This is an optimization exercise on Yosys and OpenROAD, whose aim is small area, a short achievable clock period and few clock cycles, not a production implementation. The RTL was checked by simulation tests, not by an equivalence proof against the original design. Not every run is shown, and edits may drop behaviour that the tests do not exercise. The clock cells of runs 10 to 14 come from the design's own scripts or RTL, not from TritonCTS. The clock input has no modelled driver; a real chip could not lean on it and would need a root buffer or a full tree. No activity file was given, so power comes from the tool's default toggle rates.

### config.mk
export PLATFORM = sky130hd
export DESIGN_NAME = fact_machine_wrapper
export DESIGN_NICKNAME = fact_machine_wrapper
export VERILOG_FILES = /design/flow/design.v
export SDC_FILE = /design/flow/constraint.sdc
export NUM_CORES = 4
export LEC_CHECK = 0
export CAP_MARGIN = 20
export CORE_MARGIN = 2
export CORE_UTILIZATION = 40
export SLEW_MARGIN = 20
### run.sh
#!/bin/bash
# synth_recipe.tcl (not shown) runs the flow's synth.tcl, then flattens the netlist and writes it again
# the make line also repeats each setting of config.mk as NAME=value (left out here)
make -C /OpenROAD-flow-scripts/flow DESIGN_CONFIG=/design/flow/config.mk WORK_HOME=/design/flow/orfs CLKGATE_MAP_FILE= SYNTH_SCRIPT=/design/flow/synth_recipe.tcl finish
### constraint.sdc
create_clock -name core_clock -period 5.0 [get_ports {clk}]
set_input_delay 1.0000 -clock core_clock [delete_from_list [all_inputs] [get_ports {clk}]]
set_output_delay 1.0000 -clock core_clock [all_outputs]
set_load 0.01 [all_outputs]
### design.v
module fact_machine_wrapper(
    input logic rst, go, clk,
    input logic [31:0] n,
    output logic [31:0] result,
    output logic done
    );
    logic       busy;    
    logic [5:0] code;    
    function automatic logic [31:0] fact_rom(input logic [5:0] c);
        case (c)
            6'd0: fact_rom = 32'h00000001;
            6'd1: fact_rom = 32'h00000001;
            6'd2: fact_rom = 32'h00000002;
            6'd3: fact_rom = 32'h00000006;
            6'd4: fact_rom = 32'h00000018;
            6'd5: fact_rom = 32'h00000078;
            6'd6: fact_rom = 32'h000002d0;
            6'd7: fact_rom = 32'h000013b0;
            6'd8: fact_rom = 32'h00009d80;
            6'd9: fact_rom = 32'h00058980;
            6'd10: fact_rom = 32'h00375f00;
            6'd11: fact_rom = 32'h02611500;
            6'd12: fact_rom = 32'h1c8cfc00;
            6'd13: fact_rom = 32'h7328cc00;
            6'd14: fact_rom = 32'h4c3b2800;
            6'd15: fact_rom = 32'h77775800;
            6'd16: fact_rom = 32'h77758000;
            6'd17: fact_rom = 32'heecd8000;
            6'd18: fact_rom = 32'hca730000;
            6'd19: fact_rom = 32'h06890000;
            6'd20: fact_rom = 32'h82b40000;
            6'd21: fact_rom = 32'hb8c40000;
            6'd22: fact_rom = 32'he0d80000;
            6'd23: fact_rom = 32'h33680000;
            6'd24: fact_rom = 32'hd1c00000;
            6'd25: fact_rom = 32'h7bc00000;
            6'd26: fact_rom = 32'h91800000;
            6'd27: fact_rom = 32'h58800000;
            6'd28: fact_rom = 32'hae000000;
            6'd29: fact_rom = 32'hb6000000;
            6'd30: fact_rom = 32'h54000000;
            6'd31: fact_rom = 32'h2c000000;
            6'd32: fact_rom = 32'h80000000;
            6'd33: fact_rom = 32'h80000000;
            default: fact_rom = 32'h00000000;
        endcase
    endfunction
    always_ff @(posedge clk) begin
        if (rst) begin
            busy <= 1'b0;
            done <= 1'b0;
        end else begin
            busy <= go;
            done <= ~go & (done | busy);
        end
    end
    always_ff @(posedge clk) begin
        if (go)
            code <= n[5:0] | {6{|n[31:6]}};
    end
    assign result = fact_rom(code);
endmodule
### Wiring by layer, run 1

Scale: 4 px per um. Two of the layers only.
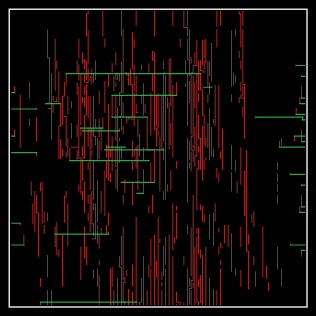
green -> met3  # wire length 224 um
red -> met2  # wire length 2270 um
GR Util All Layers: 19.1%
routed wire length: 4.96 mm
DR vias: 1797
wire length per cell: 14.4 um

### Finished layout with every layer on, run 1

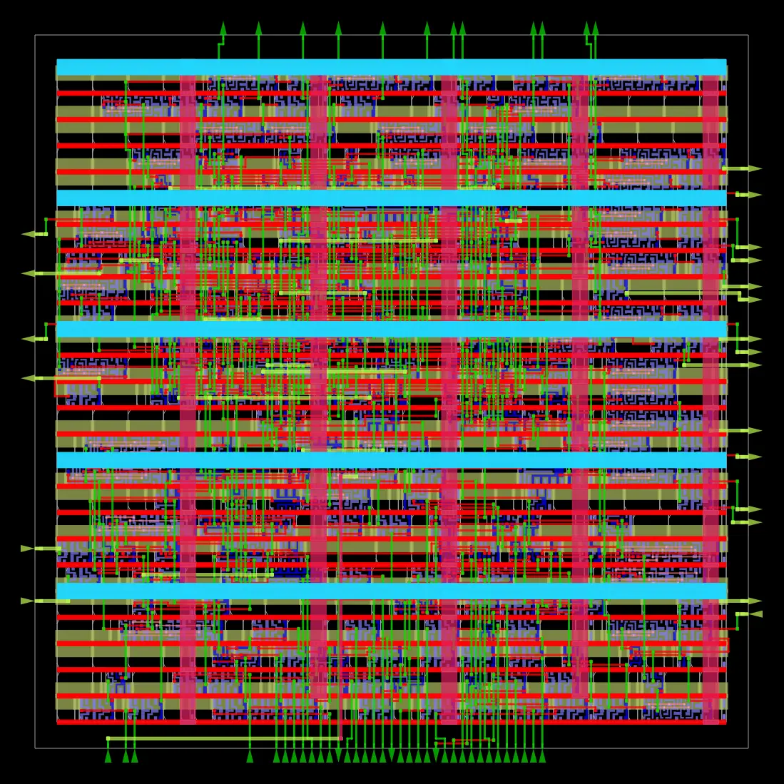
Die ar.: 5480 um^2
Die Ht: 74.1 um
# IOs: 68

### Logic cells by family, run 1

Scale: 10 px per um.
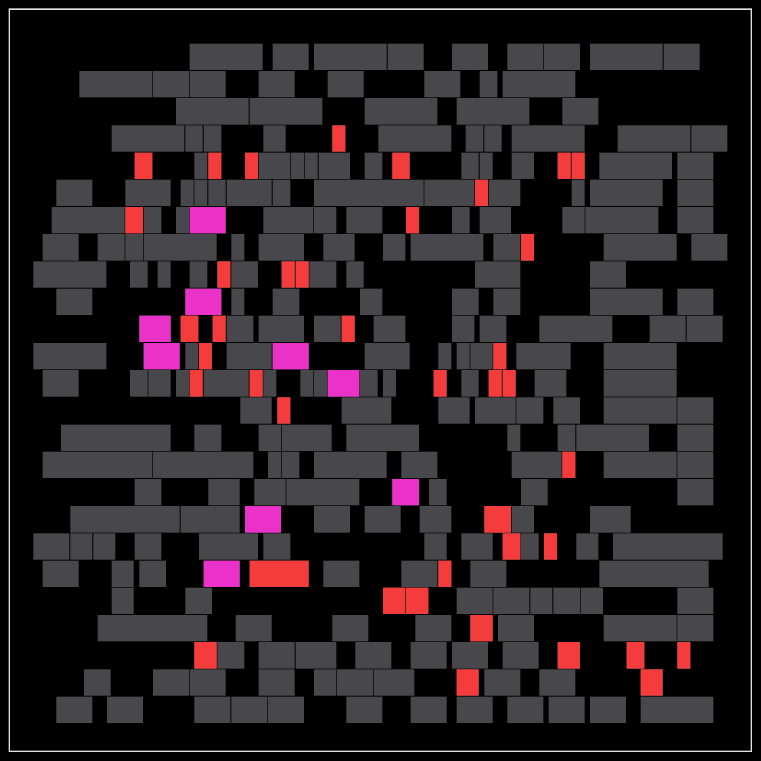
red -> NOR gates  # cells 40, most used nor2_1
magenta -> AND-OR and OR-AND gates  # cells 9, most used o32a_1
multi-input combinational area share: 36.1%
Layout Cells excl Fill: 344
most common cell after layout, fill and taps aside: clkdlybuf4s50_1

==> qor.csv, run 1 <==
metric,value,unit
dpl_cell_area,2700,um^2
gr-total-overflow,0,
dp_slack,0.832,ns
dominant_cells,multi-input gates,
pg_comb,0.000123,W
antenna_found_initial,0,
yosysWarningCount,1,
seq_area,861,um^2
gp_congestion,0.902,
clockBufferDepth,2,
synth_area_leaders,"dfxtp_1, edfxtp_1, ha_1",
grt_max_degree,27,
area_growth,43.3,%
p_switching,0.000177,W
critPathTopFamily,simple AND/OR/NAND/NOR gates,
cp_num_cells,9,
dieWidth,74.1,um
synth-seq-cells,40,
synthesis.nets,251,
netlist_area,1960,um^2
fin_crit,3.90,ns
final_core_util,59.6,%
clkCellAreaFrac,4.05,%
clock_power_share,36.3,%
r2r_start,code[1],
rsz0062_at_grt,false,
critPathBufInv,2,
setup.worst_path.class,in2reg,
power-top-group,sequential cells,
bufAreaShareNonClock,25.7,%
first_iter_violations,141,
startpoint,n[6],
status,timing/DRC/antenna clean,
seq_area_share,30.6,%
drc_errors,0,
tap_cells,67,
grt_pass1_vias,1623,
hp-class,reg2reg,
pwr.group.clock,0.000265,W
root_buffer,clkbuf_8,
setup_ws,1.10,ns
power,0.000729,W
required,5.19,ns
drt_pass1_iterations,5,
ys_async_sr_fraction,0,%
rows,25,
cp.arrival,4.09,ns
post_cts_buffers,0,
routed_via_density,5.22,
critical_path.startpoint_type,input pin,
hp-start,done,
buffers,74,
cp-end-kind,flop,
drv_slew,0,
dp.cells,336,
inverters,4,
htreeDepth,2,
cts_hold_buf,0,
whs,0.486,ns
slowest_delay,0.60,ns
synth_cells,208,
cts_resized,0,
drive_above_1_share,9.39,%
path_cells,clkdlybuf4s50_1 > or4_4 > or2_1 > o32ai_1 > inv_1 > ha_1 > nor2_1 > o21ai_0 > a32o_1,
min_period_over_period,78.1,%
multi_input_area,1020,um^2
final_cell_mix,"clkdlybuf4s50_1, dfxtp_1, nor2_1",
pwr-share-seq,46.8,%
min_path_cells,2,
postRouteAntennaNets,0,
final_area,2810,um^2
seq_cells,40,
ir_drop,0.161,mV
syn_avg_cell_area,9.44,um^2
hold_viol,0,
rr_endpoint,result[30],
fin_nets,319,
yosysUniqueCellTypes,52,
synth_top_area_cell,dfxtp_1,
path_max_fanout,10,
n_clock_buffer,5,
p_int,0.000552,W
cts_buffers,5,
portBuffers,67,
p_seq,0.000341,W
synth_top_area_share,34.7,%
fillers,445,
grt_first_pass_wirelength,7.97,mm
r2r_slack,3.05,ns
path_clk_slew,0.08,ns
max-cap-violations,0,
relSlewSlack,53.5,%
dpl.hpwl,3.69,mm
fin_tns_setup,0,ns
crit_path_end,result[25],
n_antenna_cell,0,
setup_violations,0,
core_area,4720,um^2
synth_edf_count,6,
slowest_stage,o32ai_1,
fmax,256,MHz
leakagePower,1.01,nW
nMultiInputCombCells,151,
initial_utilization,41.6,%
r2r_cells,6,
swShare,24.3,%
clock-sinks,40,
ys.flop_type,dfxtp_1,
power_density,259,nW/um^2
cts_tree,built,
worst_pin_slew,0.697,ns
yosysSeqAreaShare,43.8,%
finClkSkew,0.0111,ns
clk_latency,0.29,ns
combPwrFrac,16.9,%
holdPathEnd,done,
Testbench counts for the RTL of run 1, summed over its fixed seeds: cycles 960.
[run 1: kinds of logic (layout without fill, tap and decap cells)]
logic type	Yosys count	after routing	share of synthesized area (%)
adder cells (fa/ha/maj)	8	8	5.10
flip-flops	40	40	43.8
XOR/XNOR	1	1	0.446
buffers and inverters	17	86	4.33
AO/OA/AOI/OAI	54	54	22.0
AND/OR/NAND/NOR	86	86	23.2
multiplexers	2	2	1.08
[run 1: cells in the mapped netlist, types with 3 or more instances]
library cell / instances
dfxtp_1: 34
nor2_1: 25
nand2_1: 17
a21oi_1: 10
nand2b_1: 9
ha_1: 8
o21ai_0: 7
a211oi_1: 6
edfxtp_1: 6
nor3_1: 6
nor4_1: 6
buf_2: 5
clkbuf_1: 5
nand3_1: 5
nand3b_1: 5
o22ai_1: 4
o32ai_1: 4
inv_1: 3
o32a_1: 3
[run 1: per-layer routing]
layer,up-vias,GRT usage [%],routed length [um]
met5,-,0,0
met4,0,5.86,27
met3,2,4.20,223
met2,50,27.4,2270
met1,831,28.5,2440
li1,914,-,-
[run 1: sequential cells by signal, indices dropped and copies added, names as in the netlist]
register  flops
code          6
result       32
done          1
busy          1
==> run 2: a larger rewrite; changed files in full <==
removed: run.sh
==> design.v <==
module fact_machine_wrapper(
    input logic rst, go, clk,
    input logic [31:0] n,
    output logic [31:0] result,
    output logic done
    );
    logic        busy;        
    logic [5:0]  code;        
    logic [31:0] table_out;   
    assign table_out[0] = (code == 6'd0) | (code == 6'd1);
    assign table_out[1] = (code == 6'd2) | (code == 6'd3);
    assign table_out[2] = (code == 6'd3);
    assign table_out[3] = (code == 6'd4) | (code == 6'd5);
    assign table_out[4] = (code == 6'd4) | (code == 6'd5) | (code == 6'd6) | (code == 6'd7);
    assign table_out[5] = (code == 6'd5) | (code == 6'd7);
    assign table_out[6] = (code == 6'd5) | (code == 6'd6);
    assign table_out[7] = (code == 6'd6) | (code == 6'd7) | (code == 6'd8) | (code == 6'd9);
    assign table_out[8] = (code == 6'd7) | (code == 6'd8) | (code == 6'd9) | (code == 6'd10) | (code == 6'd11);
    assign table_out[9] = (code == 6'd6) | (code == 6'd7) | (code == 6'd10);
    assign table_out[10] = (code == 6'd8) | (code == 6'd10) | (code == 6'd11) | (code == 6'd12) | (code == 6'd13);
    assign table_out[11] = (code == 6'd8) | (code == 6'd9) | (code == 6'd10) | (code == 6'd12) | (code == 6'd13) | (code == 6'd14) | (code == 6'd15);
    assign table_out[12] = (code == 6'd7) | (code == 6'd8) | (code == 6'd10) | (code == 6'd11) | (code == 6'd12) | (code == 6'd15);
    assign table_out[13] = (code == 6'd12) | (code == 6'd14);
    assign table_out[14] = (code == 6'd10) | (code == 6'd12) | (code == 6'd13) | (code == 6'd15);
    assign table_out[15] = (code == 6'd8) | (code == 6'd9) | (code == 6'd12) | (code == 6'd13) | (code == 6'd16) | (code == 6'd17);
    assign table_out[16] = (code == 6'd9) | (code == 6'd10) | (code == 6'd11) | (code == 6'd14) | (code == 6'd15) | (code == 6'd16) | (code == 6'd17) | (code == 6'd18) | (code == 6'd19);
    assign table_out[17] = (code == 6'd10) | (code == 6'd14) | (code == 6'd15) | (code == 6'd18);
    assign table_out[18] = (code == 6'd9) | (code == 6'd10) | (code == 6'd12) | (code == 6'd15) | (code == 6'd16) | (code == 6'd17) | (code == 6'd20) | (code == 6'd21);
    assign table_out[19] = (code == 6'd12) | (code == 6'd13) | (code == 6'd14) | (code == 6'd17) | (code == 6'd19) | (code == 6'd22) | (code == 6'd23);
    assign table_out[20] = (code == 6'd10) | (code == 6'd14) | (code == 6'd15) | (code == 6'd16) | (code == 6'd18) | (code == 6'd20) | (code == 6'd22);
    assign table_out[21] = (code == 6'd10) | (code == 6'd11) | (code == 6'd13) | (code == 6'd14) | (code == 6'd15) | (code == 6'd16) | (code == 6'd18) | (code == 6'd20) | (code == 6'd23);
    assign table_out[22] = (code == 6'd11) | (code == 6'd15) | (code == 6'd16) | (code == 6'd17) | (code == 6'd18) | (code == 6'd21) | (code == 6'd22) | (code == 6'd23) | (code == 6'd24) | (code == 6'd25);
    assign table_out[23] = (code == 6'd12) | (code == 6'd17) | (code == 6'd19) | (code == 6'd20) | (code == 6'd21) | (code == 6'd22) | (code == 6'd24) | (code == 6'd25) | (code == 6'd26) | (code == 6'd27);
    assign table_out[24] = (code == 6'd13) | (code == 6'd15) | (code == 6'd16) | (code == 6'd23) | (code == 6'd24) | (code == 6'd25) | (code == 6'd26);
    assign table_out[25] = (code == 6'd11) | (code == 6'd13) | (code == 6'd15) | (code == 6'd16) | (code == 6'd17) | (code == 6'd18) | (code == 6'd19) | (code == 6'd20) | (code == 6'd23) | (code == 6'd25) | (code == 6'd28) | (code == 6'd29);
    assign table_out[26] = (code == 6'd12) | (code == 6'd14) | (code == 6'd15) | (code == 6'd16) | (code == 6'd17) | (code == 6'd19) | (code == 6'd28) | (code == 6'd29) | (code == 6'd30) | (code == 6'd31);
    assign table_out[27] = (code == 6'd12) | (code == 6'd14) | (code == 6'd17) | (code == 6'd18) | (code == 6'd21) | (code == 6'd25) | (code == 6'd27) | (code == 6'd28) | (code == 6'd31);
    assign table_out[28] = (code == 6'd12) | (code == 6'd13) | (code == 6'd15) | (code == 6'd16) | (code == 6'd21) | (code == 6'd23) | (code == 6'd24) | (code == 6'd25) | (code == 6'd26) | (code == 6'd27) | (code == 6'd29) | (code == 6'd30);
    assign table_out[29] = (code == 6'd13) | (code == 6'd15) | (code == 6'd16) | (code == 6'd17) | (code == 6'd21) | (code == 6'd22) | (code == 6'd23) | (code == 6'd25) | (code == 6'd28) | (code == 6'd29) | (code == 6'd31);
    assign table_out[30] = (code == 6'd13) | (code == 6'd14) | (code == 6'd15) | (code == 6'd16) | (code == 6'd17) | (code == 6'd18) | (code == 6'd22) | (code == 6'd24) | (code == 6'd25) | (code == 6'd27) | (code == 6'd30);
    assign table_out[31] = (code == 6'd17) | (code == 6'd18) | (code == 6'd20) | (code == 6'd21) | (code == 6'd22) | (code == 6'd24) | (code == 6'd26) | (code == 6'd28) | (code == 6'd29) | (code == 6'd32) | (code == 6'd33);
    always_ff @(posedge clk) begin
        if (rst) begin
            busy <= 1'b0;
            done <= 1'b0;
        end else begin
            busy <= go;
            done <= ~go & (done | busy);
        end
    end
    always_ff @(posedge clk) begin
        if (go)
            code <= n[5:0] | {6{|n[31:6]}};
        result <= table_out;
    end
endmodule
==> flow/run.sh <==
#!/bin/bash
# The standard layout, with a plain buf_1 as each port's buffer.
set -euo pipefail
export BUFFER_PORTS_ARGS="-buffer_cell sky130_fd_sc_hd__buf_1"
bash standard.sh > standard.log 2>&1
==> standard.sh <==
#!/bin/bash
# synth_recipe.tcl (not shown) runs the flow's synth.tcl, then flattens the netlist and writes it again
# the make line also repeats each setting of config.mk as NAME=value (left out here)
make -C /OpenROAD-flow-scripts/flow DESIGN_CONFIG=/design/flow/config.mk WORK_HOME=/design/flow/orfs CLKGATE_MAP_FILE= SYNTH_SCRIPT=/design/flow/synth_recipe.tcl "${@:-finish}"
==> config.mk <==
export PLATFORM = sky130hd
export DESIGN_NAME = fact_machine_wrapper
export DESIGN_NICKNAME = fact_machine_wrapper
export VERILOG_FILES = /design/flow/design.v
export SDC_FILE = /design/flow/constraint.sdc
export NUM_CORES = 4
export LEC_CHECK = 0
export CAP_MARGIN = 20
export CORE_MARGIN = 2
export CORE_UTILIZATION = 25
export SLEW_MARGIN = 20
### Pin placement, run 2

Scale: 6 px per um. Pins as bars across the die edge, other pins in grey.
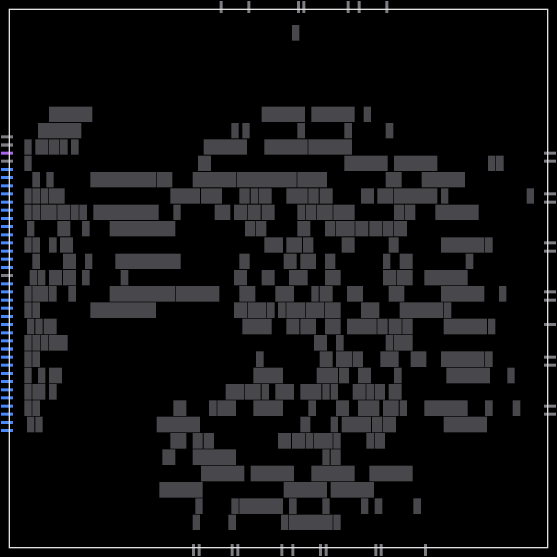
blue -> `n`  # pins 32, direction input, edge left
purple -> `rst`  # pins 1, direction input, edge left
all pins by edge = 37 left, 13 right, 11 bottom, 7 top
Die Width: 89.5 um
port buffer count: 67
Die Ht: 89.5 um

### Sequential cells coloured by netlist name, run 2

Scale: 6 px per um. Other sequential cells in the stronger grey, the rest of the logic in the fainter grey.
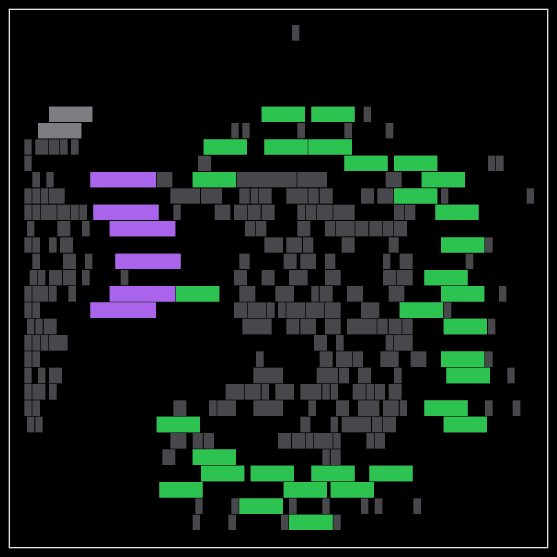
purple -> `code`  # flops 6, where left middle
green -> `result`  # flops 32
Reg area: 861 um^2
P_seq: 0.000356 W

==> run 2 against run 1 <==
Critical path depth fell by 5. Total power shrank 9.2%. Sequential share of layout area rose by 8.0 points. Utilization decreased by 29 points. Worst hold slack got worse by 0.00087 ns. Fmax grew 92%. Via count down 6.1%. Non-clock buffer count fell by 5. Final area decreased by 21%. Count of clock-buffer cells in the layout up 3. Global-route usage fell by 7.9 points.
==> qor.csv, run 2 <==
metric,value,unit
leakagePower,0.750,nW
cp-end-kind,flop,
cts_tree,built,
track_usage,11.2,%
wl_met3,347,um
antenna_found_initial,0,
critPathBufInv,1,
yosysSeqAreaShare,47.1,%
fin_crit,2.03,ns
largest_reg_flops,32,
area_growth,22.0,%
path_clk_slew,0.07,ns
synth_xor_xnor_area_share,1.92,%
synth_adder_area_share,0,%
routed_via_density,4.74,
finClkSkew,0.00549,ns
final_area,2230,um^2
min_path_cells,2,
hold_viol,0,
ir_drop,0.0963,mV
min_period_over_period,40.7,%
whs,0.485,ns
grt_max_degree,40,
synth_cells,202,
synth-compound-area-share,17.1,%
fillers,765,
synth_top_area_cell,dfxtp_1,
setup_ws,2.97,ns
clk_latency,0.28,ns
dp.cells,347,
yosysMostFrequentCell,dfxtp_1,
drive_above_1_share,3.89,%
finalNonFillerCells,356,
power,0.000662,W
yosysUniqueCellTypes,51,
vias,1687,
r2r_start,code[2],
initial_utilization,25.5,%
cp.arrival,2.07,ns
syn_avg_cell_area,9.04,um^2
synth-simple-area-share,26.6,%
cts_resized,0,
synth_top_family_by_area,simple AND/OR/NAND/NOR gates,
required,5.04,ns
grt_first_pass_wirelength,6.95,mm
final_cell_mix,"buf_1, dfxtp_1, nand2_1",
rows,31,
hp-class,reg2reg,
critical_path.startpoint_type,input pin,
grt_use_met1,14.3,%
wire_per_inst,11.8,um
pin_count,68,
gp_congestion,0.808,
drt_pass1_iterations,4,
cp_num_cells,4,
slowest_stage,or4_1,
hp-start,busy,
status,timing/DRC/antenna clean,
root_buffer,clkbuf_8,
path_cells,buf_1 > or4_1 > nor4_1 > nand2_1,
max-cap-violations,0,
clock-sinks,40,
fin_tns_setup,0,ns
dp_slack,2.66,ns
synth_common_cells,"dfxtp_1, nand2_1, nor2_1",
grtUsageMet3,3.42,%
htreeDepth,2,
drv_slew,0,
synth_area_leaders,"dfxtp_1, edfxtp_1, nor4_1",
worst_pin_slew,0.859,ns
synthesis.nets,237,
totalWireLength,4.21,mm
grtUsageMet2,18.2,%
holdPathEnd,done,
setup_violations,0,
dr_wl_met2,1.96,mm
grt_pass1_vias,1468,
dpl.hpwl,2.88,mm
fmax,492,MHz
relSlewSlack,42.7,%
fin_nets,291,
ys_async_sr_fraction,0,%
final_core_util,31.1,%
busiest_layer,met2,
first_iter_violations,122,
drc_errors,0,
power_density,297,nW/um^2
path_max_fanout,6,
die_area,8010,um^2
critPathTopFamily,simple AND/OR/NAND/NOR gates,
r2r_slack,3.05,ns
maxUsedRoutingLayer,met4,
postRouteAntennaNets,0,
rsz0062_at_grt,false,
synth-seq-cells,40,
muxShareOfSynthArea,0.548,%
dpl_cell_area,2100,um^2
slowest_delay,0.61,ns
ys.flop_type,dfxtp_1,
Testbench counts for the RTL of run 2, summed over its fixed seeds: cycles 960.
[run 2: cells by family after synthesis]
logic type,count (synthesis)
AO/OA/AOI/OAI,45
XOR/XNOR,4
buffers and inverters,26
flip-flops,40
multiplexers,1
AND/OR/NAND/NOR,86
[run 2: power breakdown]
group | internal (W) | switching (W) | total, W
Clock | 0.000126 | 0.000102 | 0.000228
Sequential | 0.000341 | 0.0000159 | 0.000356
Combinational | 0.0000335 | 0.0000445 | 0.0000780
Total | 0.000500 | 0.000162 | 0.000662
[run 2: worst min-delay path, cell delays in order, from the launching register on]
cell and delay (ns):
dfxtp_1 0.30, nor2_1 0.09, nor3_1 0.05
[run 2: how the worst max path moves through the flow]
stage / start / slack [ns] / endpoint
floorplan: n[28] / 2.79 / code[0]
global placement: n[28] / 2.69 / code[0]
detailed placement: n[28] / 2.66 / code[3]
CTS: code[1] / 2.92 / result[31]
global route: code[2] / 2.79 / result[24]
finish: n[28] / 2.97 / code[3]
[run 2: cell type report]
type,count,area [um^2],share of cell area (%)
Inverter,4,15.0,0.674
Tap cell,99,124,5.56
Sequential cell,40,861,38.6
Timing Repair Buffer,69,287,12.9
Multi-Input combinational cell,136,842,37.8
Clock buffer,8,100,4.49
==> inputs of run 3 (changes only) <==
--- a/config.mk
+++ b/config.mk
@@ -7,2 +7,3 @@
 export LEC_CHECK = 0
+export ABC_AREA = 1
 export CAP_MARGIN = 20
@@ -10,2 +11,3 @@
 export CORE_UTILIZATION = 25
+export SETUP_SLACK_MARGIN = 3.3
 export SLEW_MARGIN = 20
### Clock wiring as the flow saved it, run 3

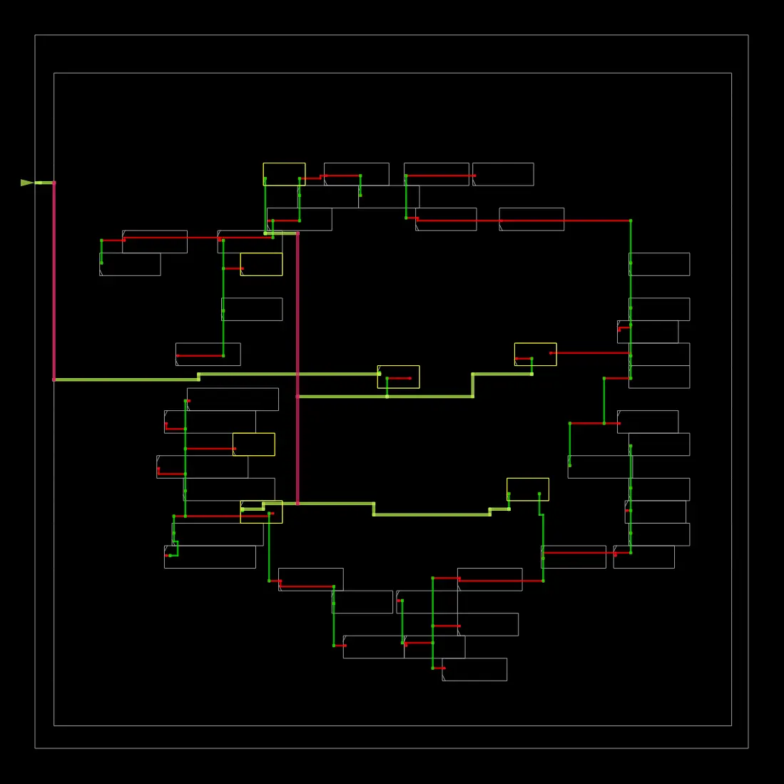
worst skew pair latency: 0.30 ns
clock buffer count: 7
Seq cells: 40

### Logic cells by family, run 3

Scale: 8 px per um.
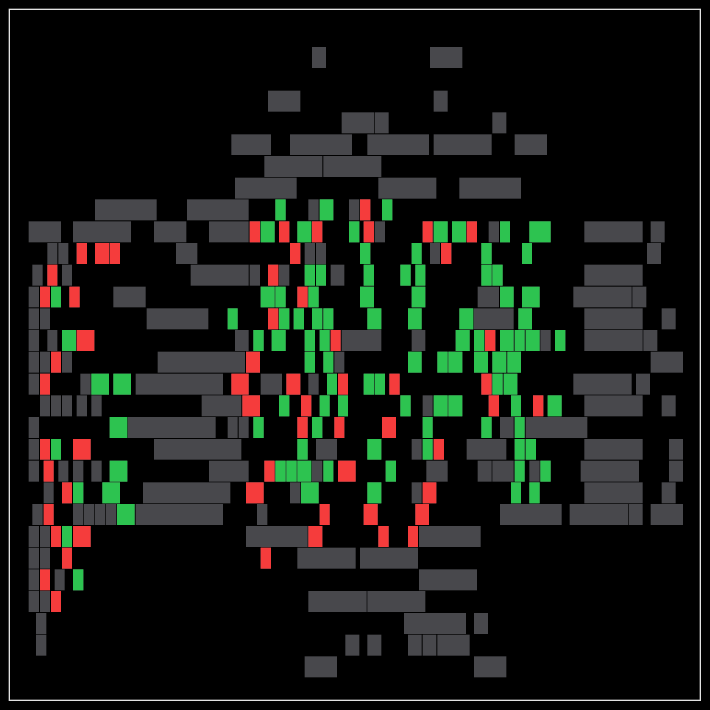
green -> NAND gates  # cells 101, most used nand2_1
red -> NOR gates  # cells 58, most used nor2_1
multi-input combinational area share: 31.7%
Layout Cells excl Fill: 388
most common cell after layout, fill and taps aside: nand2_1

==> run 3 against run 2 <==
Setup slack gained 0.30 ns. Global-route usage grew 1.3 points. Clock power is essentially flat. Sequential power shrank 1%. Synthesized area shrank 7.5%. Sequential share of layout area shrank 0.42 points. Non-clock buffer count grew 1. Flip-flop and latch count is the same.
==> qor.csv, run 3 <==
metric,value,unit
fmax,576,MHz
critical_path.startpoint_type,flop,
yosysWarningCount,1,
synth_adder_area_share,0,%
synth_area_leaders,"dfxtp_1, nand2_1, edfxtp_1",
rsz0062_at_grt,true,
yosysMostFrequentCell,nand2_1,
ir_drop,0.108,mV
final_core_util,35.5,%
pwr-share-seq,53.4,%
setup.worst_path.class,reg2out,
hp-class,reg2reg,
slowest_stage,dfxtp_1,
power-top-group,sequential cells,
synth_top_area_cell,dfxtp_1,
path_max_fanout,1,
n_antenna_cell,0,
power_density,287,nW/um^2
initial_utilization,26.2,%
drv_slew,0,
grtUsageMet2,20.9,%
postRouteAntennaNets,0,
relSlewSlack,64.8,%
muxShareOfSynthArea,0,%
track_usage,12.5,%
grt_use_met1,14.9,%
synth-simple-area-share,39.9,%
drt_pass1_iterations,4,
ys.flop_type,dfxtp_1,
p_int,0.000500,W
pin_count,68,
die_y,86.2,um
setup_violations,0,
drive_above_1_share,20.3,%
htreeDepth,2,
area_growth,35.7,%
die_area,7430,um^2
fillers,708,
drc_errors,0,
clockBufferDepth,2,
yosysSeqAreaShare,51.0,%
ys_async_sr_fraction,0,%
synth_top_area_share,40.3,%
p_seq,0.000352,W
first_iter_violations,84,
syn_avg_cell_area,7.16,um^2
final_cell_mix,"nand2_1, nor2_1, buf_1",
dp_slack,3.14,ns
core_area,6460,um^2
dpl_cell_area,2030,um^2
required,4.00,ns
status,timing/DRC/antenna clean,
cts_hold_buf,0,
synth_top_family_by_area,simple AND/OR/NAND/NOR gates,
power,0.000658,W
gr-total-overflow,0,
swShare,24.0,%
wire_per_inst,11.4,um
cts_buffers,5,
root_buffer,clkbuf_8,
vias,1726,
finClkSkew,0.00259,ns
grt_pass1_vias,1676,
p_switching,0.000158,W
dr_wl_met2,2.02,mm
clock-sinks,40,
routed_via_density,4.45,
wl_met1,1.93,mm
largest_reg_flops,32,
whs,0.471,ns
fin_tns_setup,0,ns
synth_edf_count,6,
min_period_over_period,34.7,%
cts_tree,built,
path_clk_slew,0.07,ns
yosysUniqueCellTypes,16,
fin_crit,1.74,ns
setup_ws,3.26,ns
wl_met3,428,um
dpl.hpwl,3.45,mm
leakagePower,1.22,nW
rows,29,
netlist_area,1690,um^2
synthesis.nets,271,
grt_first_pass_wirelength,7.25,mm
busiest_layer,met2,
gp_congestion,0.928,
combPwrFrac,12.3,%
synth-compound-area-share,2.37,%
hold_viol,0,
synth_xor_xnor_area_share,0,%
slowest_delay,0.30,ns
cp-end-kind,primary output,
worst_pin_slew,0.527,ns
dieWidth,86.2,um
antenna_found_initial,0,
critPathTopFamily,flip-flops,
totalWireLength,4.44,mm
synth-seq-cells,40,
[run 3: changes by cell type in the layout (fill, tap and decap cells not counted), sizes merged, moves of 8 or more]
cell and delta:
a31oi -9, nand3 +24, nor2 +38, nor4 -10, inv +25, nand2 +48, nand4 +8
[run 3: final timing paths]
kind / from / end / cells after the start / slack [ns]
max: result[19] / result[19] / 1 / 3.26
min: busy / done / 2 / 0.47
max reg2reg: code[3] / result[20] / 6 / 3.37
min reg2reg: busy / done / 2 / 0.47
[run 3: what timing repair did]
action	4_1_cts	5_1_grt
endpoints found under the hold margin	0	0
setup endpoints to repair	36	37
cloned	0	0
pin swaps	0	0
gates resized for setup	40	20
setup buffers	0	3
[run 3: layout make-up]
| type | count | area (um^2) | share of cell area [%] |
|---|---|---|---|
| Multi-Input combinational cell | 166 | 726 | 31.7 |
| Inverter | 28 | 105 | 4.59 |
| Tap cell | 77 | 96.3 | 4.20 |
| Timing Repair Buffer | 70 | 393 | 17.1 |
| Clock buffer | 7 | 96.3 | 4.20 |
| Sequential cell | 40 | 876 | 38.2 |
==> inputs of run 4 (changes only) <==
--- a/config.mk
+++ b/config.mk
@@ -11,3 +11,2 @@
 export CORE_UTILIZATION = 25
-export SETUP_SLACK_MARGIN = 3.3
 export SLEW_MARGIN = 20
### Finished layout with every layer on, run 4

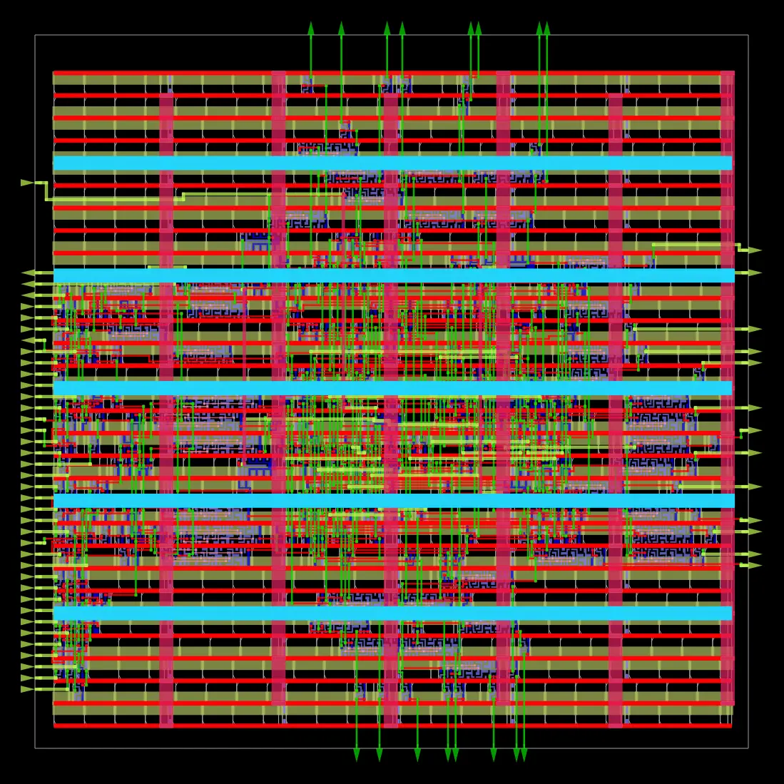
final core area utilization: 32.8%
Die Ht: 86.2 um
Std-Cell Rows: 29
design area: 2120 um^2

### Sequential cells coloured by netlist name, run 4

Scale: 6 px per um. Other sequential cells in the stronger grey, the rest of the logic in the fainter grey.
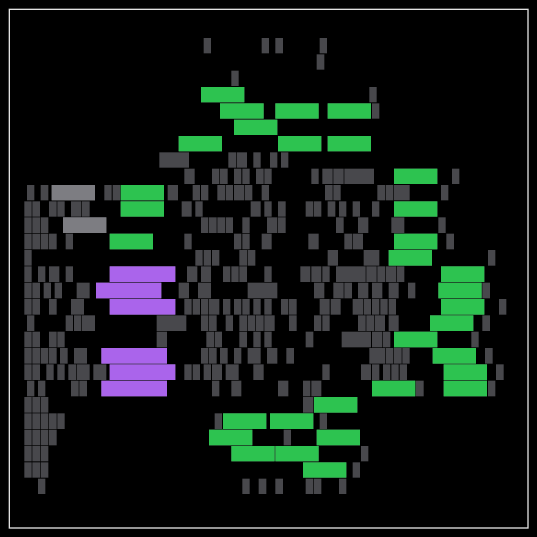
purple -> `code`  # flops 6
green -> `result`  # flops 32
not coloured = 2
Seq area share: 40.6%
P_seq: 0.000350 W

==> run 4 against run 3 <==
Synthesized cell count stayed put. Still clean on timing, DRC and antenna. Wire length down 2.3%. First-iteration DRC count shrank 15%. Largest power group unchanged. Largest cell class unchanged.
==> qor.csv, run 4 <==
metric,value,unit
finClkSkew,0.00305,ns
worst_pin_slew,0.734,ns
critPathTopFamily,flip-flops,
setup_violations,0,
dp_slack,3.04,ns
finalNonFillerCells,386,
pin_count,68,
ys.flop_type,dfxtp_1,
totalWireLength,4.34,mm
synthesis.nets,271,
gp_congestion,0.939,
wire_per_inst,11.2,um
power_density,299,nW/um^2
area_growth,25.5,%
yosysWarningCount,1,
cp.arrival,0.78,ns
postRouteAntennaNets,0,
dp.cells,378,
track_usage,12.5,%
critical_path.startpoint_type,flop,
antenna_found_initial,0,
cp-end-kind,primary output,
path_cells,buf_1,
hp-class,reg2reg,
vias,1720,
grtUsageMet2,21.1,%
drive_above_1_share,3.56,%
cts_buffers,5,
grt_first_pass_wirelength,7.25,mm
post_cts_buffers,0,
cts_resized,0,
syn_avg_cell_area,7.16,um^2
yosysUniqueCellTypes,16,
path_max_fanout,2,
max-cap-violations,0,
dpl.hpwl,3.39,mm
synth_area_leaders,"dfxtp_1, nand2_1, edfxtp_1",
fmax,562,MHz
routed_via_density,4.46,
first_iter_violations,71,
fin_crit,1.78,ns
min_path_cells,2,
critPathBufInv,1,
clock-sinks,40,
min_period_over_period,35.6,%
grtUsageMet3,4.00,%
hold_viol,0,
cp_num_cells,1,
slowest_stage,dfxtp_1,
clockBufferDepth,2,
drc_errors,0,
yosysSeqAreaShare,51.0,%
synth-seq-cells,40,
slowest_delay,0.34,ns
htreeDepth,2,
cts_hold_buf,0,
power,0.000633,W
ir_drop,0.0852,mV
synth_top_area_share,40.3,%
whs,0.476,ns
n_antenna_cell,0,
required,4.00,ns
ys_async_sr_fraction,0,%
netlist_area,1690,um^2
setup.worst_path.class,reg2out,
initial_utilization,26.2,%
fin_nets,343,
gr-total-overflow,0,
status,timing/DRC/antenna clean,
drt_pass1_iterations,4,
core_area,6460,um^2
path_clk_slew,0.07,ns
grt_pass1_vias,1668,
portBuffers,67,
rsz0062_at_grt,false,
synth_common_cells,"nand2_1, nor2_1, dfxtp_1",
final_cell_mix,"buf_1, nand2_1, nor2_1",
synth_top_area_cell,dfxtp_1,
largest_reg_flops,32,
grt_use_met1,14.5,%
fin_tns_setup,0,ns
die_area,7430,um^2
final_common_cell,buf_1,
root_buffer,clkbuf_8,
yosysMostFrequentCell,nand2_1,
leakagePower,1.05,nW
r2r_cells,5,
dpl_cell_area,2030,um^2
grt_max_degree,13,
synth_edf_count,6,
relSlewSlack,50.9,%
cts_tree,built,
synth_cells,236,
setup_ws,3.22,ns
drv_slew,0,
busiest_layer,met2,
dieWidth,86.2,um
clk_latency,0.29,ns
[run 4: routing by layer]
metal | up-vias | part of all wire (%)
met1 | 726 | 42
met2 | 90 | 46
met5 | - | 0
met3 | 8 | 11
li1 | 896 | -
met4 | 0 | 1.7
[run 4: area by class of cell]
| class | count | area (um^2) |
|---|---|---|
| fill | 723 | 4340 |
| sequential | 40 | 861 |
| multi-input combinational | 166 | 713 |
| timing repair buffer | 67 | 251 |
| inverter | 28 | 105 |
| tap | 77 | 96.3 |
| clock buffer | 6 | 82.6 |
| clock inverter | 2 | 10.0 |
[run 4: final timing paths]
check / to / slack (ns) / from
max: done / 3.22 / done
min: done / 0.48 / busy
max reg2reg: result[24] / 3.23 / code[4]
min reg2reg: done / 0.48 / busy
[run 4: kinds of logic after synthesis]
family / synth area share [%]
AOI/OAI and AO/OA: 2.37
and+or+nand+nor: 39.9
buffers and inverters: 6.81
DFF: 51.0
[run 4: power by group]
part	leakage (nW)	total [W]	internal [W]	switching, W
registers	0.339	0.000350	0.000342	0.00000730
clock network	0.0510	0.000215	0.000110	0.000105
logic	0.665	0.0000687	0.0000227	0.0000460
==> inputs of run 5 (changes only) <==
--- a/config.mk
+++ b/config.mk
@@ -11,2 +11,4 @@
 export CORE_UTILIZATION = 25
+export CTS_CLUSTER_DIAMETER = 200
+export CTS_CLUSTER_SIZE = 50
 export SLEW_MARGIN = 20
==> run 5 against run 4 <==
Still clean on timing, DRC and antenna. Sequential power hardly changed. Die area is the same. Worst hold slack is the same.
==> qor.csv, run 5 <==
metric,value,unit
status,timing/DRC/antenna clean,
holdPathEnd,done,
n_antenna_cell,0,
fin_nets,343,
yosysSeqAreaShare,51.0,%
htreeDepth,2,
critPathTopFamily,flip-flops,
initial_utilization,26.2,%
portBuffers,67,
synth-seq-cells,40,
cts_hold_buf,0,
synth_top_area_cell,dfxtp_1,
dominant_cells,registers,
area_growth,25.5,%
bufAreaShareNonClock,11.9,%
fillers,723,
clock_power_share,33.9,%
combPwrFrac,10.8,%
seq_cells,40,
power-top-group,sequential cells,
netlist_area,1690,um^2
postRouteAntennaNets,0,
pwr.group.clock,0.000215,W
gp_congestion,0.939,
swShare,25.0,%
routed_via_density,4.46,
drc_errors,0,
grt_first_pass_wirelength,7.25,mm
pwr-share-seq,55.2,%
drt_pass1_iterations,4,
critPathBufInv,1,
n_clock_buffer,6,
dpl.hpwl,3.39,mm
grt_use_met1,14.5,%
grtUsageMet3,4.00,%
cts_resized,0,
wire_per_inst,11.2,um
track_usage,12.5,%
die_area,7430,um^2
yosysUniqueCellTypes,16,
seq_area_share,40.6,%
slowest_stage,dfxtp_1,
slowest_delay,0.34,ns
fin_crit,1.78,ns
cts_tree,built,
inverters,28,
final_core_util,32.8,%
clockBufferDepth,2,
p_int,0.000475,W
setup.worst_path.class,reg2out,
seq_area,861,um^2
clk_latency,0.29,ns
cp-end-kind,primary output,
tap_cells,77,
max-cap-violations,0,
grtUsageMet2,21.1,%
rows,29,
yosysWarningCount,1,
hp-start,busy,
synth_top_area_share,40.3,%
ys.flop_type,dfxtp_1,
hold_viol,0,
hp-class,reg2reg,
nMultiInputCombCells,166,
## run 5: cell counts in the layout (fill, tap and decap cells not counted)
Identical to the previous run, type by type.
## run 5: stage by stage
step	instances	setup slack [ns]	hold WS (ns)	total power, W	instance area, um^2
floorplan	236	3.24	0.453	0.000396	1690
global placement	378	3.08	0.467	0.000426	2030
detailed placement	378	3.04	0.467	0.000426	2030
CTS	386	3.21	0.478	0.000642	2120
global route	386	3.11	0.499	0.000668	2120
finish	386	3.22	0.476	0.000633	2120
## run 5: worst max path at each step
stage          depth (start not counted)     from    endpoint
6_report                               1     done        done
5_1_grt                                5  code[4]  result[24]
4_1_cts                                1     done        done
3_5_place_dp                           5     n[9]     code[5]
3_3_place_gp                           5     n[9]     code[1]
2_1_floorplan                          4     n[9]     code[0]
## run 5: per-layer routing
layer | routed length, um | vias to the layer above
met5 | 0 | -
met4 | 74 | 0
met3 | 470 | 8
met2 | 1980 | 90
li1 | - | 896
met1 | 1810 | 726
## run 5: cell families after synthesis
group,Yosys count,share of synthesized area [%]
DFF,40,51.0
and+or+nand+nor,159,39.9
AOI/OAI and AO/OA,7,2.37
buffers and inverters,30,6.81
### Pin placement, run 5

Scale: 6 px per um. Pins as bars across the die edge, other pins in grey.
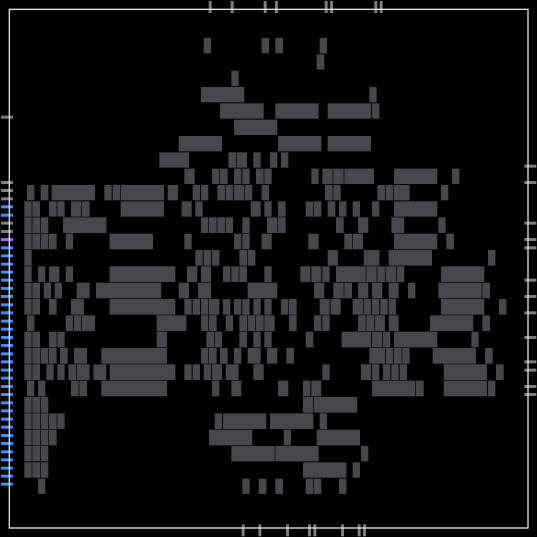
blue -> `n`  # pins 32, direction input, edge left
purple -> `rst`  # pins 1, direction input, edge left
all pins by edge = 39 left, 13 right, 8 bottom, 8 top
Die Width: 86.2 um

### Clock wiring as the flow saved it, run 5

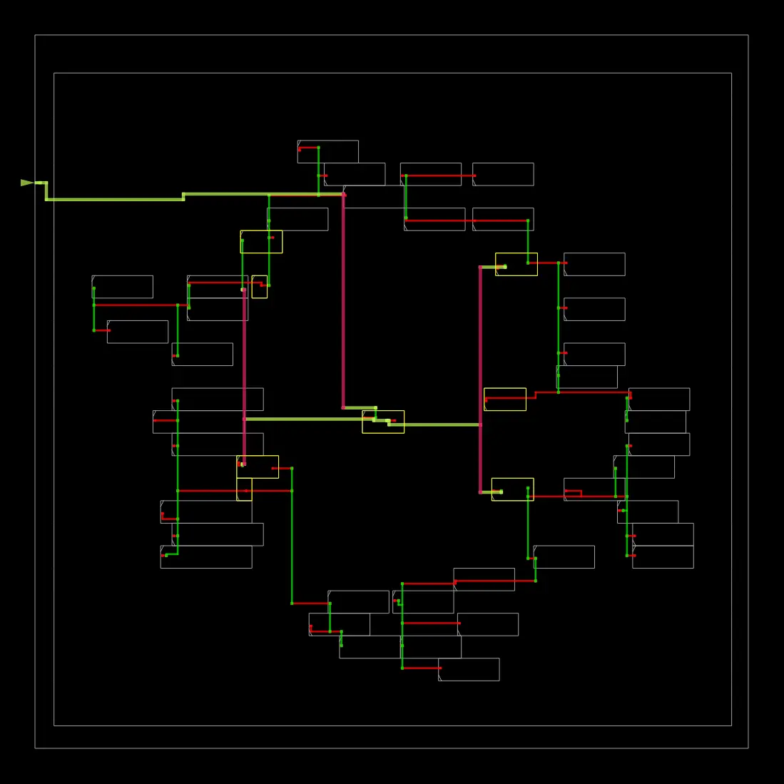
clock sink count: 40
total CTS buffers: 5

==> inputs of run 6 (changes only) <==
==> flow/run.sh (replaced) <==
#!/bin/bash
# The standard layout, with two changes:
#  - the combinational logic of the standard synthesis is re-synthesised for
#    area (flow/resyn.tcl, ABC script flow/resyn.scr); flip-flops are kept as
#    the standard synthesis made them;
#  - each port's buffer is a plain buf_1.
# Each tool's output goes to a log of its own in this folder.
set -euo pipefail
W=$(pwd)
R=$W/orfs/results/sky130hd/fact_machine_wrapper/base
export BUFFER_PORTS_ARGS="-buffer_cell sky130_fd_sc_hd__buf_1"
bash standard.sh $R/1_2_yosys.v > standard_synth.log 2>&1
cp $R/1_2_yosys.v $W/standard_1_2_yosys.v
YOSYS=${YOSYS_EXE:-$(dirname "$FLOW_HOME")/tools/install/yosys/bin/yosys}
LIB=$FLOW_HOME/platforms/sky130hd/lib/sky130_fd_sc_hd__tt_025C_1v80.lib \
IN=$W/standard_1_2_yosys.v OUT=$W/resyn.v TOP=$FLOW_TOP ABCSCRIPT=$W/flow/resyn.scr \
  $YOSYS -c $W/flow/resyn.tcl > resyn.log 2>&1
cp $W/resyn.v $R/1_2_yosys.v
bash standard.sh > standard.log 2>&1
==> flow/resyn.scr (new file) <==
strash
collapse
sop
fx
strash
balance -l
 resub -K 6 -l
 rewrite -l
 resub -K 6 -N 2 -l
 refactor -l
 resub -K 8 -l
 balance -l
 resub -K 8 -N 2 -l
 rewrite -l
 resub -K 10 -l
 rewrite -z -l
 resub -K 10 -N 2 -l
 balance -l
 resub -K 12 -l
 refactor -z -l
 resub -K 12 -N 2 -l
 rewrite -z -l
 balance -l
dch -f
map -a
==> flow/resyn.tcl (new file) <==
# Re-synthesise the combinational logic of the standard synthesis netlist for
# area, keeping every flip-flop instance (name, cell type, connections).
yosys -import
set lib $::env(LIB)
read_liberty -ignore_miss_func -ignore_miss_dir $lib
read_verilog $::env(IN)
hierarchy -top $::env(TOP)
set ffs {}
foreach c [split [string trim [exec grep -oE {sky130_fd_sc_hd__[a-z0-9_]+} $::env(IN)]] "\n"] {
  if {[regexp {__(e?dfxtp|dfrtp|dfstp|dfbbp|sdf|dlx|dlrtp|edfxbp|dfxbp)} $c] && [lsearch $ffs $c] < 0} { lappend ffs $c }
}
puts "flip-flop cells kept: $ffs"
setattr -mod -set keep_hierarchy 1 {*}$ffs
flatten
foreach m $ffs { blackbox $m }
opt_clean -purge
abc -liberty $lib -script $::env(ABCSCRIPT)
read_liberty -lib -nooverwrite $lib
splitnets
opt_clean -purge
hilomap -singleton -hicell sky130_fd_sc_hd__conb_1 HI -locell sky130_fd_sc_hd__conb_1 LO
insbuf -buf sky130_fd_sc_hd__buf_4 A X
yosys rename -hide w:*.*
opt_clean -purge
tee -o $::env(OUT).stat stat -liberty $lib
check -assert -mapped
write_verilog -noattr -nohex -nodec $::env(OUT)
--- a/config.mk
+++ b/config.mk
@@ -7,3 +7,2 @@
 export LEC_CHECK = 0
-export ABC_AREA = 1
 export CAP_MARGIN = 20
@@ -11,4 +10,2 @@
 export CORE_UTILIZATION = 25
-export CTS_CLUSTER_DIAMETER = 200
-export CTS_CLUSTER_SIZE = 50
 export SLEW_MARGIN = 20
==> run 6 against run 5 <==
Largest cell class unchanged. Count of clock-buffer cells in the layout up 1. Combinational power down 14%. Synthesized area down 14%. First-iteration DRC count up 7.0%. Still clean. Final area down 10%. Largest power group unchanged. Clock skew down 0.0012 ns.
==> qor.csv, run 6 <==
metric,value,unit
p_seq,0.000350,W
required,5.15,ns
vias,1401,
postRouteAntennaNets,0,
drt_pass1_iterations,4,
r2r_slack,2.59,ns
pin_count,68,
rr_endpoint,result[21],
grt_max_degree,13,
maxUsedRoutingLayer,met4,
area_growth,30.4,%
p_switching,0.000150,W
path_clk_slew,0.07,ns
hp-class,reg2reg,
power_density,336,nW/um^2
htreeDepth,2,
wire_per_inst,11.0,um
relSlewSlack,64.2,%
clock_power_share,36.1,%
path_cells,clkinv_1 > nor2_1 > clkinv_1 > nor2_1 > clkinv_1 > nor2_1 > clkinv_1 > nor2_1 > nor3_1 > nand2_1 > or2_2 > o311ai_0,
setup_violations,0,
startpoint,code[4],
worst_pin_slew,0.533,ns
cp-end-kind,flop,
wl_met3,354,um
die_y,80.4,um
path_max_fanout,7,
syn_avg_cell_area,8.44,um^2
hold_viol,0,
cts_buffers,5,
status,timing/DRC/antenna clean,
swShare,23.4,%
drive_above_1_share,3.63,%
fin_nets,282,
critical_path.startpoint_type,flop,
dieWidth,80.4,um
clockBufferDepth,2,
combPwrFrac,9.2,%
largest_reg_flops,32,
yosysWarningCount,1,
dpl.hpwl,2.77,mm
wl_met1,1.49,mm
fin_tns_setup,0,ns
grt_use_met1,13.7,%
dr_wl_met2,1.62,mm
drc_errors,0,
track_usage,12.0,%
grt_pass1_vias,1378,
root_buffer,clkbuf_8,
crit_path_end,result[21],
slowest_stage,edfxtp_1,
gr-total-overflow,0,
synth_cells,173,
power-top-group,sequential cells,
netlist_area,1460,um^2
n_antenna_cell,0,
pwr-share-seq,54.7,%
portBuffers,67,
setup.worst_path.class,reg2reg,
leakagePower,0.688,nW
slowest_delay,0.40,ns
first_iter_violations,76,
clock-sinks,40,
cp.arrival,2.56,ns
finalNonFillerCells,320,
fmax,415,MHz
final_common_cell,buf_1,
core_area,5570,um^2
rsz0062_at_grt,false,
cts_resized,0,
drv_slew,0,
busiest_layer,met2,
ir_drop,0.118,mV
post_cts_buffers,0,
p_int,0.000490,W
dp.cells,312,
grtUsageMet2,19.8,%
whs,0.477,ns
grt_first_pass_wirelength,5.93,mm
cts_hold_buf,0,
gp_congestion,0.867,
routed_via_density,4.38,
max-cap-violations,0,
r2r_cells,12,
antenna_found_initial,0,
initial_utilization,26.2,%
pg_comb,0.0000589,W
min_period_over_period,48.2,%
r2r_start,code[4],
cts_tree,built,
fin_crit,2.41,ns
synthesis.nets,208,
grtUsageMet3,4.83,%
final_cell_mix,"buf_1, dfxtp_1, nor2_1",
[run 6: cell type report]
| class | instances | area (um^2) |
|---|---|---|
| Fill cell | 626 | 3670 |
| Timing Repair Buffer | 67 | 251 |
| Tap cell | 72 | 90.1 |
| Sequential cell | 40 | 861 |
| Clock inverter | 1 | 5.00 |
| Multi-Input combinational cell | 104 | 490 |
| Inverter | 29 | 109 |
| Clock buffer | 7 | 97.6 |
[run 6: worst min-delay path by stage]
stage,startpoint,end,slack [ns],depth (start not counted)
5_1_grt,busy,done,0.54,2
3_5_place_dp,busy,done,0.47,2
4_1_cts,busy,done,0.48,2
3_3_place_gp,busy,done,0.47,2
6_report,busy,done,0.48,2
2_1_floorplan,busy,done,0.45,2
[run 6: worst max-delay path: cells and delay by family (launching register included)]
kind	cells	cell delay [ns]
AOI/OAI and AO/OA	1	0.11
and+or+nand+nor	7	1.13
DFF	1	0.40
buffers and inverters	4	0.62
[run 6: metrics by stage]
step	total power, W	cell area (um^2)	utilization [%]	setup slack, ns
CTS	0.000650	1900	34.2	2.62
finish	0.000640	1900	34.2	2.59
global placement	0.000416	1800	32.3	2.43
detailed placement	0.000416	1800	32.3	2.40
floorplan	0.000388	1460	-	2.60
global route	0.000678	1900	34.2	2.18
### Clock wiring as the flow saved it, run 6

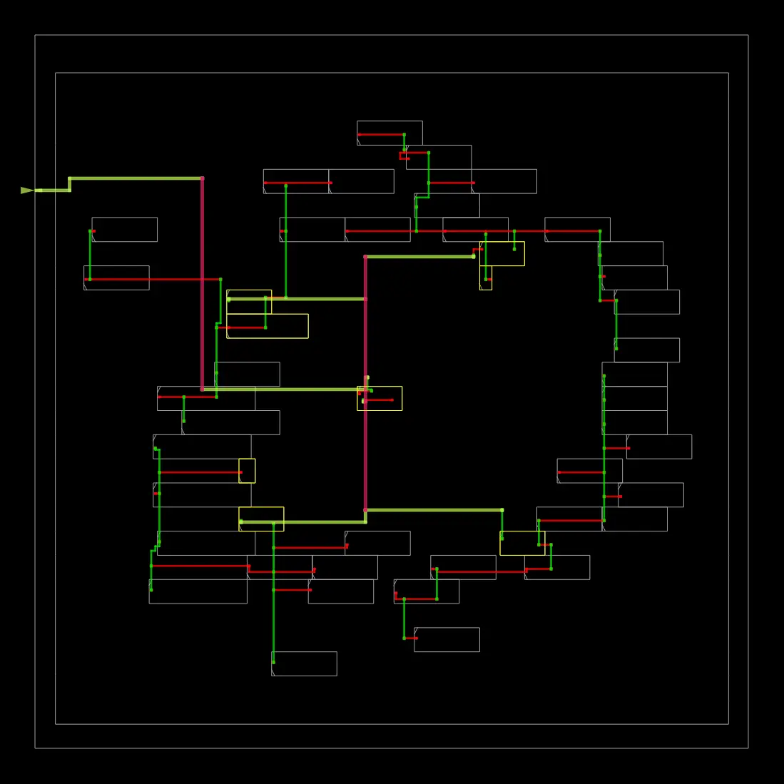
Clock Skews: 0.00182 ns
power in the clock group: 0.000231 W
worst skew pair latency: 0.29 ns

### Finished layout with every layer on, run 6

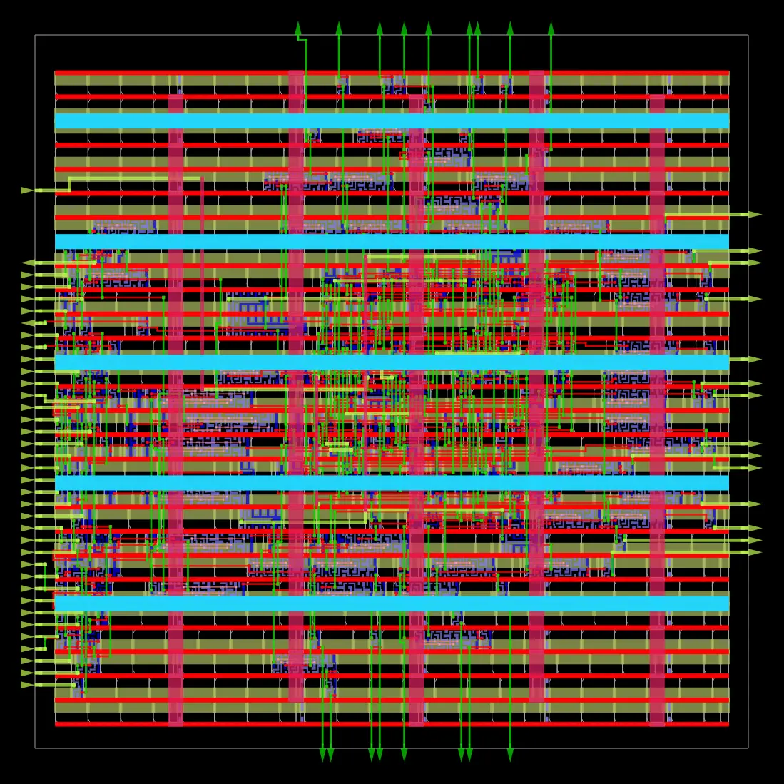
Std-Cell Rows: 27
Die ar.: 6470 um^2
final core area utilization: 34.2%
routed wire length: 3.53 mm
design area: 1900 um^2

==> inputs of run 7 (changes only) <==
--- a/flow/resyn.scr
+++ b/flow/resyn.scr
@@ -23,3 +23,12 @@
  balance -l
+&get -n
+&st
+&if -g -K 6
+&synch2
+&if -g -K 6
+&synch2
+&put
 dch -f
-map -a
+map -D 700
+topo
+stime -p
### Logic cells by family, run 7

Scale: 8 px per um.
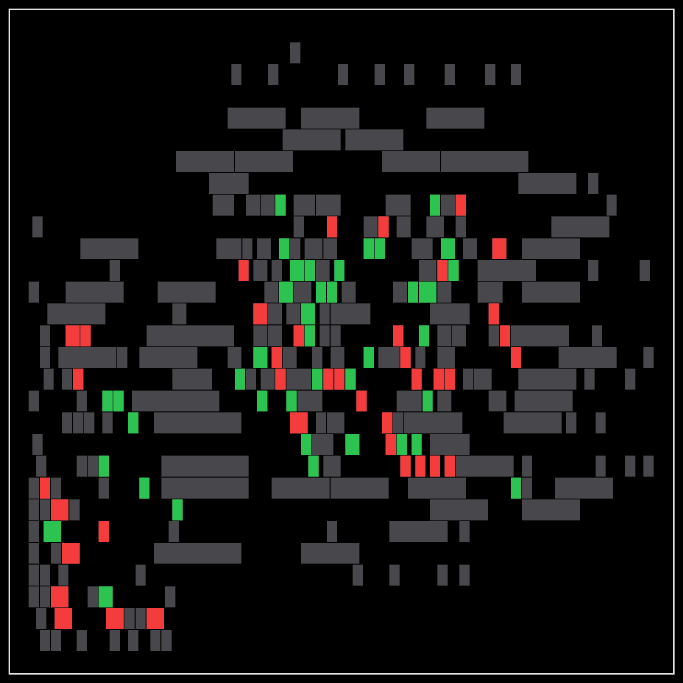
red -> NOR gates  # cells 39, most used nor2_1
green -> NAND gates  # cells 40, most used nand2_1
multi-input combinational area share: 30.0%
Layout Cells excl Fill: 338
most common cell after layout, fill and taps aside: buf_1

==> run 7 against run 6 <==
Clock skew is 0.0033 ns higher. Sequential share of layout area is 2.4 points lower. Wire length is 18% higher. Worst hold slack better by 0.0057 ns. Critical path depth is 5 lower. Largest power group unchanged.
==> qor.csv, run 7 <==
metric,value,unit
status,timing/DRC/antenna clean,
path_clk_slew,0.08,ns
initial_utilization,26.1,%
fillers,660,
wl_met3,412,um
drive_above_1_share,3.42,%
hp-class,reg2reg,
fin_crit,2.08,ns
dpl.hpwl,3.11,mm
setup.worst_path.class,reg2reg,
swShare,25.0,%
totalWireLength,4.17,mm
combPwrFrac,10.5,%
critPathTopFamily,flip-flops,
gr-total-overflow,0,
cp.arrival,2.25,ns
seq_cells,40,
max-cap-violations,0,
dr_wl_met2,1.79,mm
required,5.17,ns
drc_errors,0,
routed_via_density,4.69,
leakagePower,0.683,nW
syn_avg_cell_area,8.27,um^2
p_switching,0.000171,W
seq_area,861,um^2
rsz0062_at_grt,false,
critical_path.startpoint_type,flop,
drv_slew,0,
setup_violations,0,
worst_pin_slew,0.525,ns
fin_nets,297,
drt_pass1_iterations,5,
dp.cells,330,
tap_cells,75,
maxUsedRoutingLayer,met4,
dpl_cell_area,1900,um^2
fin_tns_setup,0,ns
cts_tree,built,
nMultiInputCombCells,124,
wire_per_inst,12.3,um
die_area,6870,um^2
fmax,480,MHz
htreeDepth,2,
inverters,24,
cp-end-kind,flop,
synthesis.nets,223,
cts_buffers,5,
min_period_over_period,41.6,%
whs,0.483,ns
first_iter_violations,177,
clk_latency,0.29,ns
dominant_cells,registers,
clkCellAreaFrac,5.53,%
post_cts_buffers,0,
clock-sinks,40,
slowest_stage,edfxtp_1,
n_clock_buffer,5,
grt_pass1_vias,1529,
pwr-share-seq,51.6,%
final_core_util,33.8,%
hold_viol,0,
track_usage,12.4,%
dp_slack,2.79,ns
largest_reg_flops,32,
vias,1584,
finClkSkew,0.00512,ns
power,0.000684,W
clockBufferDepth,2,
cts_resized,0,
buffers,67,
final_cell_mix,"buf_1, dfxtp_1, nand2_1",
yosysWarningCount,1,
grt_first_pass_wirelength,7.02,mm
netlist_area,1560,um^2
path_max_fanout,13,
relSlewSlack,65.0,%
critPathBufInv,3,
final_area,2010,um^2
root_buffer,clkbuf_8,
wl_met1,1.91,mm
ir_drop,0.159,mV
gp_congestion,0.925,
bufAreaShareNonClock,12.5,%
setup_ws,2.92,ns
area_growth,29.4,%
grt_max_degree,15,
power_density,340,nW/um^2
path_cells,clkinv_1 > nor2_1 > clkinv_1 > nand2_1 > clkinv_1 > nor2_1 > o32ai_1,
seq_area_share,42.8,%
rows,28,
core_area,5960,um^2
synth_cells,188,
antenna_found_initial,0,
### Pin placement, run 7

Scale: 6 px per um. Pins as bars across the die edge, other pins in grey.
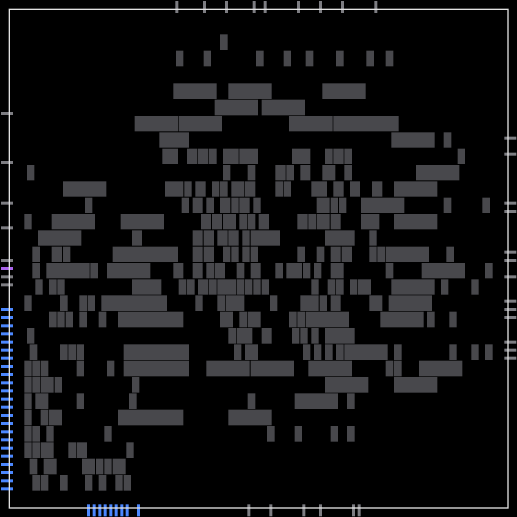
purple -> `rst`  # pins 1, direction input, edge left
blue -> `n`  # pins 32, direction input, edge 23 left, 9 bottom
all pins by edge = 31 left, 15 bottom, 13 right, 9 top
Die Width: 82.9 um
Die Ht: 82.9 um

run 7: power by group through the flow:
stage | clock, W | combinational, W | sequential (W)
final | 0.000260 | 0.0000716 | 0.000353
after global routing | 0.000279 | 0.0000809 | 0.000355
after CTS | 0.000266 | 0.0000715 | 0.000353
after detailed placement | 0 | 0.0000713 | 0.000360
after global placement | 0 | 0.0000720 | 0.000360
after floorplan | 0 | 0.0000361 | 0.000363
run 7: final timing paths:
path	startpoint	to	slack, ns	depth (start not counted)
setup / recovery	code[0]	result[18]	2.92	7
hold / removal	done	done	0.48	2
setup reg to reg	code[0]	result[18]	2.92	7
hold reg to reg	done	done	0.48	2
run 7: tightest hold or removal path: stages, from the launching register on:
cell and delay, ns:
dfxtp_1 0.31, nor2_1 0.08, nor3_1 0.05
run 7: layer usage:
| layer | vias up | GRT usage [%] |
|---|---|---|
| li1 | 804 | - |
| met1 | 682 | 16.4 |
| met2 | 91 | 18.9 |
| met3 | 7 | 3.98 |
| met4 | 0 | 4.32 |
| met5 | - | 0 |
==> inputs of run 8 (changes only) <==
--- a/config.mk
+++ b/config.mk
@@ -7,2 +7,3 @@
 export LEC_CHECK = 0
+export ABC_AREA = 1
 export CAP_MARGIN = 20
@@ -10,2 +11,3 @@
 export CORE_UTILIZATION = 25
+export SETUP_SLACK_MARGIN = 3.2
 export SLEW_MARGIN = 20
==> run 8 against run 7 <==
Die area grew 0.46%. Via count increased by 9.8%. Total power rose by 0.74%. Combinational power grew 27%. Synthesized cell count rose by 1.6%. Critical path type is now reg2out. Highest routed layer unchanged.
==> qor.csv, run 8 <==
metric,value,unit
drt_pass1_iterations,5,
power_density,311,nW/um^2
gp_congestion,0.942,
p_seq,0.000347,W
clock_power_share,36.4,%
clk_latency,0.29,ns
drive_above_1_share,15.1,%
required,4.00,ns
root_buffer,clkbuf_8,
vias,1739,
final_cell_mix,"buf_1, dfxtp_1, nand2_1",
first_iter_violations,317,
critical_path.startpoint_type,flop,
min_period_over_period,35.3,%
final_area,2210,um^2
track_usage,12.1,%
fin_tns_setup,0,ns
cp-end-kind,primary output,
cts_buffers,5,
rows,28,
path_cells,buf_1,
worst_pin_slew,0.432,ns
synthesis.nets,226,
cp.arrival,0.76,ns
ir_drop,0.118,mV
drc_errors,0,
dieWidth,83.1,um
core_area,5990,um^2
grt_pass1_vias,1519,
grt_first_pass_wirelength,6.86,mm
relSlewSlack,71.1,%
netlist_area,1560,um^2
clockBufferDepth,2,
grt_max_degree,17,
path_max_fanout,1,
die_area,6900,um^2
pwr-share-seq,50.4,%
critPathBufInv,1,
synth_cells,191,
clock-sinks,40,
dpl_cell_area,1940,um^2
initial_utilization,26.1,%
pin_count,68,
area_growth,41.6,%
power-top-group,sequential cells,
syn_avg_cell_area,8.18,um^2
path_clk_slew,0.07,ns
max-cap-violations,0,
cts_tree,built,
slowest_delay,0.32,ns
hp-class,reg2reg,
pg_comb,0.0000909,W
drv_slew,0,
fin_nets,318,
slowest_stage,dfxtp_1,
critPathTopFamily,flip-flops,
hold_viol,0,
largest_reg_flops,32,
fmax,567,MHz
antenna_found_initial,0,
combPwrFrac,13.2,%
fin_crit,1.76,ns
setup_violations,0,
leakagePower,0.810,nW
routed_via_density,4.84,
n_antenna_cell,0,
yosysWarningCount,1,
die_y,83.1,um
cts_hold_buf,0,
r2r_slack,3.33,ns
status,timing/DRC/antenna clean,
postRouteAntennaNets,0,
rsz0062_at_grt,true,
final_common_cell,buf_1,
htreeDepth,2,
portBuffers,67,
p_int,0.000518,W
power,0.000689,W
dpl.hpwl,3.19,mm
gr-total-overflow,0,
p_switching,0.000171,W
setup.worst_path.class,reg2out,
swShare,24.8,%
-- run 8: final timing paths --
kind                                 start         end  depth (start not counted)
worst max-delay path            result[30]  result[30]                          1
worst min register to register        busy        done                          2
worst max register to register     code[2]  result[31]                          4
worst min-delay path                  busy        done                          2
-- run 8: metal layers --
metal  global-route usage (%)  wire length (um)  vias up
met2                     19.5              1880      120
met3                     4.08               484       17
li1                         -                 -      848
met4                     4.62               108        0
met1                     15.0              1770      754
met5                        0                 0        -
-- run 8: per-stage QoR --
step	hold WS (ns)	setup slack, ns	std cells	util [%]
finish	0.472	3.24	359	36.9
global route	0.548	3.15	359	36.9
CTS	0.475	3.20	344	34.8
detailed placement	0.461	2.92	333	32.4
global placement	0.455	2.94	333	32.4
floorplan	0.438	3.14	191	-
-- run 8: cell type report --
cell class                 instances  area, um^2
fill                             629        3780
inverter                          28         108
clock buffer                       7         108
timing repair buffer              85         397
clock inverter                     1        8.76
sequential                        40         861
multi-input combinational        123         638
tap                               75        93.8
-- run 8: timing repair --
item,in CTS,in global routing
setup endpoints to repair,12,21
pin swaps,0,3
buffers inserted,3,15
endpoints found under the hold margin,0,0
resized for setup,2,10
### Wiring by layer, run 8

Scale: 4 px per um. Two of the layers only.
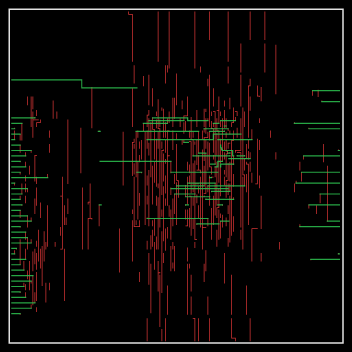
red -> met2  # wire length 1880 um
green -> met3  # wire length 485 um
wire length per cell: 11.8 um
routed wire length: 4.25 mm

### Clock wiring as the flow saved it, run 8

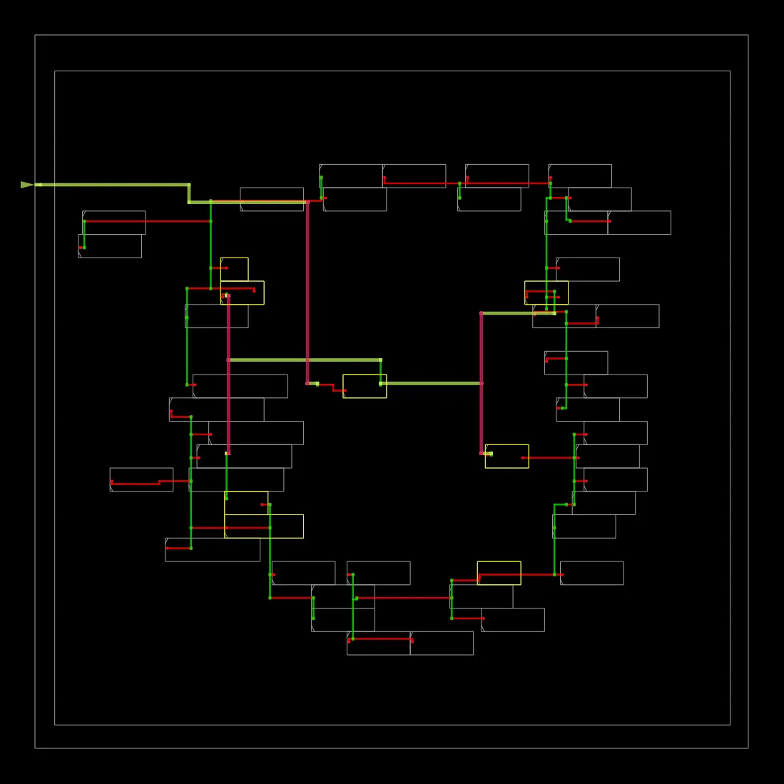
Clock Skews: 0.00494 ns
power in the clock group: 0.000251 W

==> inputs of run 9 (changes only) <==
--- a/flow/resyn.scr
+++ b/flow/resyn.scr
@@ -23,12 +23,3 @@
  balance -l
-&get -n
-&st
-&if -g -K 6
-&synch2
-&if -g -K 6
-&synch2
-&put
 dch -f
-map -D 700
-topo
-stime -p
+map -a
### Clock wiring as the flow saved it, run 9

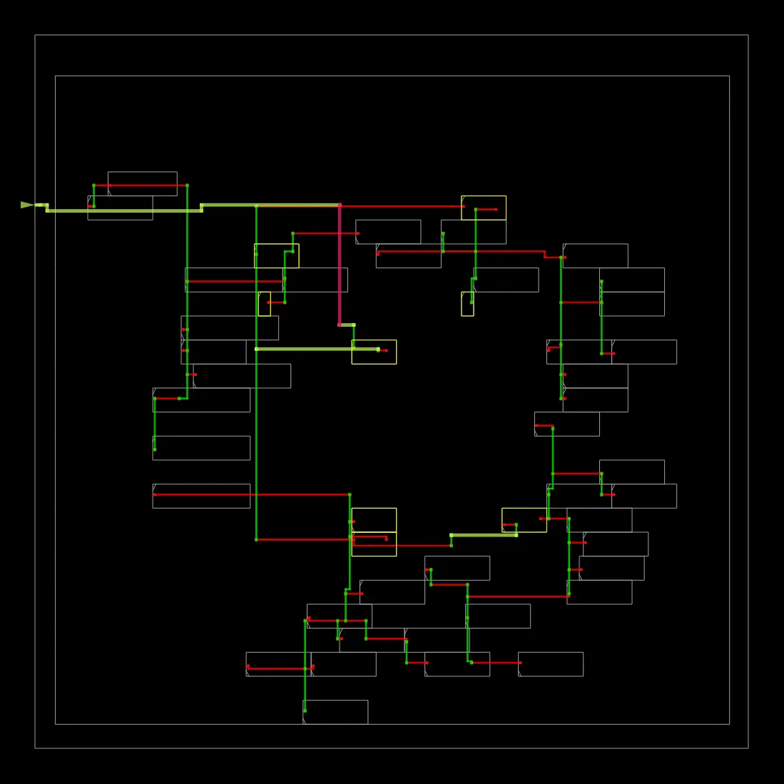
Clock Skews: 0.00459 ns
clock buffer count: 8
power in the clock group: 0.000212 W

==> run 9 against run 8 <==
Still clean on timing, DRC and antenna. Synthesized area is 5.7% lower. Register-to-register slack gained 0.04 ns. Synthesized cell count shrank 8.4%. Clock skew barely moved. Non-clock buffer count is 15 lower. Critical path depth is 3 higher. Clock power shrank 16%.
==> qor.csv, run 9 <==
metric,value,unit
first_iter_violations,158,
max-cap-violations,0,
largest_reg_flops,32,
path_clk_slew,0.07,ns
dpl_cell_area,1830,um^2
r2r_slack,3.37,ns
final_common_cell,buf_1,
r2r_start,code[0],
gr-total-overflow,0,
drv_slew,0,
status,timing/DRC/antenna clean,
r2r_cells,7,
path_cells,buf_1 > or4_4 > nor3_4 > nand2_1,
grt_use_met1,14.2,%
grt_pass1_vias,1344,
hp-start,busy,
cp.arrival,1.95,ns
clk_latency,0.29,ns
grtUsageMet2,20.1,%
critPathTopFamily,simple AND/OR/NAND/NOR gates,
drc_errors,0,
clockBufferDepth,2,
slowest_stage,or4_4,
dpl.hpwl,2.85,mm
leakagePower,0.717,nW
pin_count,68,
die_y,80.8,um
setup.worst_path.class,in2reg,
clock-sinks,40,
antenna_found_initial,0,
fin_tns_setup,0,ns
power,0.000626,W
grt_first_pass_wirelength,5.99,mm
post_cts_buffers,3,
hp-class,reg2reg,
min_path_cells,2,
setup_ws,3.08,ns
rr_endpoint,result[24],
fin_crit,1.92,ns
netlist_area,1470,um^2
cts_buffers,5,
totalWireLength,3.71,mm
ir_drop,0.0991,mV
required,5.03,ns
dieWidth,80.8,um
power_density,319,nW/um^2
whs,0.458,ns
fin_nets,287,
cts_hold_buf,0,
portBuffers,67,
hold_viol,0,
dp_slack,2.79,ns
yosysWarningCount,1,
relSlewSlack,72.2,%
grtUsageMet3,4.44,%
holdPathEnd,done,
synthesis.nets,210,
busiest_layer,met2,
root_buffer,clkbuf_8,
core_area,5610,um^2
final_core_util,35.1,%
path_max_fanout,6,
grt_max_degree,14,
die_area,6530,um^2
slowest_delay,0.54,ns
### Wiring by layer, run 9

Scale: 4 px per um. Two of the layers only.
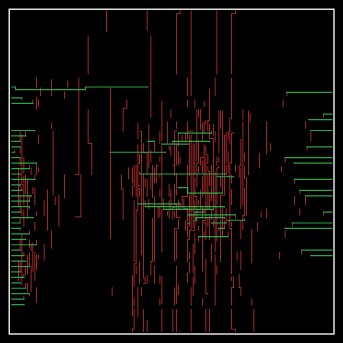
red -> met2  # wire length 1740 um
green -> met3  # wire length 427 um
GR Util All Layers: 12.1%
wire length per cell: 11.4 um

-- run 9: how the worst max path moves through the flow --
| stage | to | slack, ns | cells after the start |
|---|---|---|---|
| after detailed placement | code[2] | 2.79 | 5 |
| after global routing | code[4] | 3.01 | 4 |
| after floorplan | code[0] | 2.96 | 3 |
| final | code[2] | 3.08 | 4 |
| after CTS | code[2] | 3.11 | 5 |
| after global placement | code[2] | 2.81 | 5 |
-- run 9: power by group --
| group | total, W | internal, W | switching [W] |
|---|---|---|---|
| clock | 0.000212 | 0.000112 | 0.0000993 |
| sequential | 0.000349 | 0.000342 | 0.00000673 |
| combinational | 0.0000655 | 0.0000234 | 0.0000421 |
-- run 9: cell type report --
cell class                 instances  area, um^2
tap                               72        90.1
inverter                          30         113
clock buffer                       8        90.1
multi-input combinational        105         532
fill                             617        3640
sequential                        40         862
timing repair buffer              70         279
-- run 9: layer usage --
metal | vias to the layer above | wire length [um] | part of all wire, %
li1 | 741 | - | -
met1 | 655 | 1500 | 41
met2 | 88 | 1740 | 47
met3 | 4 | 427 | 12
met4 | 0 | 33 | 0.89
met5 | - | 0 | 0
### Pin placement, run 9

Scale: 6 px per um. Pins as bars across the die edge, other pins in grey.
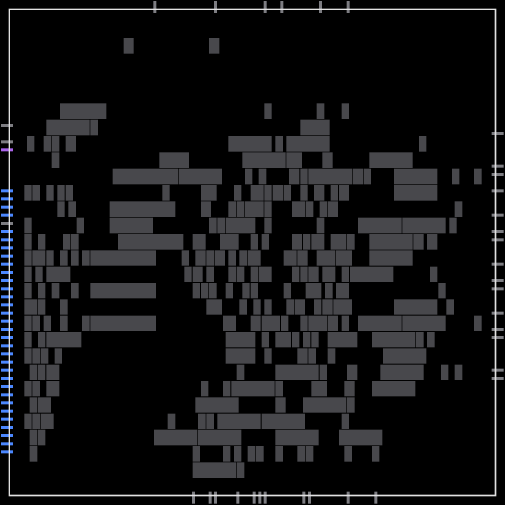

==> inputs of run 10 (changes only) <==
==> flow/run.sh (replaced) <==
#!/bin/bash
# The standard layout (standard.sh), with these changes:
#  - each port's buffer is a plain buf_1;
#  - if flow/resyn.scr exists, the combinational logic of the standard
#    synthesis is re-synthesised with that ABC script (flow/resyn.tcl);
#    flip-flops are kept exactly as the standard synthesis made them;
#  - after CTS, the clock tree is replaced by three clock buffers on the
#    clock port, each driving a third of the registers (flow/onebuf.tcl), so
#    every register's clock passes through one buffer of the same kind.
# Each tool's output goes to a log of its own in this folder.
set -euo pipefail
W=$(pwd)
R=$W/orfs/results/sky130hd/fact_machine_wrapper/base
export BUFFER_PORTS_ARGS="-buffer_cell sky130_fd_sc_hd__buf_1"
if [[ -f $W/flow/resyn.scr ]]; then
  bash standard.sh $R/1_2_yosys.v > standard_synth.log 2>&1
  cp $R/1_2_yosys.v $W/standard_1_2_yosys.v
  YOSYS=${YOSYS_EXE:-$(dirname "$FLOW_HOME")/tools/install/yosys/bin/yosys}
  LIB=$FLOW_HOME/platforms/sky130hd/lib/sky130_fd_sc_hd__tt_025C_1v80.lib \
  IN=$W/standard_1_2_yosys.v OUT=$W/resyn.v TOP=$FLOW_TOP ABCSCRIPT=$W/flow/resyn.scr \
    $YOSYS -c $W/flow/resyn.tcl > resyn.log 2>&1
  cp $W/resyn.v $R/1_2_yosys.v
fi
bash standard.sh $R/4_cts.odb > standard_to_cts.log 2>&1
IN_ODB=$R/4_cts.odb OUT_ODB=$R/4_cts.odb CLK_NBUF=3 CLK_BUF=sky130_fd_sc_hd__clkbuf_8 CLK_PORT=clk \
PLATFORM_DIR=$FLOW_HOME/platforms/sky130hd \
  openroad -no_init -exit $W/flow/onebuf.tcl > onebuf.log 2>&1
bash standard.sh > standard.log 2>&1
==> flow/onebuf.tcl (new file) <==
# Replace the clock tree that CTS built by CLK_NBUF clock buffers (cell
# CLK_BUF) that the clock port drives, each driving an equal share of the
# registers, grouped by position. Every register's clock then passes through
# exactly one buffer of the same kind. CTS's dummy loads are removed.
read_db $::env(IN_ODB)
set block [ord::get_db_block]
set buf_master [[ord::get_db] findMaster $::env(CLK_BUF)]
set clk_net [$block findNet $::env(CLK_PORT)]
set root ""
foreach it [$clk_net getITerms] {
  if {[$it isInputSignal]} { set root [$it getInst] }
}
if {$root eq ""} { error "no buffer on the clock port" }
set root_out ""
foreach it [$root getITerms] { if {[$it isOutputSignal]} { set root_out [$it getNet] } }
# collect every clock buffer below the root, level by level
set todo [list $root_out]
set sinks {}
set dead_insts {}
set dead_nets {}
while {[llength $todo]} {
  set net [lindex $todo 0]; set todo [lrange $todo 1 end]
  foreach it [$net getITerms] {
    if {![$it isInputSignal]} continue
    set inst [$it getInst]
    set m [[$inst getMaster] getName]
    if {[string match "sky130_fd_sc_hd__clkbuf_*" $m] || [string match "sky130_fd_sc_hd__buf_*" $m]} {
      lappend dead_insts $inst
      foreach o [$inst getITerms] {
        if {![$o isOutputSignal]} continue
        set onet [$o getNet]
        if {$onet eq "NULL" || $onet eq ""} continue
        lappend todo $onet
        lappend dead_nets $onet
      }
    } elseif {[$it getMTerm] ne "" && [[$it getMTerm] getName] eq "CLK"} {
      lappend sinks $it
    } else {
      # a dummy load CTS added for balancing: its output drives nothing
      foreach o [$inst getITerms] {
        if {![$o isOutputSignal]} continue
        set onet [$o getNet]
        if {$onet eq "NULL" || $onet eq ""} continue
        if {[llength [$onet getITerms]] > 1 || [llength [$onet getBTerms]] > 0} { error "clock sink [$inst getName] drives logic" }
        lappend dead_nets $onet
      }
      lappend dead_insts $inst
    }
  }
}
puts "clock sinks: [llength $sinks], buffers removed: [llength $dead_insts]"
foreach it $sinks { $it disconnect }
foreach inst $dead_insts { odb::dbInst_destroy $inst }
foreach net $dead_nets { odb::dbNet_destroy $net }
odb::dbInst_destroy $root
odb::dbNet_destroy $root_out
# split the sinks into K groups of equal size by position (slices across the
# wider side of their bounding box), each driven by one buffer on the port
set K $::env(CLK_NBUF)
set pts {}
set x0 1e18; set x1 -1e18; set y0 1e18; set y1 -1e18
foreach it $sinks {
  set b [[$it getInst] getBBox]
  set x [expr {([$b xMin] + [$b xMax]) / 2}]; set y [expr {([$b yMin] + [$b yMax]) / 2}]
  lappend pts [list $it $x $y]
  set x0 [expr {min($x0, $x)}]; set x1 [expr {max($x1, $x)}]; set y0 [expr {min($y0, $y)}]; set y1 [expr {max($y1, $y)}]
}
set key [expr {($x1 - $x0) >= ($y1 - $y0) ? 1 : 2}]
set pts [lsort -integer -index $key $pts]
set n [llength $pts]
for {set g 0} {$g < $K} {incr g} {
  set lo [expr {$g * $n / $K}]; set hi [expr {($g + 1) * $n / $K - 1}]
  set grp [lrange $pts $lo $hi]
  set net [odb::dbNet_create $block "clknet_$g"]
  $net setSigType CLOCK
  set inst [odb::dbInst_create $block $buf_master "clkbuf_$g"]
  [$inst findITerm A] connect $clk_net
  [$inst findITerm X] connect $net
  [$inst findITerm VPWR] connect [$block findNet VDD]
  [$inst findITerm VGND] connect [$block findNet VSS]
  [$inst findITerm VPB] connect [$block findNet VDD]
  [$inst findITerm VNB] connect [$block findNet VSS]
  set xs 0; set ys 0
  foreach p $grp { [lindex $p 0] connect $net; set xs [expr {$xs + [lindex $p 1]}]; set ys [expr {$ys + [lindex $p 2]}] }
  set m [llength $grp]
  $inst setLocation [expr {$xs / $m}] [expr {$ys / $m}]
  $inst setPlacementStatus PLACED
  puts "clock buffer clkbuf_$g drives $m sinks"
}
source $::env(PLATFORM_DIR)/setRC.tcl
detailed_placement
check_placement -verbose
write_db $::env(OUT_ODB)
--- a/config.mk
+++ b/config.mk
@@ -9,5 +9,5 @@
 export CAP_MARGIN = 20
-export CORE_MARGIN = 2
-export CORE_UTILIZATION = 25
-export SETUP_SLACK_MARGIN = 3.2
+export CORE_AREA = 2 2 72 72
+export DIE_AREA = 0 0 74 74
+export SETUP_SLACK_MARGIN = 3.25
 export SLEW_MARGIN = 20
removed: flow/resyn.scr
### Pin placement, run 10

Scale: 6 px per um. Pins as bars across the die edge, other pins in grey.
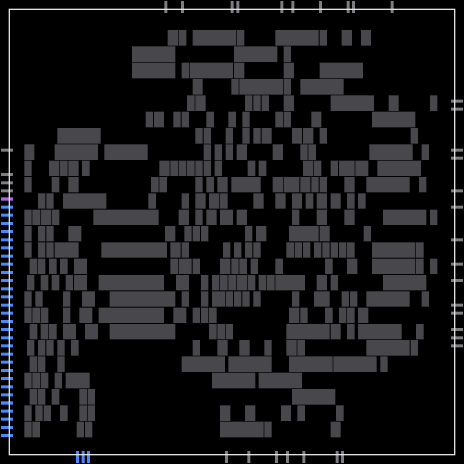
purple -> `rst`  # pins 1, direction input, edge left
blue -> `n`  # pins 32, direction input, edge 29 left, 3 bottom
all pins by edge = 34 left, 14 right, 10 top, 10 bottom
Die Ht: 74 um
Die Width: 74 um

==> run 10 against run 9 <==
Combinational power up 6.6%. Setup slack better by 0.25 ns. Clock power down 37%. Clock skew up 0.0049 ns. Synthesized area up 15%. Worst hold slack better by 0.025 ns. Sequential share of layout area down 2.8 points. Critical path depth up 1. Critical path type unchanged. Largest cell class unchanged. Highest routed layer unchanged.
==> qor.csv, run 10 <==
metric,value,unit
status,timing/DRC/antenna clean,
final_area,2100,um^2
portBuffers,67,
fmax,600,MHz
synth-seq-cells,40,
setup_violations,0,
rows,25,
synth_top_family_by_area,simple AND/OR/NAND/NOR gates,
yosysUniqueCellTypes,16,
synth-simple-area-share,39.9,%
dp_slack,3.13,ns
postRouteAntennaNets,0,
synth_top_area_share,40.3,%
setup.worst_path.class,in2reg,
yosysWarningCount,1,
r2r_start,code[3],
antenna_found_initial,0,
holdPathEnd,done,
inverters,28,
yosysSeqAreaShare,51.0,%
drt_pass1_iterations,4,
finalNonFillerCells,371,
seq_cells,40,
r2r_slack,3.45,ns
hp-class,reg2reg,
vias,1723,
multi_input_area,736,um^2
min_period_over_period,33.3,%
cp.arrival,1.56,ns
drv_slew,0,
power_density,264,nW/um^2
ys_async_sr_fraction,0,%
gr-total-overflow,0,
hp-start,busy,
pwr-share-seq,63.1,%
synth_edf_count,6,
grt_first_pass_wirelength,6.51,mm
clock_power_share,24.3,%
totalWireLength,3.95,mm
seq_area,861,um^2
syn_avg_cell_area,7.16,um^2
routed_via_density,4.64,
power,0.000553,W
synth_adder_area_share,0,%
dpl_cell_area,2020,um^2
setup_ws,3.33,ns
n_antenna_cell,0,
synth_xor_xnor_area_share,0,%
initial_utilization,35.8,%
grt_max_degree,15,
path_max_fanout,6,
fin_nets,341,
ys.flop_type,dfxtp_1,
cp-end-kind,flop,
track_usage,15.2,%
finClkSkew,0.00952,ns
critical_path.startpoint_type,input pin,
dp.cells,368,
relSlewSlack,66.9,%
fin_tns_setup,0,ns
synth_top_area_cell,dfxtp_1,
synth_area_leaders,"dfxtp_1, nand2_1, edfxtp_1",
pin_count,68,
swShare,23.7,%
drive_above_1_share,8.22,%
clock-sinks,40,
final_cell_mix,"nand2_1, buf_1, nor2_1",
final_core_util,44.4,%
grt_pass1_vias,1533,
leakagePower,1.08,nW
nMultiInputCombCells,166,
r2r_cells,6,
fillers,531,
synthesis.nets,271,
whs,0.483,ns
yosysMostFrequentCell,nand2_1,
drc_errors,0,
muxShareOfSynthArea,0,%
p_switching,0.000131,W
p_seq,0.000349,W
pwr.group.clock,0.000134,W
largest_reg_flops,32,
### Logic cells by family, run 10

Scale: 10 px per um.
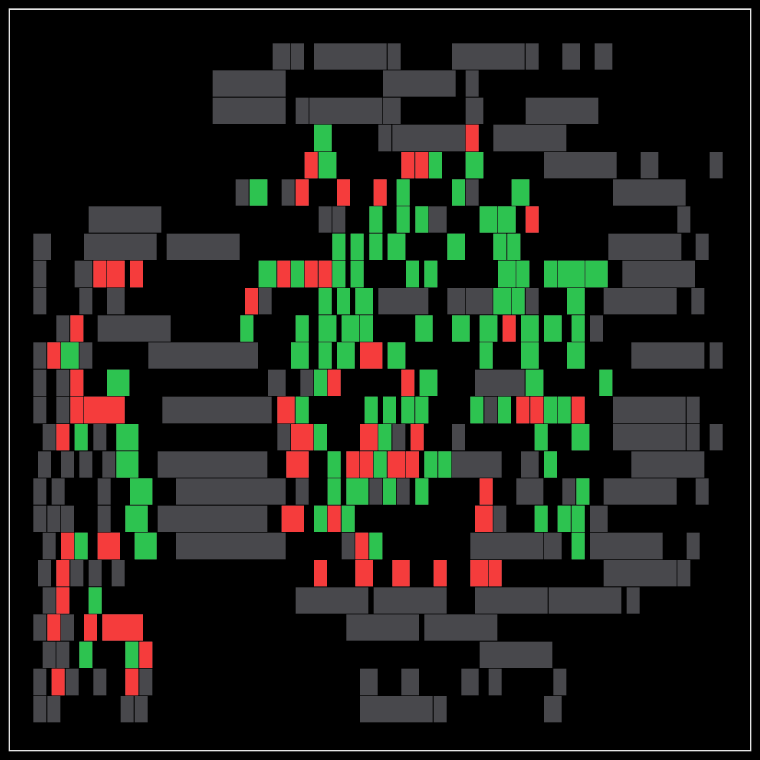
red -> NOR gates  # cells 58, most used nor2_1
green -> NAND gates  # cells 101, most used nand2_1
most common cell after layout, fill and taps aside: nand2_1
multi-input combinational area share: 35.1%

==> run 10: cells by family after synthesis <==
kind of cell	count (synthesis)
AO/OA/AOI/OAI	7
AND/OR/NAND/NOR	159
buffers and inverters	30
flip-flops	40
==> run 10: worst max path at each step <==
stage	startpoint	to	slack (ns)	cells past startpoint
2_1_floorplan	n[13]	code[0]	3.31	4
3_5_place_dp	n[9]	code[1]	3.13	5
3_3_place_gp	n[9]	code[1]	3.17	5
5_1_grt	n[20]	code[4]	3.25	5
4_1_cts	done	done	3.24	1
6_report	n[11]	code[1]	3.33	5
==> run 10: worst max-delay path: stages <==
cell	delay (ns)
buf_1	0.07
nor2_1	0.09
nand2_1	0.06
nor2_2	0.21
nand4_1	0.12
==> run 10: what timing repair did <==
action	CTS	global route
endpoints found under the setup margin	14	20
buffers inserted	0	0
gates resized for setup	14	4
endpoints found under the hold margin	0	0
gates cloned	0	0
==> run 10: layer usage <==
metal | GRT usage [%] | vias up | part of all wire (%)
li1 | - | 890 | -
met1 | 19.1 | 736 | 42
met2 | 26.6 | 90 | 47
met3 | 2.30 | 7 | 9.5
met4 | 5.25 | 0 | 1.4
met5 | 0 | - | 0
==> inputs of run 11 (changes only) <==
--- a/config.mk
+++ b/config.mk
@@ -9,5 +9,5 @@
 export CAP_MARGIN = 20
-export CORE_AREA = 2 2 72 72
-export DIE_AREA = 0 0 74 74
-export SETUP_SLACK_MARGIN = 3.25
+export CORE_MARGIN = 2
+export CORE_UTILIZATION = 25
+export SETUP_SLACK_MARGIN = 3.4
 export SLEW_MARGIN = 20
### Finished layout with every layer on, run 11

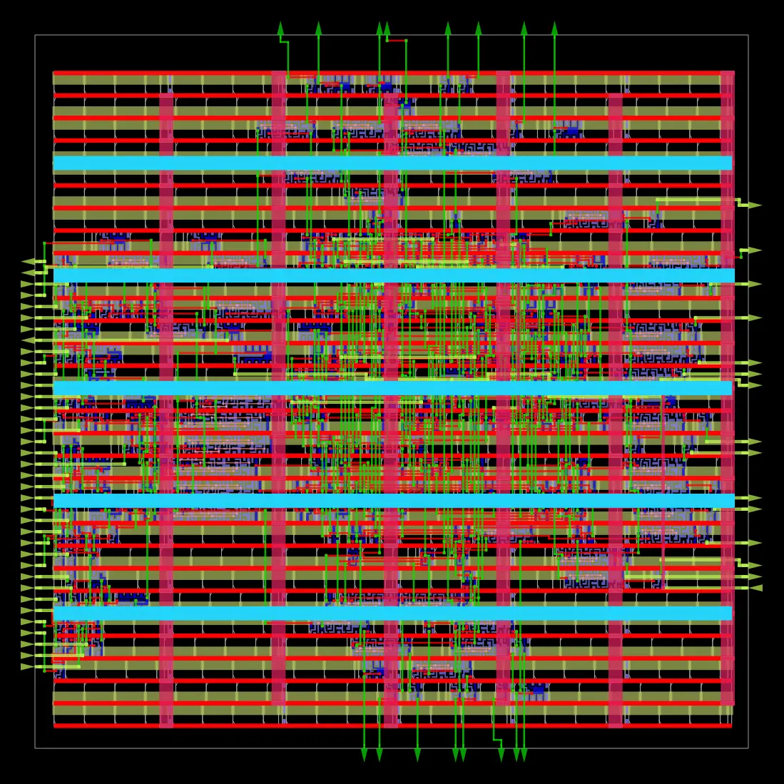
Die Ht: 86.2 um
Die Width: 86.2 um
routed wire length: 4.46 mm
Std-Cell Rows: 29

### Clock wiring as the flow saved it, run 11

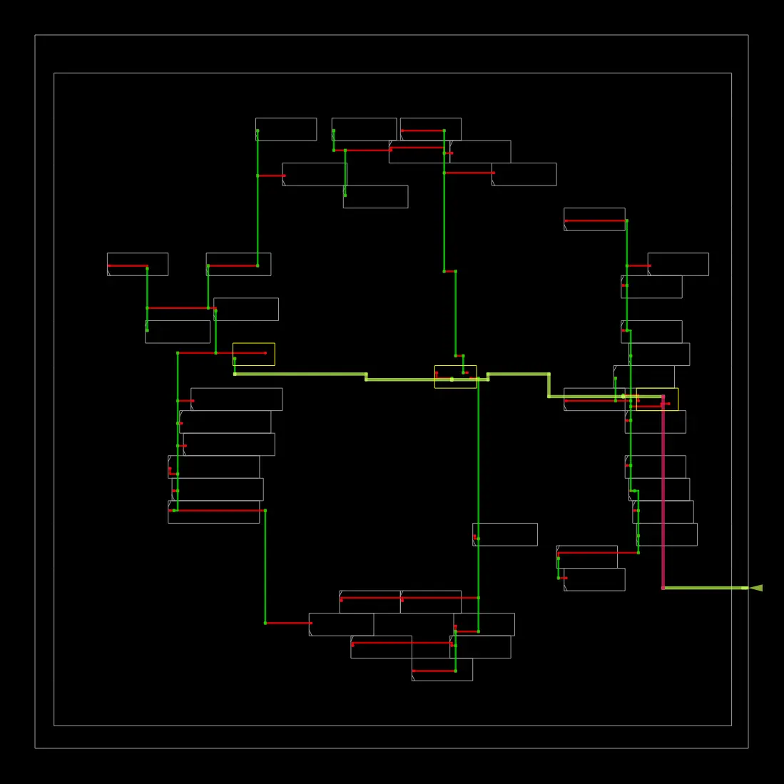
Clock Skews: 0.00795 ns
worst skew pair latency: 0.15 ns
power in the clock group: 0.000133 W

==> run 11 against run 10 <==
Clock power about the same. Final cell count increased by 3.8%. Total power increased by 3.2%. Global-route usage decreased by 3.3 points. Register-to-register slack improved by 0.05 ns. Combinational power increased by 24%. Critical path depth unchanged. Flip-flop and latch count unchanged. Setup slack improved by 0.012 ns. Critical path type unchanged.
==> qor.csv, run 11 <==
metric,value,unit
wire_per_inst,11.6,um
critical_path.startpoint_type,input pin,
dr_wl_met2,2.07,mm
relSlewSlack,67.6,%
pg_comb,0.0000867,W
hp-start,busy,
combPwrFrac,15.2,%
seq_area,872,um^2
dpl.hpwl,3.43,mm
p_seq,0.000351,W
synth-seq-cells,40,
grt_pass1_vias,1621,
synth_edf_count,6,
grt_max_degree,15,
min_path_cells,2,
path_max_fanout,6,
yosysUniqueCellTypes,16,
p_switching,0.000137,W
grt_first_pass_wirelength,7.14,mm
drc_errors,0,
drt_pass1_iterations,4,
startpoint,n[24],
yosysMostFrequentCell,nand2_1,
worst_pin_slew,0.484,ns
slowest_delay,0.17,ns
path_cells,buf_1 > nor2_1 > nand2_1 > nor2_4 > nand4_1,
first_iter_violations,155,
netlist_area,1690,um^2
cp_num_cells,5,
yosysSeqAreaShare,51.0,%
crit_path_end,code[4],
r2r_start,code[0],
fmax,605,MHz
clock_power_share,23.3,%
swShare,24.1,%
track_usage,11.9,%
fillers,709,
maxUsedRoutingLayer,met4,
wl_met1,1.95,mm
grt_use_met1,15.1,%
finalNonFillerCells,385,
final_cell_mix,"nand2_1, nor2_1, buf_1",
power-top-group,sequential cells,
cp-end-kind,flop,
gp_congestion,0.898,
max-cap-violations,0,
ys_async_sr_fraction,0,%
min_period_over_period,33.1,%
core_area,6460,um^2
die_area,7430,um^2
syn_avg_cell_area,7.16,um^2
clock-sinks,40,
hold_viol,0,
pwr-share-seq,61.5,%
final_core_util,35.6,%
final_common_cell,nand2_1,
synth_cells,236,
ys.flop_type,dfxtp_1,
r2r_cells,6,
whs,0.468,ns
grtUsageMet3,3.43,%
wl_met3,394,um
gr-total-overflow,0,
fin_tns_setup,0,ns
synthesis.nets,271,
fin_crit,1.65,ns
hp-class,reg2reg,
critPathTopFamily,simple AND/OR/NAND/NOR gates,
p_int,0.000433,W
vias,1698,
dp.cells,378,
grtUsageMet2,20.1,%
cts_hold_buf,0,
setup.worst_path.class,in2reg,
path_clk_slew,0.08,ns
synth_top_area_cell,dfxtp_1,
slowest_stage,nor2_4,
critPathBufInv,1,
n_antenna_cell,0,
pin_count,68,
drv_slew,0,
r2r_slack,3.50,ns
setup_violations,0,
synth_area_leaders,"dfxtp_1, nand2_1, edfxtp_1",
required,4.89,ns
rr_endpoint,result[31],
rsz0062_at_grt,true,
initial_utilization,26.2,%
portBuffers,67,
synth_top_area_share,40.3,%
antenna_found_initial,0,
status,timing/DRC/antenna clean,
largest_reg_flops,32,
multi_input_area,806,um^2
[run 11: cell count changes in the layout (fill, tap and decap cells not counted), moves of 7 or more]
cell,before,now
nor2_1,43,34
dfxtp_1,34,25
buf_1,53,34
buf_2,14,24
dfxtp_2,0,9
buf_6,0,9
nor2_4,2,9
[run 11: cell type report]
class | instances | share of cell area [%]
tap | 77 | 4.19
timing repair buffer | 71 | 16.5
sequential | 40 | 37.9
multi-input combinational | 166 | 35.0
inverter | 28 | 4.57
buffer | 3 | 1.80
[run 11: cell families (layout without fill, tap and decap cells)]
family                 Yosys count  after routing  synth area share, %
buffers and inverters           30            102                 6.81
DFF                             40             40                 51.0
AOI/OAI and AO/OA                7              7                 2.37
and+or+nand+nor                159            159                 39.9
[run 11: repair_timing]
action / CTS / global route
gates resized for setup: 41 / 21
endpoints found under the setup margin: 48 / 36
pin swaps: 0 / 6
buffers inserted: 2 / 2
[run 11: metrics by stage]
stage	power, W	cell area [um^2]	setup slack (ns)
2_1_floorplan	0.000398	1750	3.33
3_3_place_gp	0.000430	2080	3.18
3_5_place_dp	0.000430	2080	3.17
4_1_cts	0.000651	2260	3.26
5_1_grt	0.000598	2300	3.26
6_report	0.000571	2300	3.35
==> inputs of run 12 (changes only) <==
--- a/config.mk
+++ b/config.mk
@@ -11,3 +11,3 @@
 export CORE_UTILIZATION = 25
-export SETUP_SLACK_MARGIN = 3.4
+export SETUP_SLACK_MARGIN = 3.1
 export SLEW_MARGIN = 20
### Logic cells by family, run 12

Scale: 8 px per um.
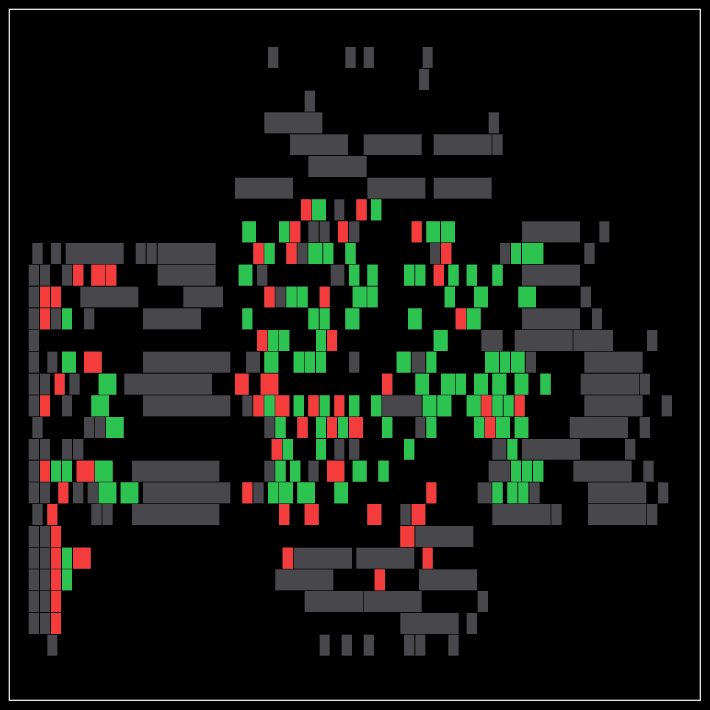
green -> NAND gates  # cells 101, most used nand2_1
red -> NOR gates  # cells 58, most used nor2_1
multi-input combinational area share: 34.7%
Layout Cells excl Fill: 381
most common cell after layout, fill and taps aside: buf_1

### Finished layout with every layer on, run 12

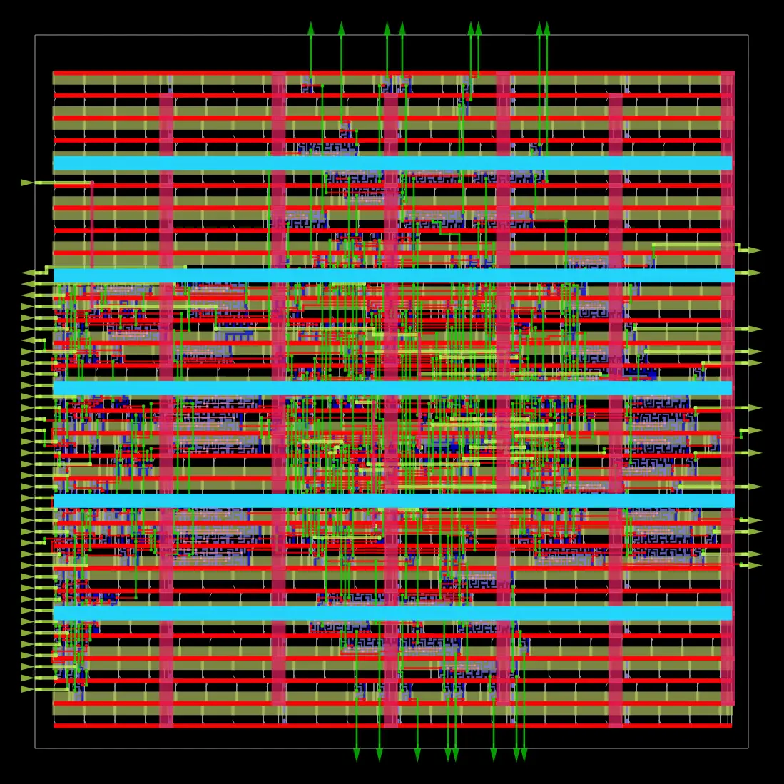
routed wire length: 4.28 mm
Die ar.: 7430 um^2

==> run 12 against run 11 <==
Worst hold slack gained 0.0066 ns. Still clean. Combinational power is 21% lower. Sequential power about the same. Setup slack got worse by 0.12 ns. Highest routed layer unchanged.
==> qor.csv, run 12 <==
metric,value,unit
track_usage,12.0,%
min_path_cells,2,
synth_edf_count,6,
p_int,0.000420,W
synth_xor_xnor_area_share,0,%
fin_tns_setup,0,ns
first_iter_violations,83,
synth-compound-area-share,2.37,%
synth_top_area_share,40.3,%
hp-class,reg2reg,
wire_per_inst,11.2,um
synth-seq-cells,40,
final_core_util,32.1,%
synthesis.nets,271,
drive_above_1_share,2.96,%
cp.arrival,1.85,ns
hp-start,busy,
netlist_area,1690,um^2
ys.flop_type,dfxtp_1,
power,0.000549,W
r2r_slack,3.23,ns
post_cts_buffers,0,
leakagePower,1.02,nW
slowest_delay,0.60,ns
final_cell_mix,"buf_1, nand2_1, nor2_1",
pin_count,68,
gp_congestion,0.939,
r2r_cells,5,
syn_avg_cell_area,7.16,um^2
max-cap-violations,0,
p_seq,0.000350,W
synth_cells,236,
vias,1704,
drv_slew,0,
rows,29,
synth_adder_area_share,0,%
r2r_start,code[4],
clock-sinks,40,
synth_area_leaders,"dfxtp_1, nand2_1, edfxtp_1",
grt_pass1_vias,1640,
final_area,2080,um^2
required,5.08,ns
area_growth,22.9,%
path_cells,nor2_1 > nand3_1 > nand2_1 > nor2_1 > nand3_1,
combPwrFrac,12.5,%
drt_pass1_iterations,4,
fin_crit,1.77,ns
path_max_fanout,11,
routed_via_density,4.47,
synth_common_cells,"nand2_1, nor2_1, dfxtp_1",
ir_drop,0.132,mV
power_density,265,nW/um^2
yosysWarningCount,1,
pwr.group.clock,0.000131,W
pwr-share-seq,63.6,%
setup_ws,3.23,ns
clk_latency,0.15,ns
setup.worst_path.class,reg2reg,
hold_viol,0,
finClkSkew,0.00743,ns
power-top-group,sequential cells,
yosysMostFrequentCell,nand2_1,
ys_async_sr_fraction,0,%
pg_comb,0.0000689,W
core_area,6460,um^2
grt_first_pass_wirelength,7.09,mm
initial_utilization,26.2,%
cts_hold_buf,0,
setup_violations,0,
holdPathEnd,done,
critPathBufInv,0,
fillers,725,
min_period_over_period,35.4,%
antenna_found_initial,0,
yosysSeqAreaShare,51.0,%
largest_reg_flops,32,
whs,0.475,ns
critPathTopFamily,simple AND/OR/NAND/NOR gates,
n_antenna_cell,0,
synth-simple-area-share,39.9,%
relSlewSlack,50.4,%
dp.cells,378,
die_y,86.2,um
yosysUniqueCellTypes,16,
swShare,23.6,%
dpl.hpwl,3.39,mm
fin_nets,341,
slowest_stage,nor2_1,
rsz0062_at_grt,false,
cp-end-kind,flop,
postRouteAntennaNets,0,
dpl_cell_area,2030,um^2
worst_pin_slew,0.741,ns
path_clk_slew,0.08,ns
fmax,565,MHz
synth_top_area_cell,dfxtp_1,
drc_errors,0,
dp_slack,3.04,ns
gr-total-overflow,0,
p_switching,0.000129,W
cts_resized,0,
portBuffers,67,
grt_max_degree,15,
clock_power_share,23.9,%
status,timing/DRC/antenna clean,
dieWidth,86.2,um
synth_top_family_by_area,simple AND/OR/NAND/NOR gates,
rr_endpoint,result[24],
critical_path.startpoint_type,flop,
muxShareOfSynthArea,0,%
-- run 12: cell count changes in the layout (fill, tap and decap cells not counted), moves of 2 or more --
cell / before / now
buf_4: 4 / 0
nor2_2: 7 / 5
nand3_1: 28 / 30
dfxtp_1: 25 / 34
nand3_2: 2 / 0
buf_6: 9 / 0
dfxtp_2: 9 / 0
buf_1: 34 / 67
buf_2: 24 / 0
nor2_1: 34 / 45
nor2_4: 9 / 0
-- run 12: worst max path at each step --
stage | startpoint | end | slack [ns] | cells after the start
finish | code[4] | result[24] | 3.23 | 5
global placement | n[9] | code[1] | 3.08 | 5
global route | code[4] | result[24] | 3.11 | 5
detailed placement | n[9] | code[5] | 3.04 | 5
floorplan | n[9] | code[0] | 3.24 | 4
CTS | done | done | 3.21 | 1
-- run 12: layout make-up --
class                   count  area, um^2  share of cell area (%)
multi-input cells         166         721                    34.7
inverters                  28         105                    5.06
flip-flops and latches     40         861                    41.5
plain buffers               3        41.3                    1.99
well taps                  77        96.3                    4.64
repair buffers             67         251                    12.1
-- run 12: metal layers --
metal	part of all wire, %	wire length (um)	GRT usage, %
met5	0	0	0
met2	46	1980	21.4
met1	43	1820	14.1
met3	10	434	3.71
met4	1.0	43	2.70
### Clock wiring as the flow saved it, run 12

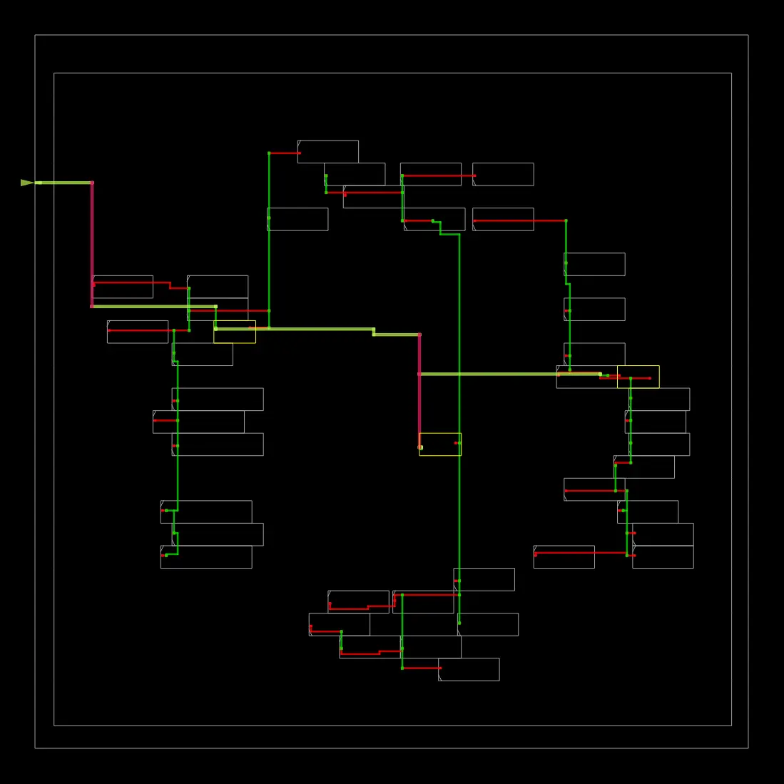

==> inputs of run 13 (changes only) <==
--- a/config.mk
+++ b/config.mk
@@ -11,3 +11,3 @@
 export CORE_UTILIZATION = 25
-export SETUP_SLACK_MARGIN = 3.1
+export SETUP_SLACK_MARGIN = 3.3
 export SLEW_MARGIN = 20
### Clock wiring as the flow saved it, run 13

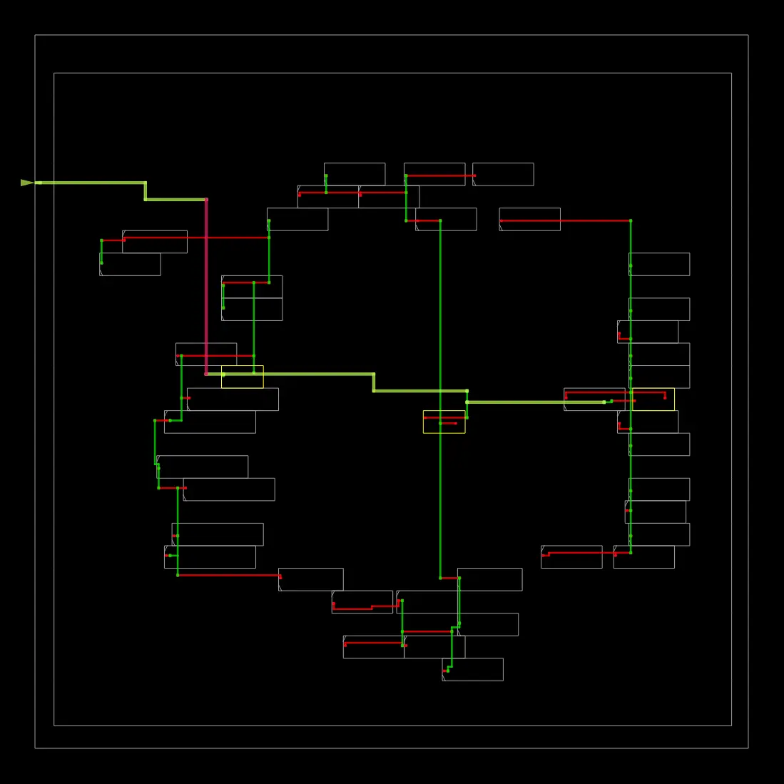
power in the clock group: 0.000131 W
worst skew pair latency: 0.14 ns
Clock Skews: 0.00496 ns

==> run 13 against run 12 <==
Still clean on timing, DRC and antenna. First-iteration DRC count decreased by 33%. Utilization up 1.6 points. Flip-flop and latch count unchanged. Final cell count increased by 0.79%. Sequential power is essentially flat. Worst hold slack got worse by 0.0020 ns. Total power rose by 1.3%. Wire length is 1.7% higher. Clock skew shrank 0.0025 ns. Critical path depth stayed put. Combinational power up about 10%. Sequential share of layout area is 1.8 points lower. Critical path type is now in2reg. Largest cell class unchanged. Largest power group unchanged.
==> qor.csv, run 13 <==
metric,value,unit
dieWidth,86.2,um
yosysWarningCount,1,
seq_area,865,um^2
path_clk_slew,0.08,ns
synthesis.nets,271,
min_path_cells,2,
min_period_over_period,32.8,%
final_common_cell,nand2_1,
portBuffers,67,
maxUsedRoutingLayer,met4,
n_antenna_cell,0,
fin_crit,1.64,ns
dominant_cells,registers,
finalNonFillerCells,384,
pwr-share-seq,62.7,%
p_seq,0.000349,W
relSlewSlack,66.1,%
status,timing/DRC/antenna clean,
synth_area_leaders,"dfxtp_1, nand2_1, edfxtp_1",
wl_met1,1.99,mm
grtUsageMet3,3.71,%
pin_count,68,
setup_violations,0,
antenna_found_initial,0,
r2r_cells,6,
pg_comb,0.0000761,W
yosysMostFrequentCell,nand2_1,
ys_async_sr_fraction,0,%
fin_tns_setup,0,ns
drive_above_1_share,16.3,%
holdPathEnd,done,
core_area,6460,um^2
syn_avg_cell_area,7.16,um^2
multi_input_area_share,33.9,%
max-cap-violations,0,
fillers,735,
grt_use_met1,14.7,%
dpl.hpwl,3.45,mm
cts_hold_buf,0,
synth_top_area_cell,dfxtp_1,
synth_adder_area_share,0,%
routed_via_density,4.39,
fin_nets,344,
synth_top_family_by_area,simple AND/OR/NAND/NOR gates,
yosysUniqueCellTypes,16,
swShare,23.5,%
area_growth,29.2,%
drc_errors,0,
synth_edf_count,6,
power_density,255,nW/um^2
drv_slew,0,
grt_first_pass_wirelength,7.22,mm
worst_pin_slew,0.506,ns
nMultiInputCombCells,166,
rsz0062_at_grt,true,
multi_input_area,741,um^2
fmax,609,MHz
gp_congestion,0.928,
setup.worst_path.class,in2reg,
power-top-group,sequential cells,
final_cell_mix,"nand2_1, nor2_1, buf_1",
critical_path.startpoint_type,input pin,
final_core_util,33.8,%
leakagePower,1.18,nW
rr_endpoint,result[20],
p_switching,0.000131,W
dp.cells,378,
hp-class,reg2reg,
post_cts_buffers,0,
die_y,86.2,um
ir_drop,0.0973,mV
rows,29,
cp-end-kind,flop,
hp-start,busy,
clock_power_share,23.6,%
r2r_start,code[3],
cp.arrival,1.53,ns
cts_resized,40,
wl_met3,285,um
die_area,7430,um^2
gr-total-overflow,0,
initial_utilization,26.2,%
synth_cells,236,
inverters,28,
grt_max_degree,15,
combPwrFrac,13.7,%
yosysSeqAreaShare,51.0,%
tap_cells,77,
synth-compound-area-share,2.37,%
startpoint,n[20],
grt_pass1_vias,1660,
synth_top_area_share,40.3,%
ys.flop_type,dfxtp_1,
postRouteAntennaNets,0,
netlist_area,1690,um^2
muxShareOfSynthArea,0,%
grtUsageMet2,21.3,%
clock-sinks,40,
r2r_slack,3.39,ns
first_iter_violations,56,
required,4.89,ns
synth_xor_xnor_area_share,0,%
busiest_layer,met2,
path_max_fanout,6,
dr_wl_met2,2.05,mm
drt_pass1_iterations,4,
synth-seq-cells,40,
seq_area_share,39.6,%
hold_viol,0,
synth-simple-area-share,39.9,%
seq_cells,40,
p_int,0.000426,W
largest_reg_flops,32,
synth_common_cells,"nand2_1, nor2_1, dfxtp_1",
### Wiring by layer, run 13

Scale: 4 px per um. Two of the layers only.
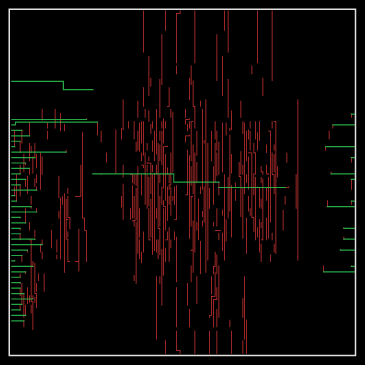
red -> met2  # wire length 2050 um
green -> met3  # wire length 285 um
routed wire length: 4.35 mm
wire length per cell: 11.3 um
DR vias: 1687
GR Util All Layers: 12.2%

[run 13: cell counts after synthesis]
Identical to the previous run, type by type.
[run 13: kinds of logic (layout without fill, tap and decap cells)]
kind of cell           after synthesis  count (layout)
flip-flops                          40              40
AND/OR/NAND/NOR                    159             159
AO/OA/AOI/OAI                        7               7
buffers and inverters               30             101
[run 13: worst max path at each step]
| stage | end | slack (ns) | depth (start not counted) |
|---|---|---|---|
| 6_report | code[4] | 3.36 | 5 |
| 2_1_floorplan | code[0] | 3.31 | 4 |
| 4_1_cts | result[27] | 3.25 | 1 |
| 3_3_place_gp | code[0] | 3.17 | 5 |
| 3_5_place_dp | code[1] | 3.14 | 5 |
| 5_1_grt | code[4] | 3.25 | 5 |
[run 13: stage by stage]
stage          hold WS (ns)  area [um^2]  worst slack, ns  power [W]
3_5_place_dp          0.471         2030             3.14   0.000427
2_1_floorplan         0.453         1700             3.31   0.000396
3_3_place_gp          0.466         2030             3.17   0.000427
5_1_grt               0.538         2180             3.25   0.000584
6_report              0.473         2180             3.36   0.000557
4_1_cts               0.474         2200             3.25   0.000656
[run 13: critical path, cell delays in order]
cell	delay (ns)
buf_1	0.07
nor2_1	0.10
nand3_1	0.12
nor2_4	0.15
nand4_1	0.09
==> inputs of run 14 (changes only) <==
--- a/config.mk
+++ b/config.mk
@@ -10,4 +10,4 @@
 export CORE_MARGIN = 2
-export CORE_UTILIZATION = 25
-export SETUP_SLACK_MARGIN = 3.3
+export CORE_UTILIZATION = 40
+export SETUP_SLACK_MARGIN = 3.25
 export SLEW_MARGIN = 20
==> run 14 against run 13 <==
Final area fell by 4.5%. Critical endpoint is now code[5]. Clock skew rose by 0.0018 ns. Wire length fell by 10%. Die area fell by 36%. Clock power barely moved. Utilization rose by 18 points. Flip-flop and latch count did not move. Total power fell by 1.3%. Setup slack got worse by 0.0085 ns. Critical path type unchanged. Via count rose by 0.53%.
==> qor.csv, run 14 <==
metric,value,unit
fmax,606,MHz
drt_pass1_iterations,4,
first_iter_violations,122,
dpl.hpwl,3.07,mm
cp-end-kind,flop,
status,timing/DRC/antenna clean,
netlist_area,1690,um^2
gr-total-overflow,0,
yosysWarningCount,1,
portBuffers,67,
relSlewSlack,67.9,%
pin_count,68,
grt_max_degree,15,
required,4.88,ns
synth_top_area_share,40.3,%
fin_crit,1.65,ns
fin_nets,341,
muxShareOfSynthArea,0,%
seq_area,861,um^2
drive_above_1_share,9.54,%
finClkSkew,0.00680,ns
largest_reg_flops,32,
core_area,4030,um^2
rsz0062_at_grt,true,
synth-seq-cells,40,
wire_per_inst,11.0,um
synth_cells,236,
antenna_found_initial,0,
grt_use_met1,23.5,%
routed_via_density,4.79,
fillers,438,
clock-sinks,40,
postRouteAntennaNets,0,
dr_wl_met2,1.84,mm
min_period_over_period,33.0,%
cp.arrival,1.54,ns
grt_pass1_vias,1505,
synth-simple-area-share,39.9,%
critical_path.startpoint_type,input pin,
worst_pin_slew,0.480,ns
maxUsedRoutingLayer,met4,
ys.flop_type,dfxtp_1,
setup_ws,3.35,ns
dpl_cell_area,2000,um^2
area_growth,23.4,%
syn_avg_cell_area,7.16,um^2
ys_async_sr_fraction,0,%
grt_first_pass_wirelength,6.66,mm
synth_top_area_cell,dfxtp_1,
setup_violations,0,
multi_input_area,741,um^2
path_clk_slew,0.08,ns
setup.worst_path.class,in2reg,
synth_edf_count,6,
final_common_cell,nand2_1,
synth_common_cells,"nand2_1, nor2_1, dfxtp_1",
power_density,264,nW/um^2
dp.cells,351,
wl_met1,1.71,mm
post_cts_buffers,0,
synth_top_family_by_area,simple AND/OR/NAND/NOR gates,
dp_slack,3.15,ns
die_area,4760,um^2
final_area,2080,um^2
drc_errors,0,
max-cap-violations,0,
finalNonFillerCells,354,
fin_tns_setup,0,ns
ir_drop,0.160,mV
synthesis.nets,271,
vias,1696,
hold_viol,0,
drv_slew,0,
==> run 14: cell counts after synthesis <==
Identical to the previous run, type by type.
==> run 14: final cells by class <==
cell class              count  share of cell area, %
repair buffers             67                   13.1
multi-input cells         166                   35.5
well taps                  50                   3.00
inverters                  28                   5.04
flip-flops and latches     40                   41.3
plain buffers               3                   1.98
==> run 14: path summary, 6_finish.rpt <==
| check | from | end | slack [ns] | cells after the start |
|---|---|---|---|---|
| setup / recovery | n[20] | code[5] | 3.35 | 5 |
| hold / removal | busy | done | 0.48 | 2 |
| setup reg to reg | code[1] | result[24] | 3.45 | 6 |
| hold reg to reg | busy | done | 0.48 | 2 |
==> run 14: report_power, final <==
group,total [W],internal (W),switching [W]
Clock,0.000130,0.0000551,0.0000751
Sequential,0.000349,0.000342,0.00000686
Combinational,0.0000703,0.0000250,0.0000453
Total,0.000549,0.000422,0.000127
==> run 14: worst max-delay path: stages <==
cell     delay, ns
buf_1         0.07
nor2_1        0.10
nand3_1       0.12
nor2_4        0.15
nand4_1       0.09
==> run 14: what timing repair did <==
item                       CTS  global route
pin swaps                    0             1
hold buffers                 0             0
gates resized for setup     18             5
setup endpoints to repair   18            25
### Sequential cells coloured by netlist name, run 14

Scale: 6 px per um. Other sequential cells in the stronger grey, the rest of the logic in the fainter grey.
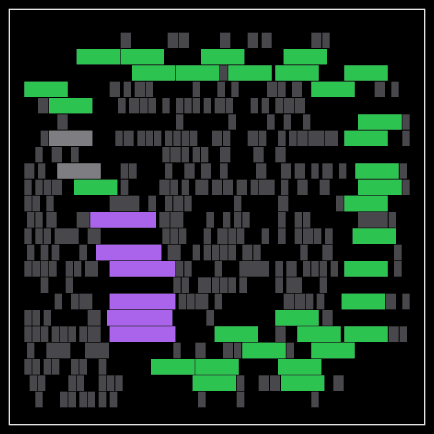
purple -> `code`  # flops 6
green -> `result`  # flops 32, where all over the die
P_seq: 0.000349 W
Seq area share: 41.3%
final core area utilization: 51.7%

### Pin placement, run 14

Scale: 6 px per um. Pins as bars across the die edge, other pins in grey.
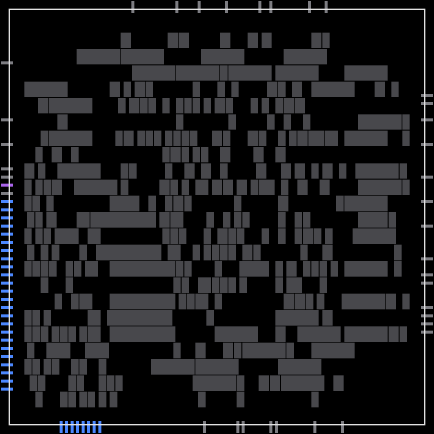
purple -> `rst`  # pins 1, direction input, edge left
blue -> `n`  # pins 32, direction input, edge 24 left, 8 bottom
all pins by edge = 31 left, 15 bottom, 14 right, 8 top
Die Width: 69.0 um
Die Ht: 69.0 um


==> screenshots <==
Clock wiring as the flow saved it.
picture 1
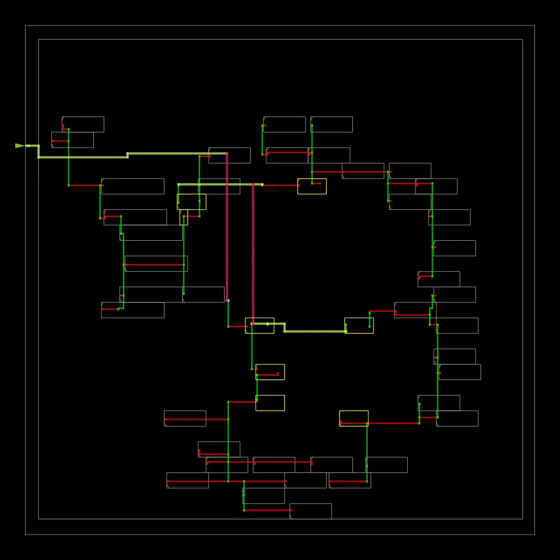
picture 2
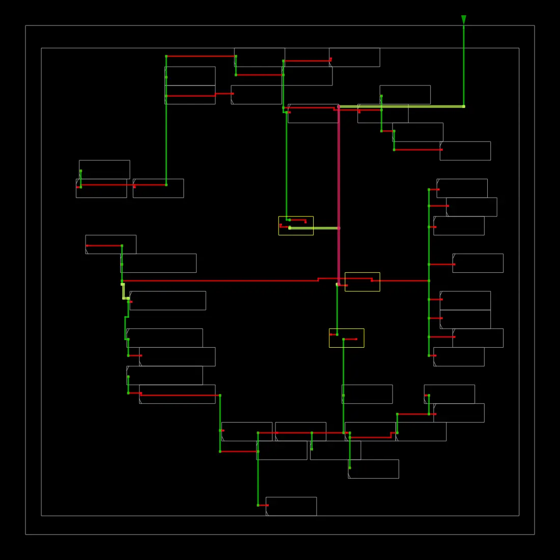
picture 3
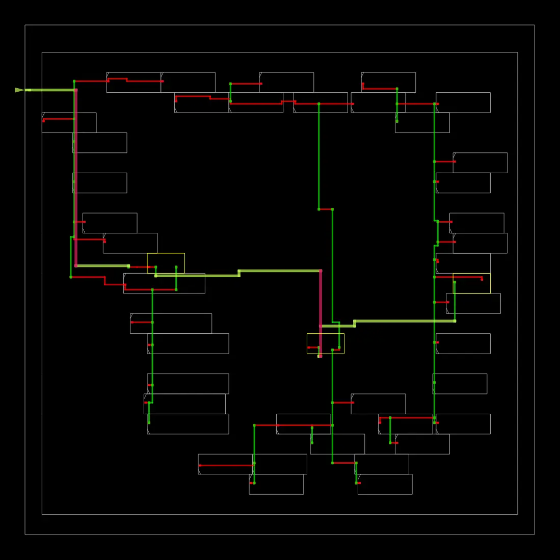
picture 4
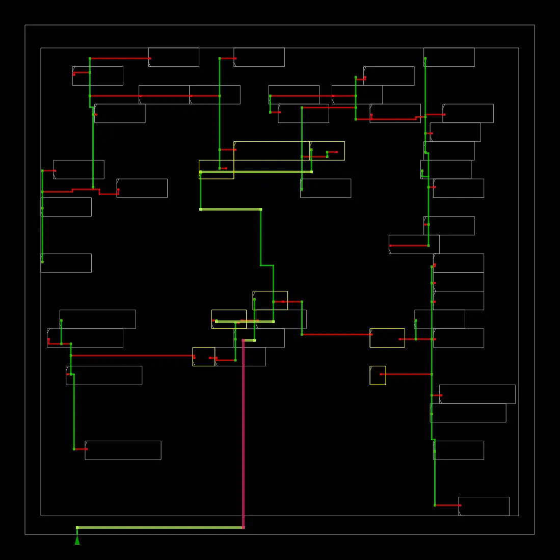
picture 5
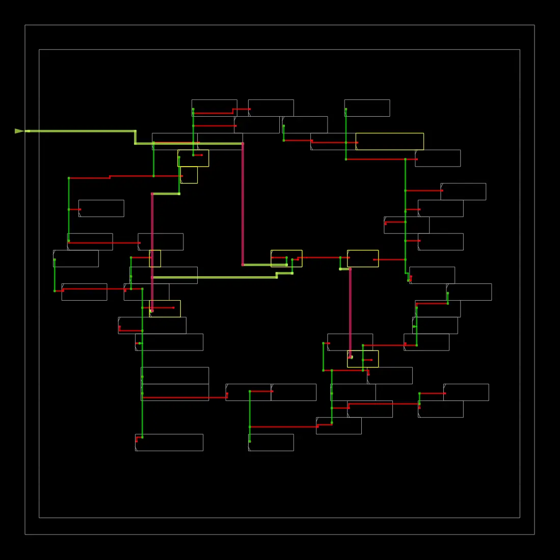
picture 2: run 10
picture 1: run 2
picture 4: run 1
picture 5: run 7
picture 3: run 14


==> gallery <==
Pin placement.
Scale: 6 px per um. Pins as bars across the die edge, other pins in grey.
image #1
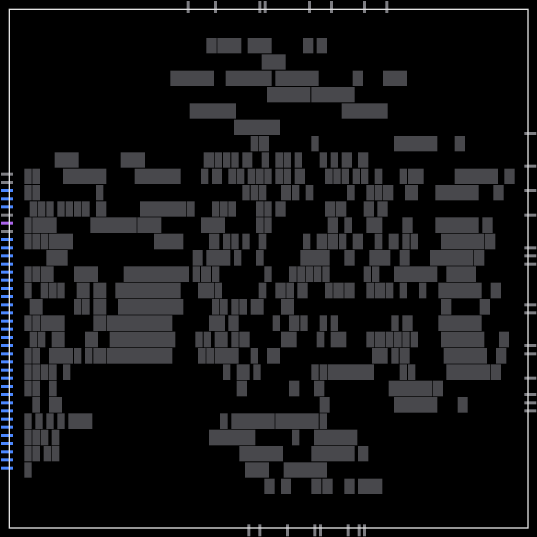
image #2
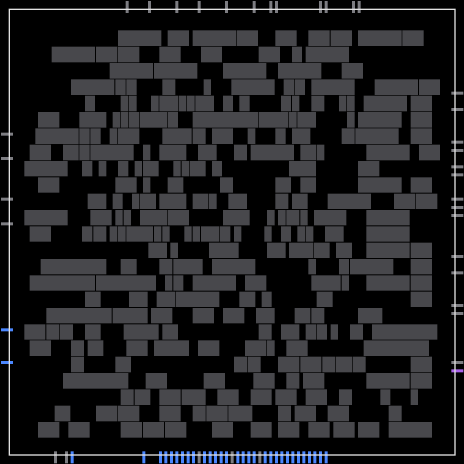
- largest die: image #1
run 1 -> image #2
run 11 -> image #1

Key to image #1:
purple -> `rst`  # pins 1, direction input, edge left
blue -> `n`  # pins 32, direction input, edge left

separate check: timing with driven ports:
The results above use ideal ports. As a check the final layouts listed here were re-extracted and re-timed, cells and wires unchanged. Step 1 sets driving cells, clkbuf_16 on the clock port and buf_2 on the other inputs (assumed; they add their load-dependent delay and slew). Step 2 adds t to the input delays and takes it off the output delays; t is the mean of the earliest and latest rising clock arrival at the registers after step 1. Input paths then give back, and output paths get back, about the clock's delay inside the block. Slacks: no drivers / after step 1 / after step 2; pairs: no drivers / after step 1.
run	t (ns)	setup slack, ns	worst setup path after step 2	worst slew at a driven data input, ns
run 1	0.314	1.097 / 1.092 / 0.778	input to register	0.04
run 2	0.309	2.966 / 2.973 / 2.664	input to register	0.03
run 3	0.324	3.263 / 3.236 / 3.156	input to register	0.03
run 4	0.317	3.219 / 3.191 / 3.046	input to register	0.03
run 5	0.317	3.219 / 3.191 / 3.046	input to register	0.03
run 6	0.315	2.592 / 2.592 / 2.428	input to register	0.03
run 7	0.317	2.918 / 2.918 / 2.821	input to register	0.03
run 8	0.316	3.236 / 3.209 / 2.955	input to register	0.03
run 9	0.308	3.081 / 3.085 / 2.777	input to register	0.03
run 10	0.183	3.335 / 3.340 / 3.171	input to register	0.03
run 11	0.188	3.347 / 3.367 / 3.184	input to register	0.03
run 12	0.187	3.229 / 3.229 / 3.141	input to register	0.03
run 13	0.188	3.358 / 3.357 / 3.195	input to register	0.03
run 14	0.188	3.349 / 3.342 / 3.187	input to register	0.03
After both steps setup and hold are still met in every run listed. For run 1, which loses most, drivers alone change the setup slack by -0.005 ns; drivers and shift together by -0.319 ns.
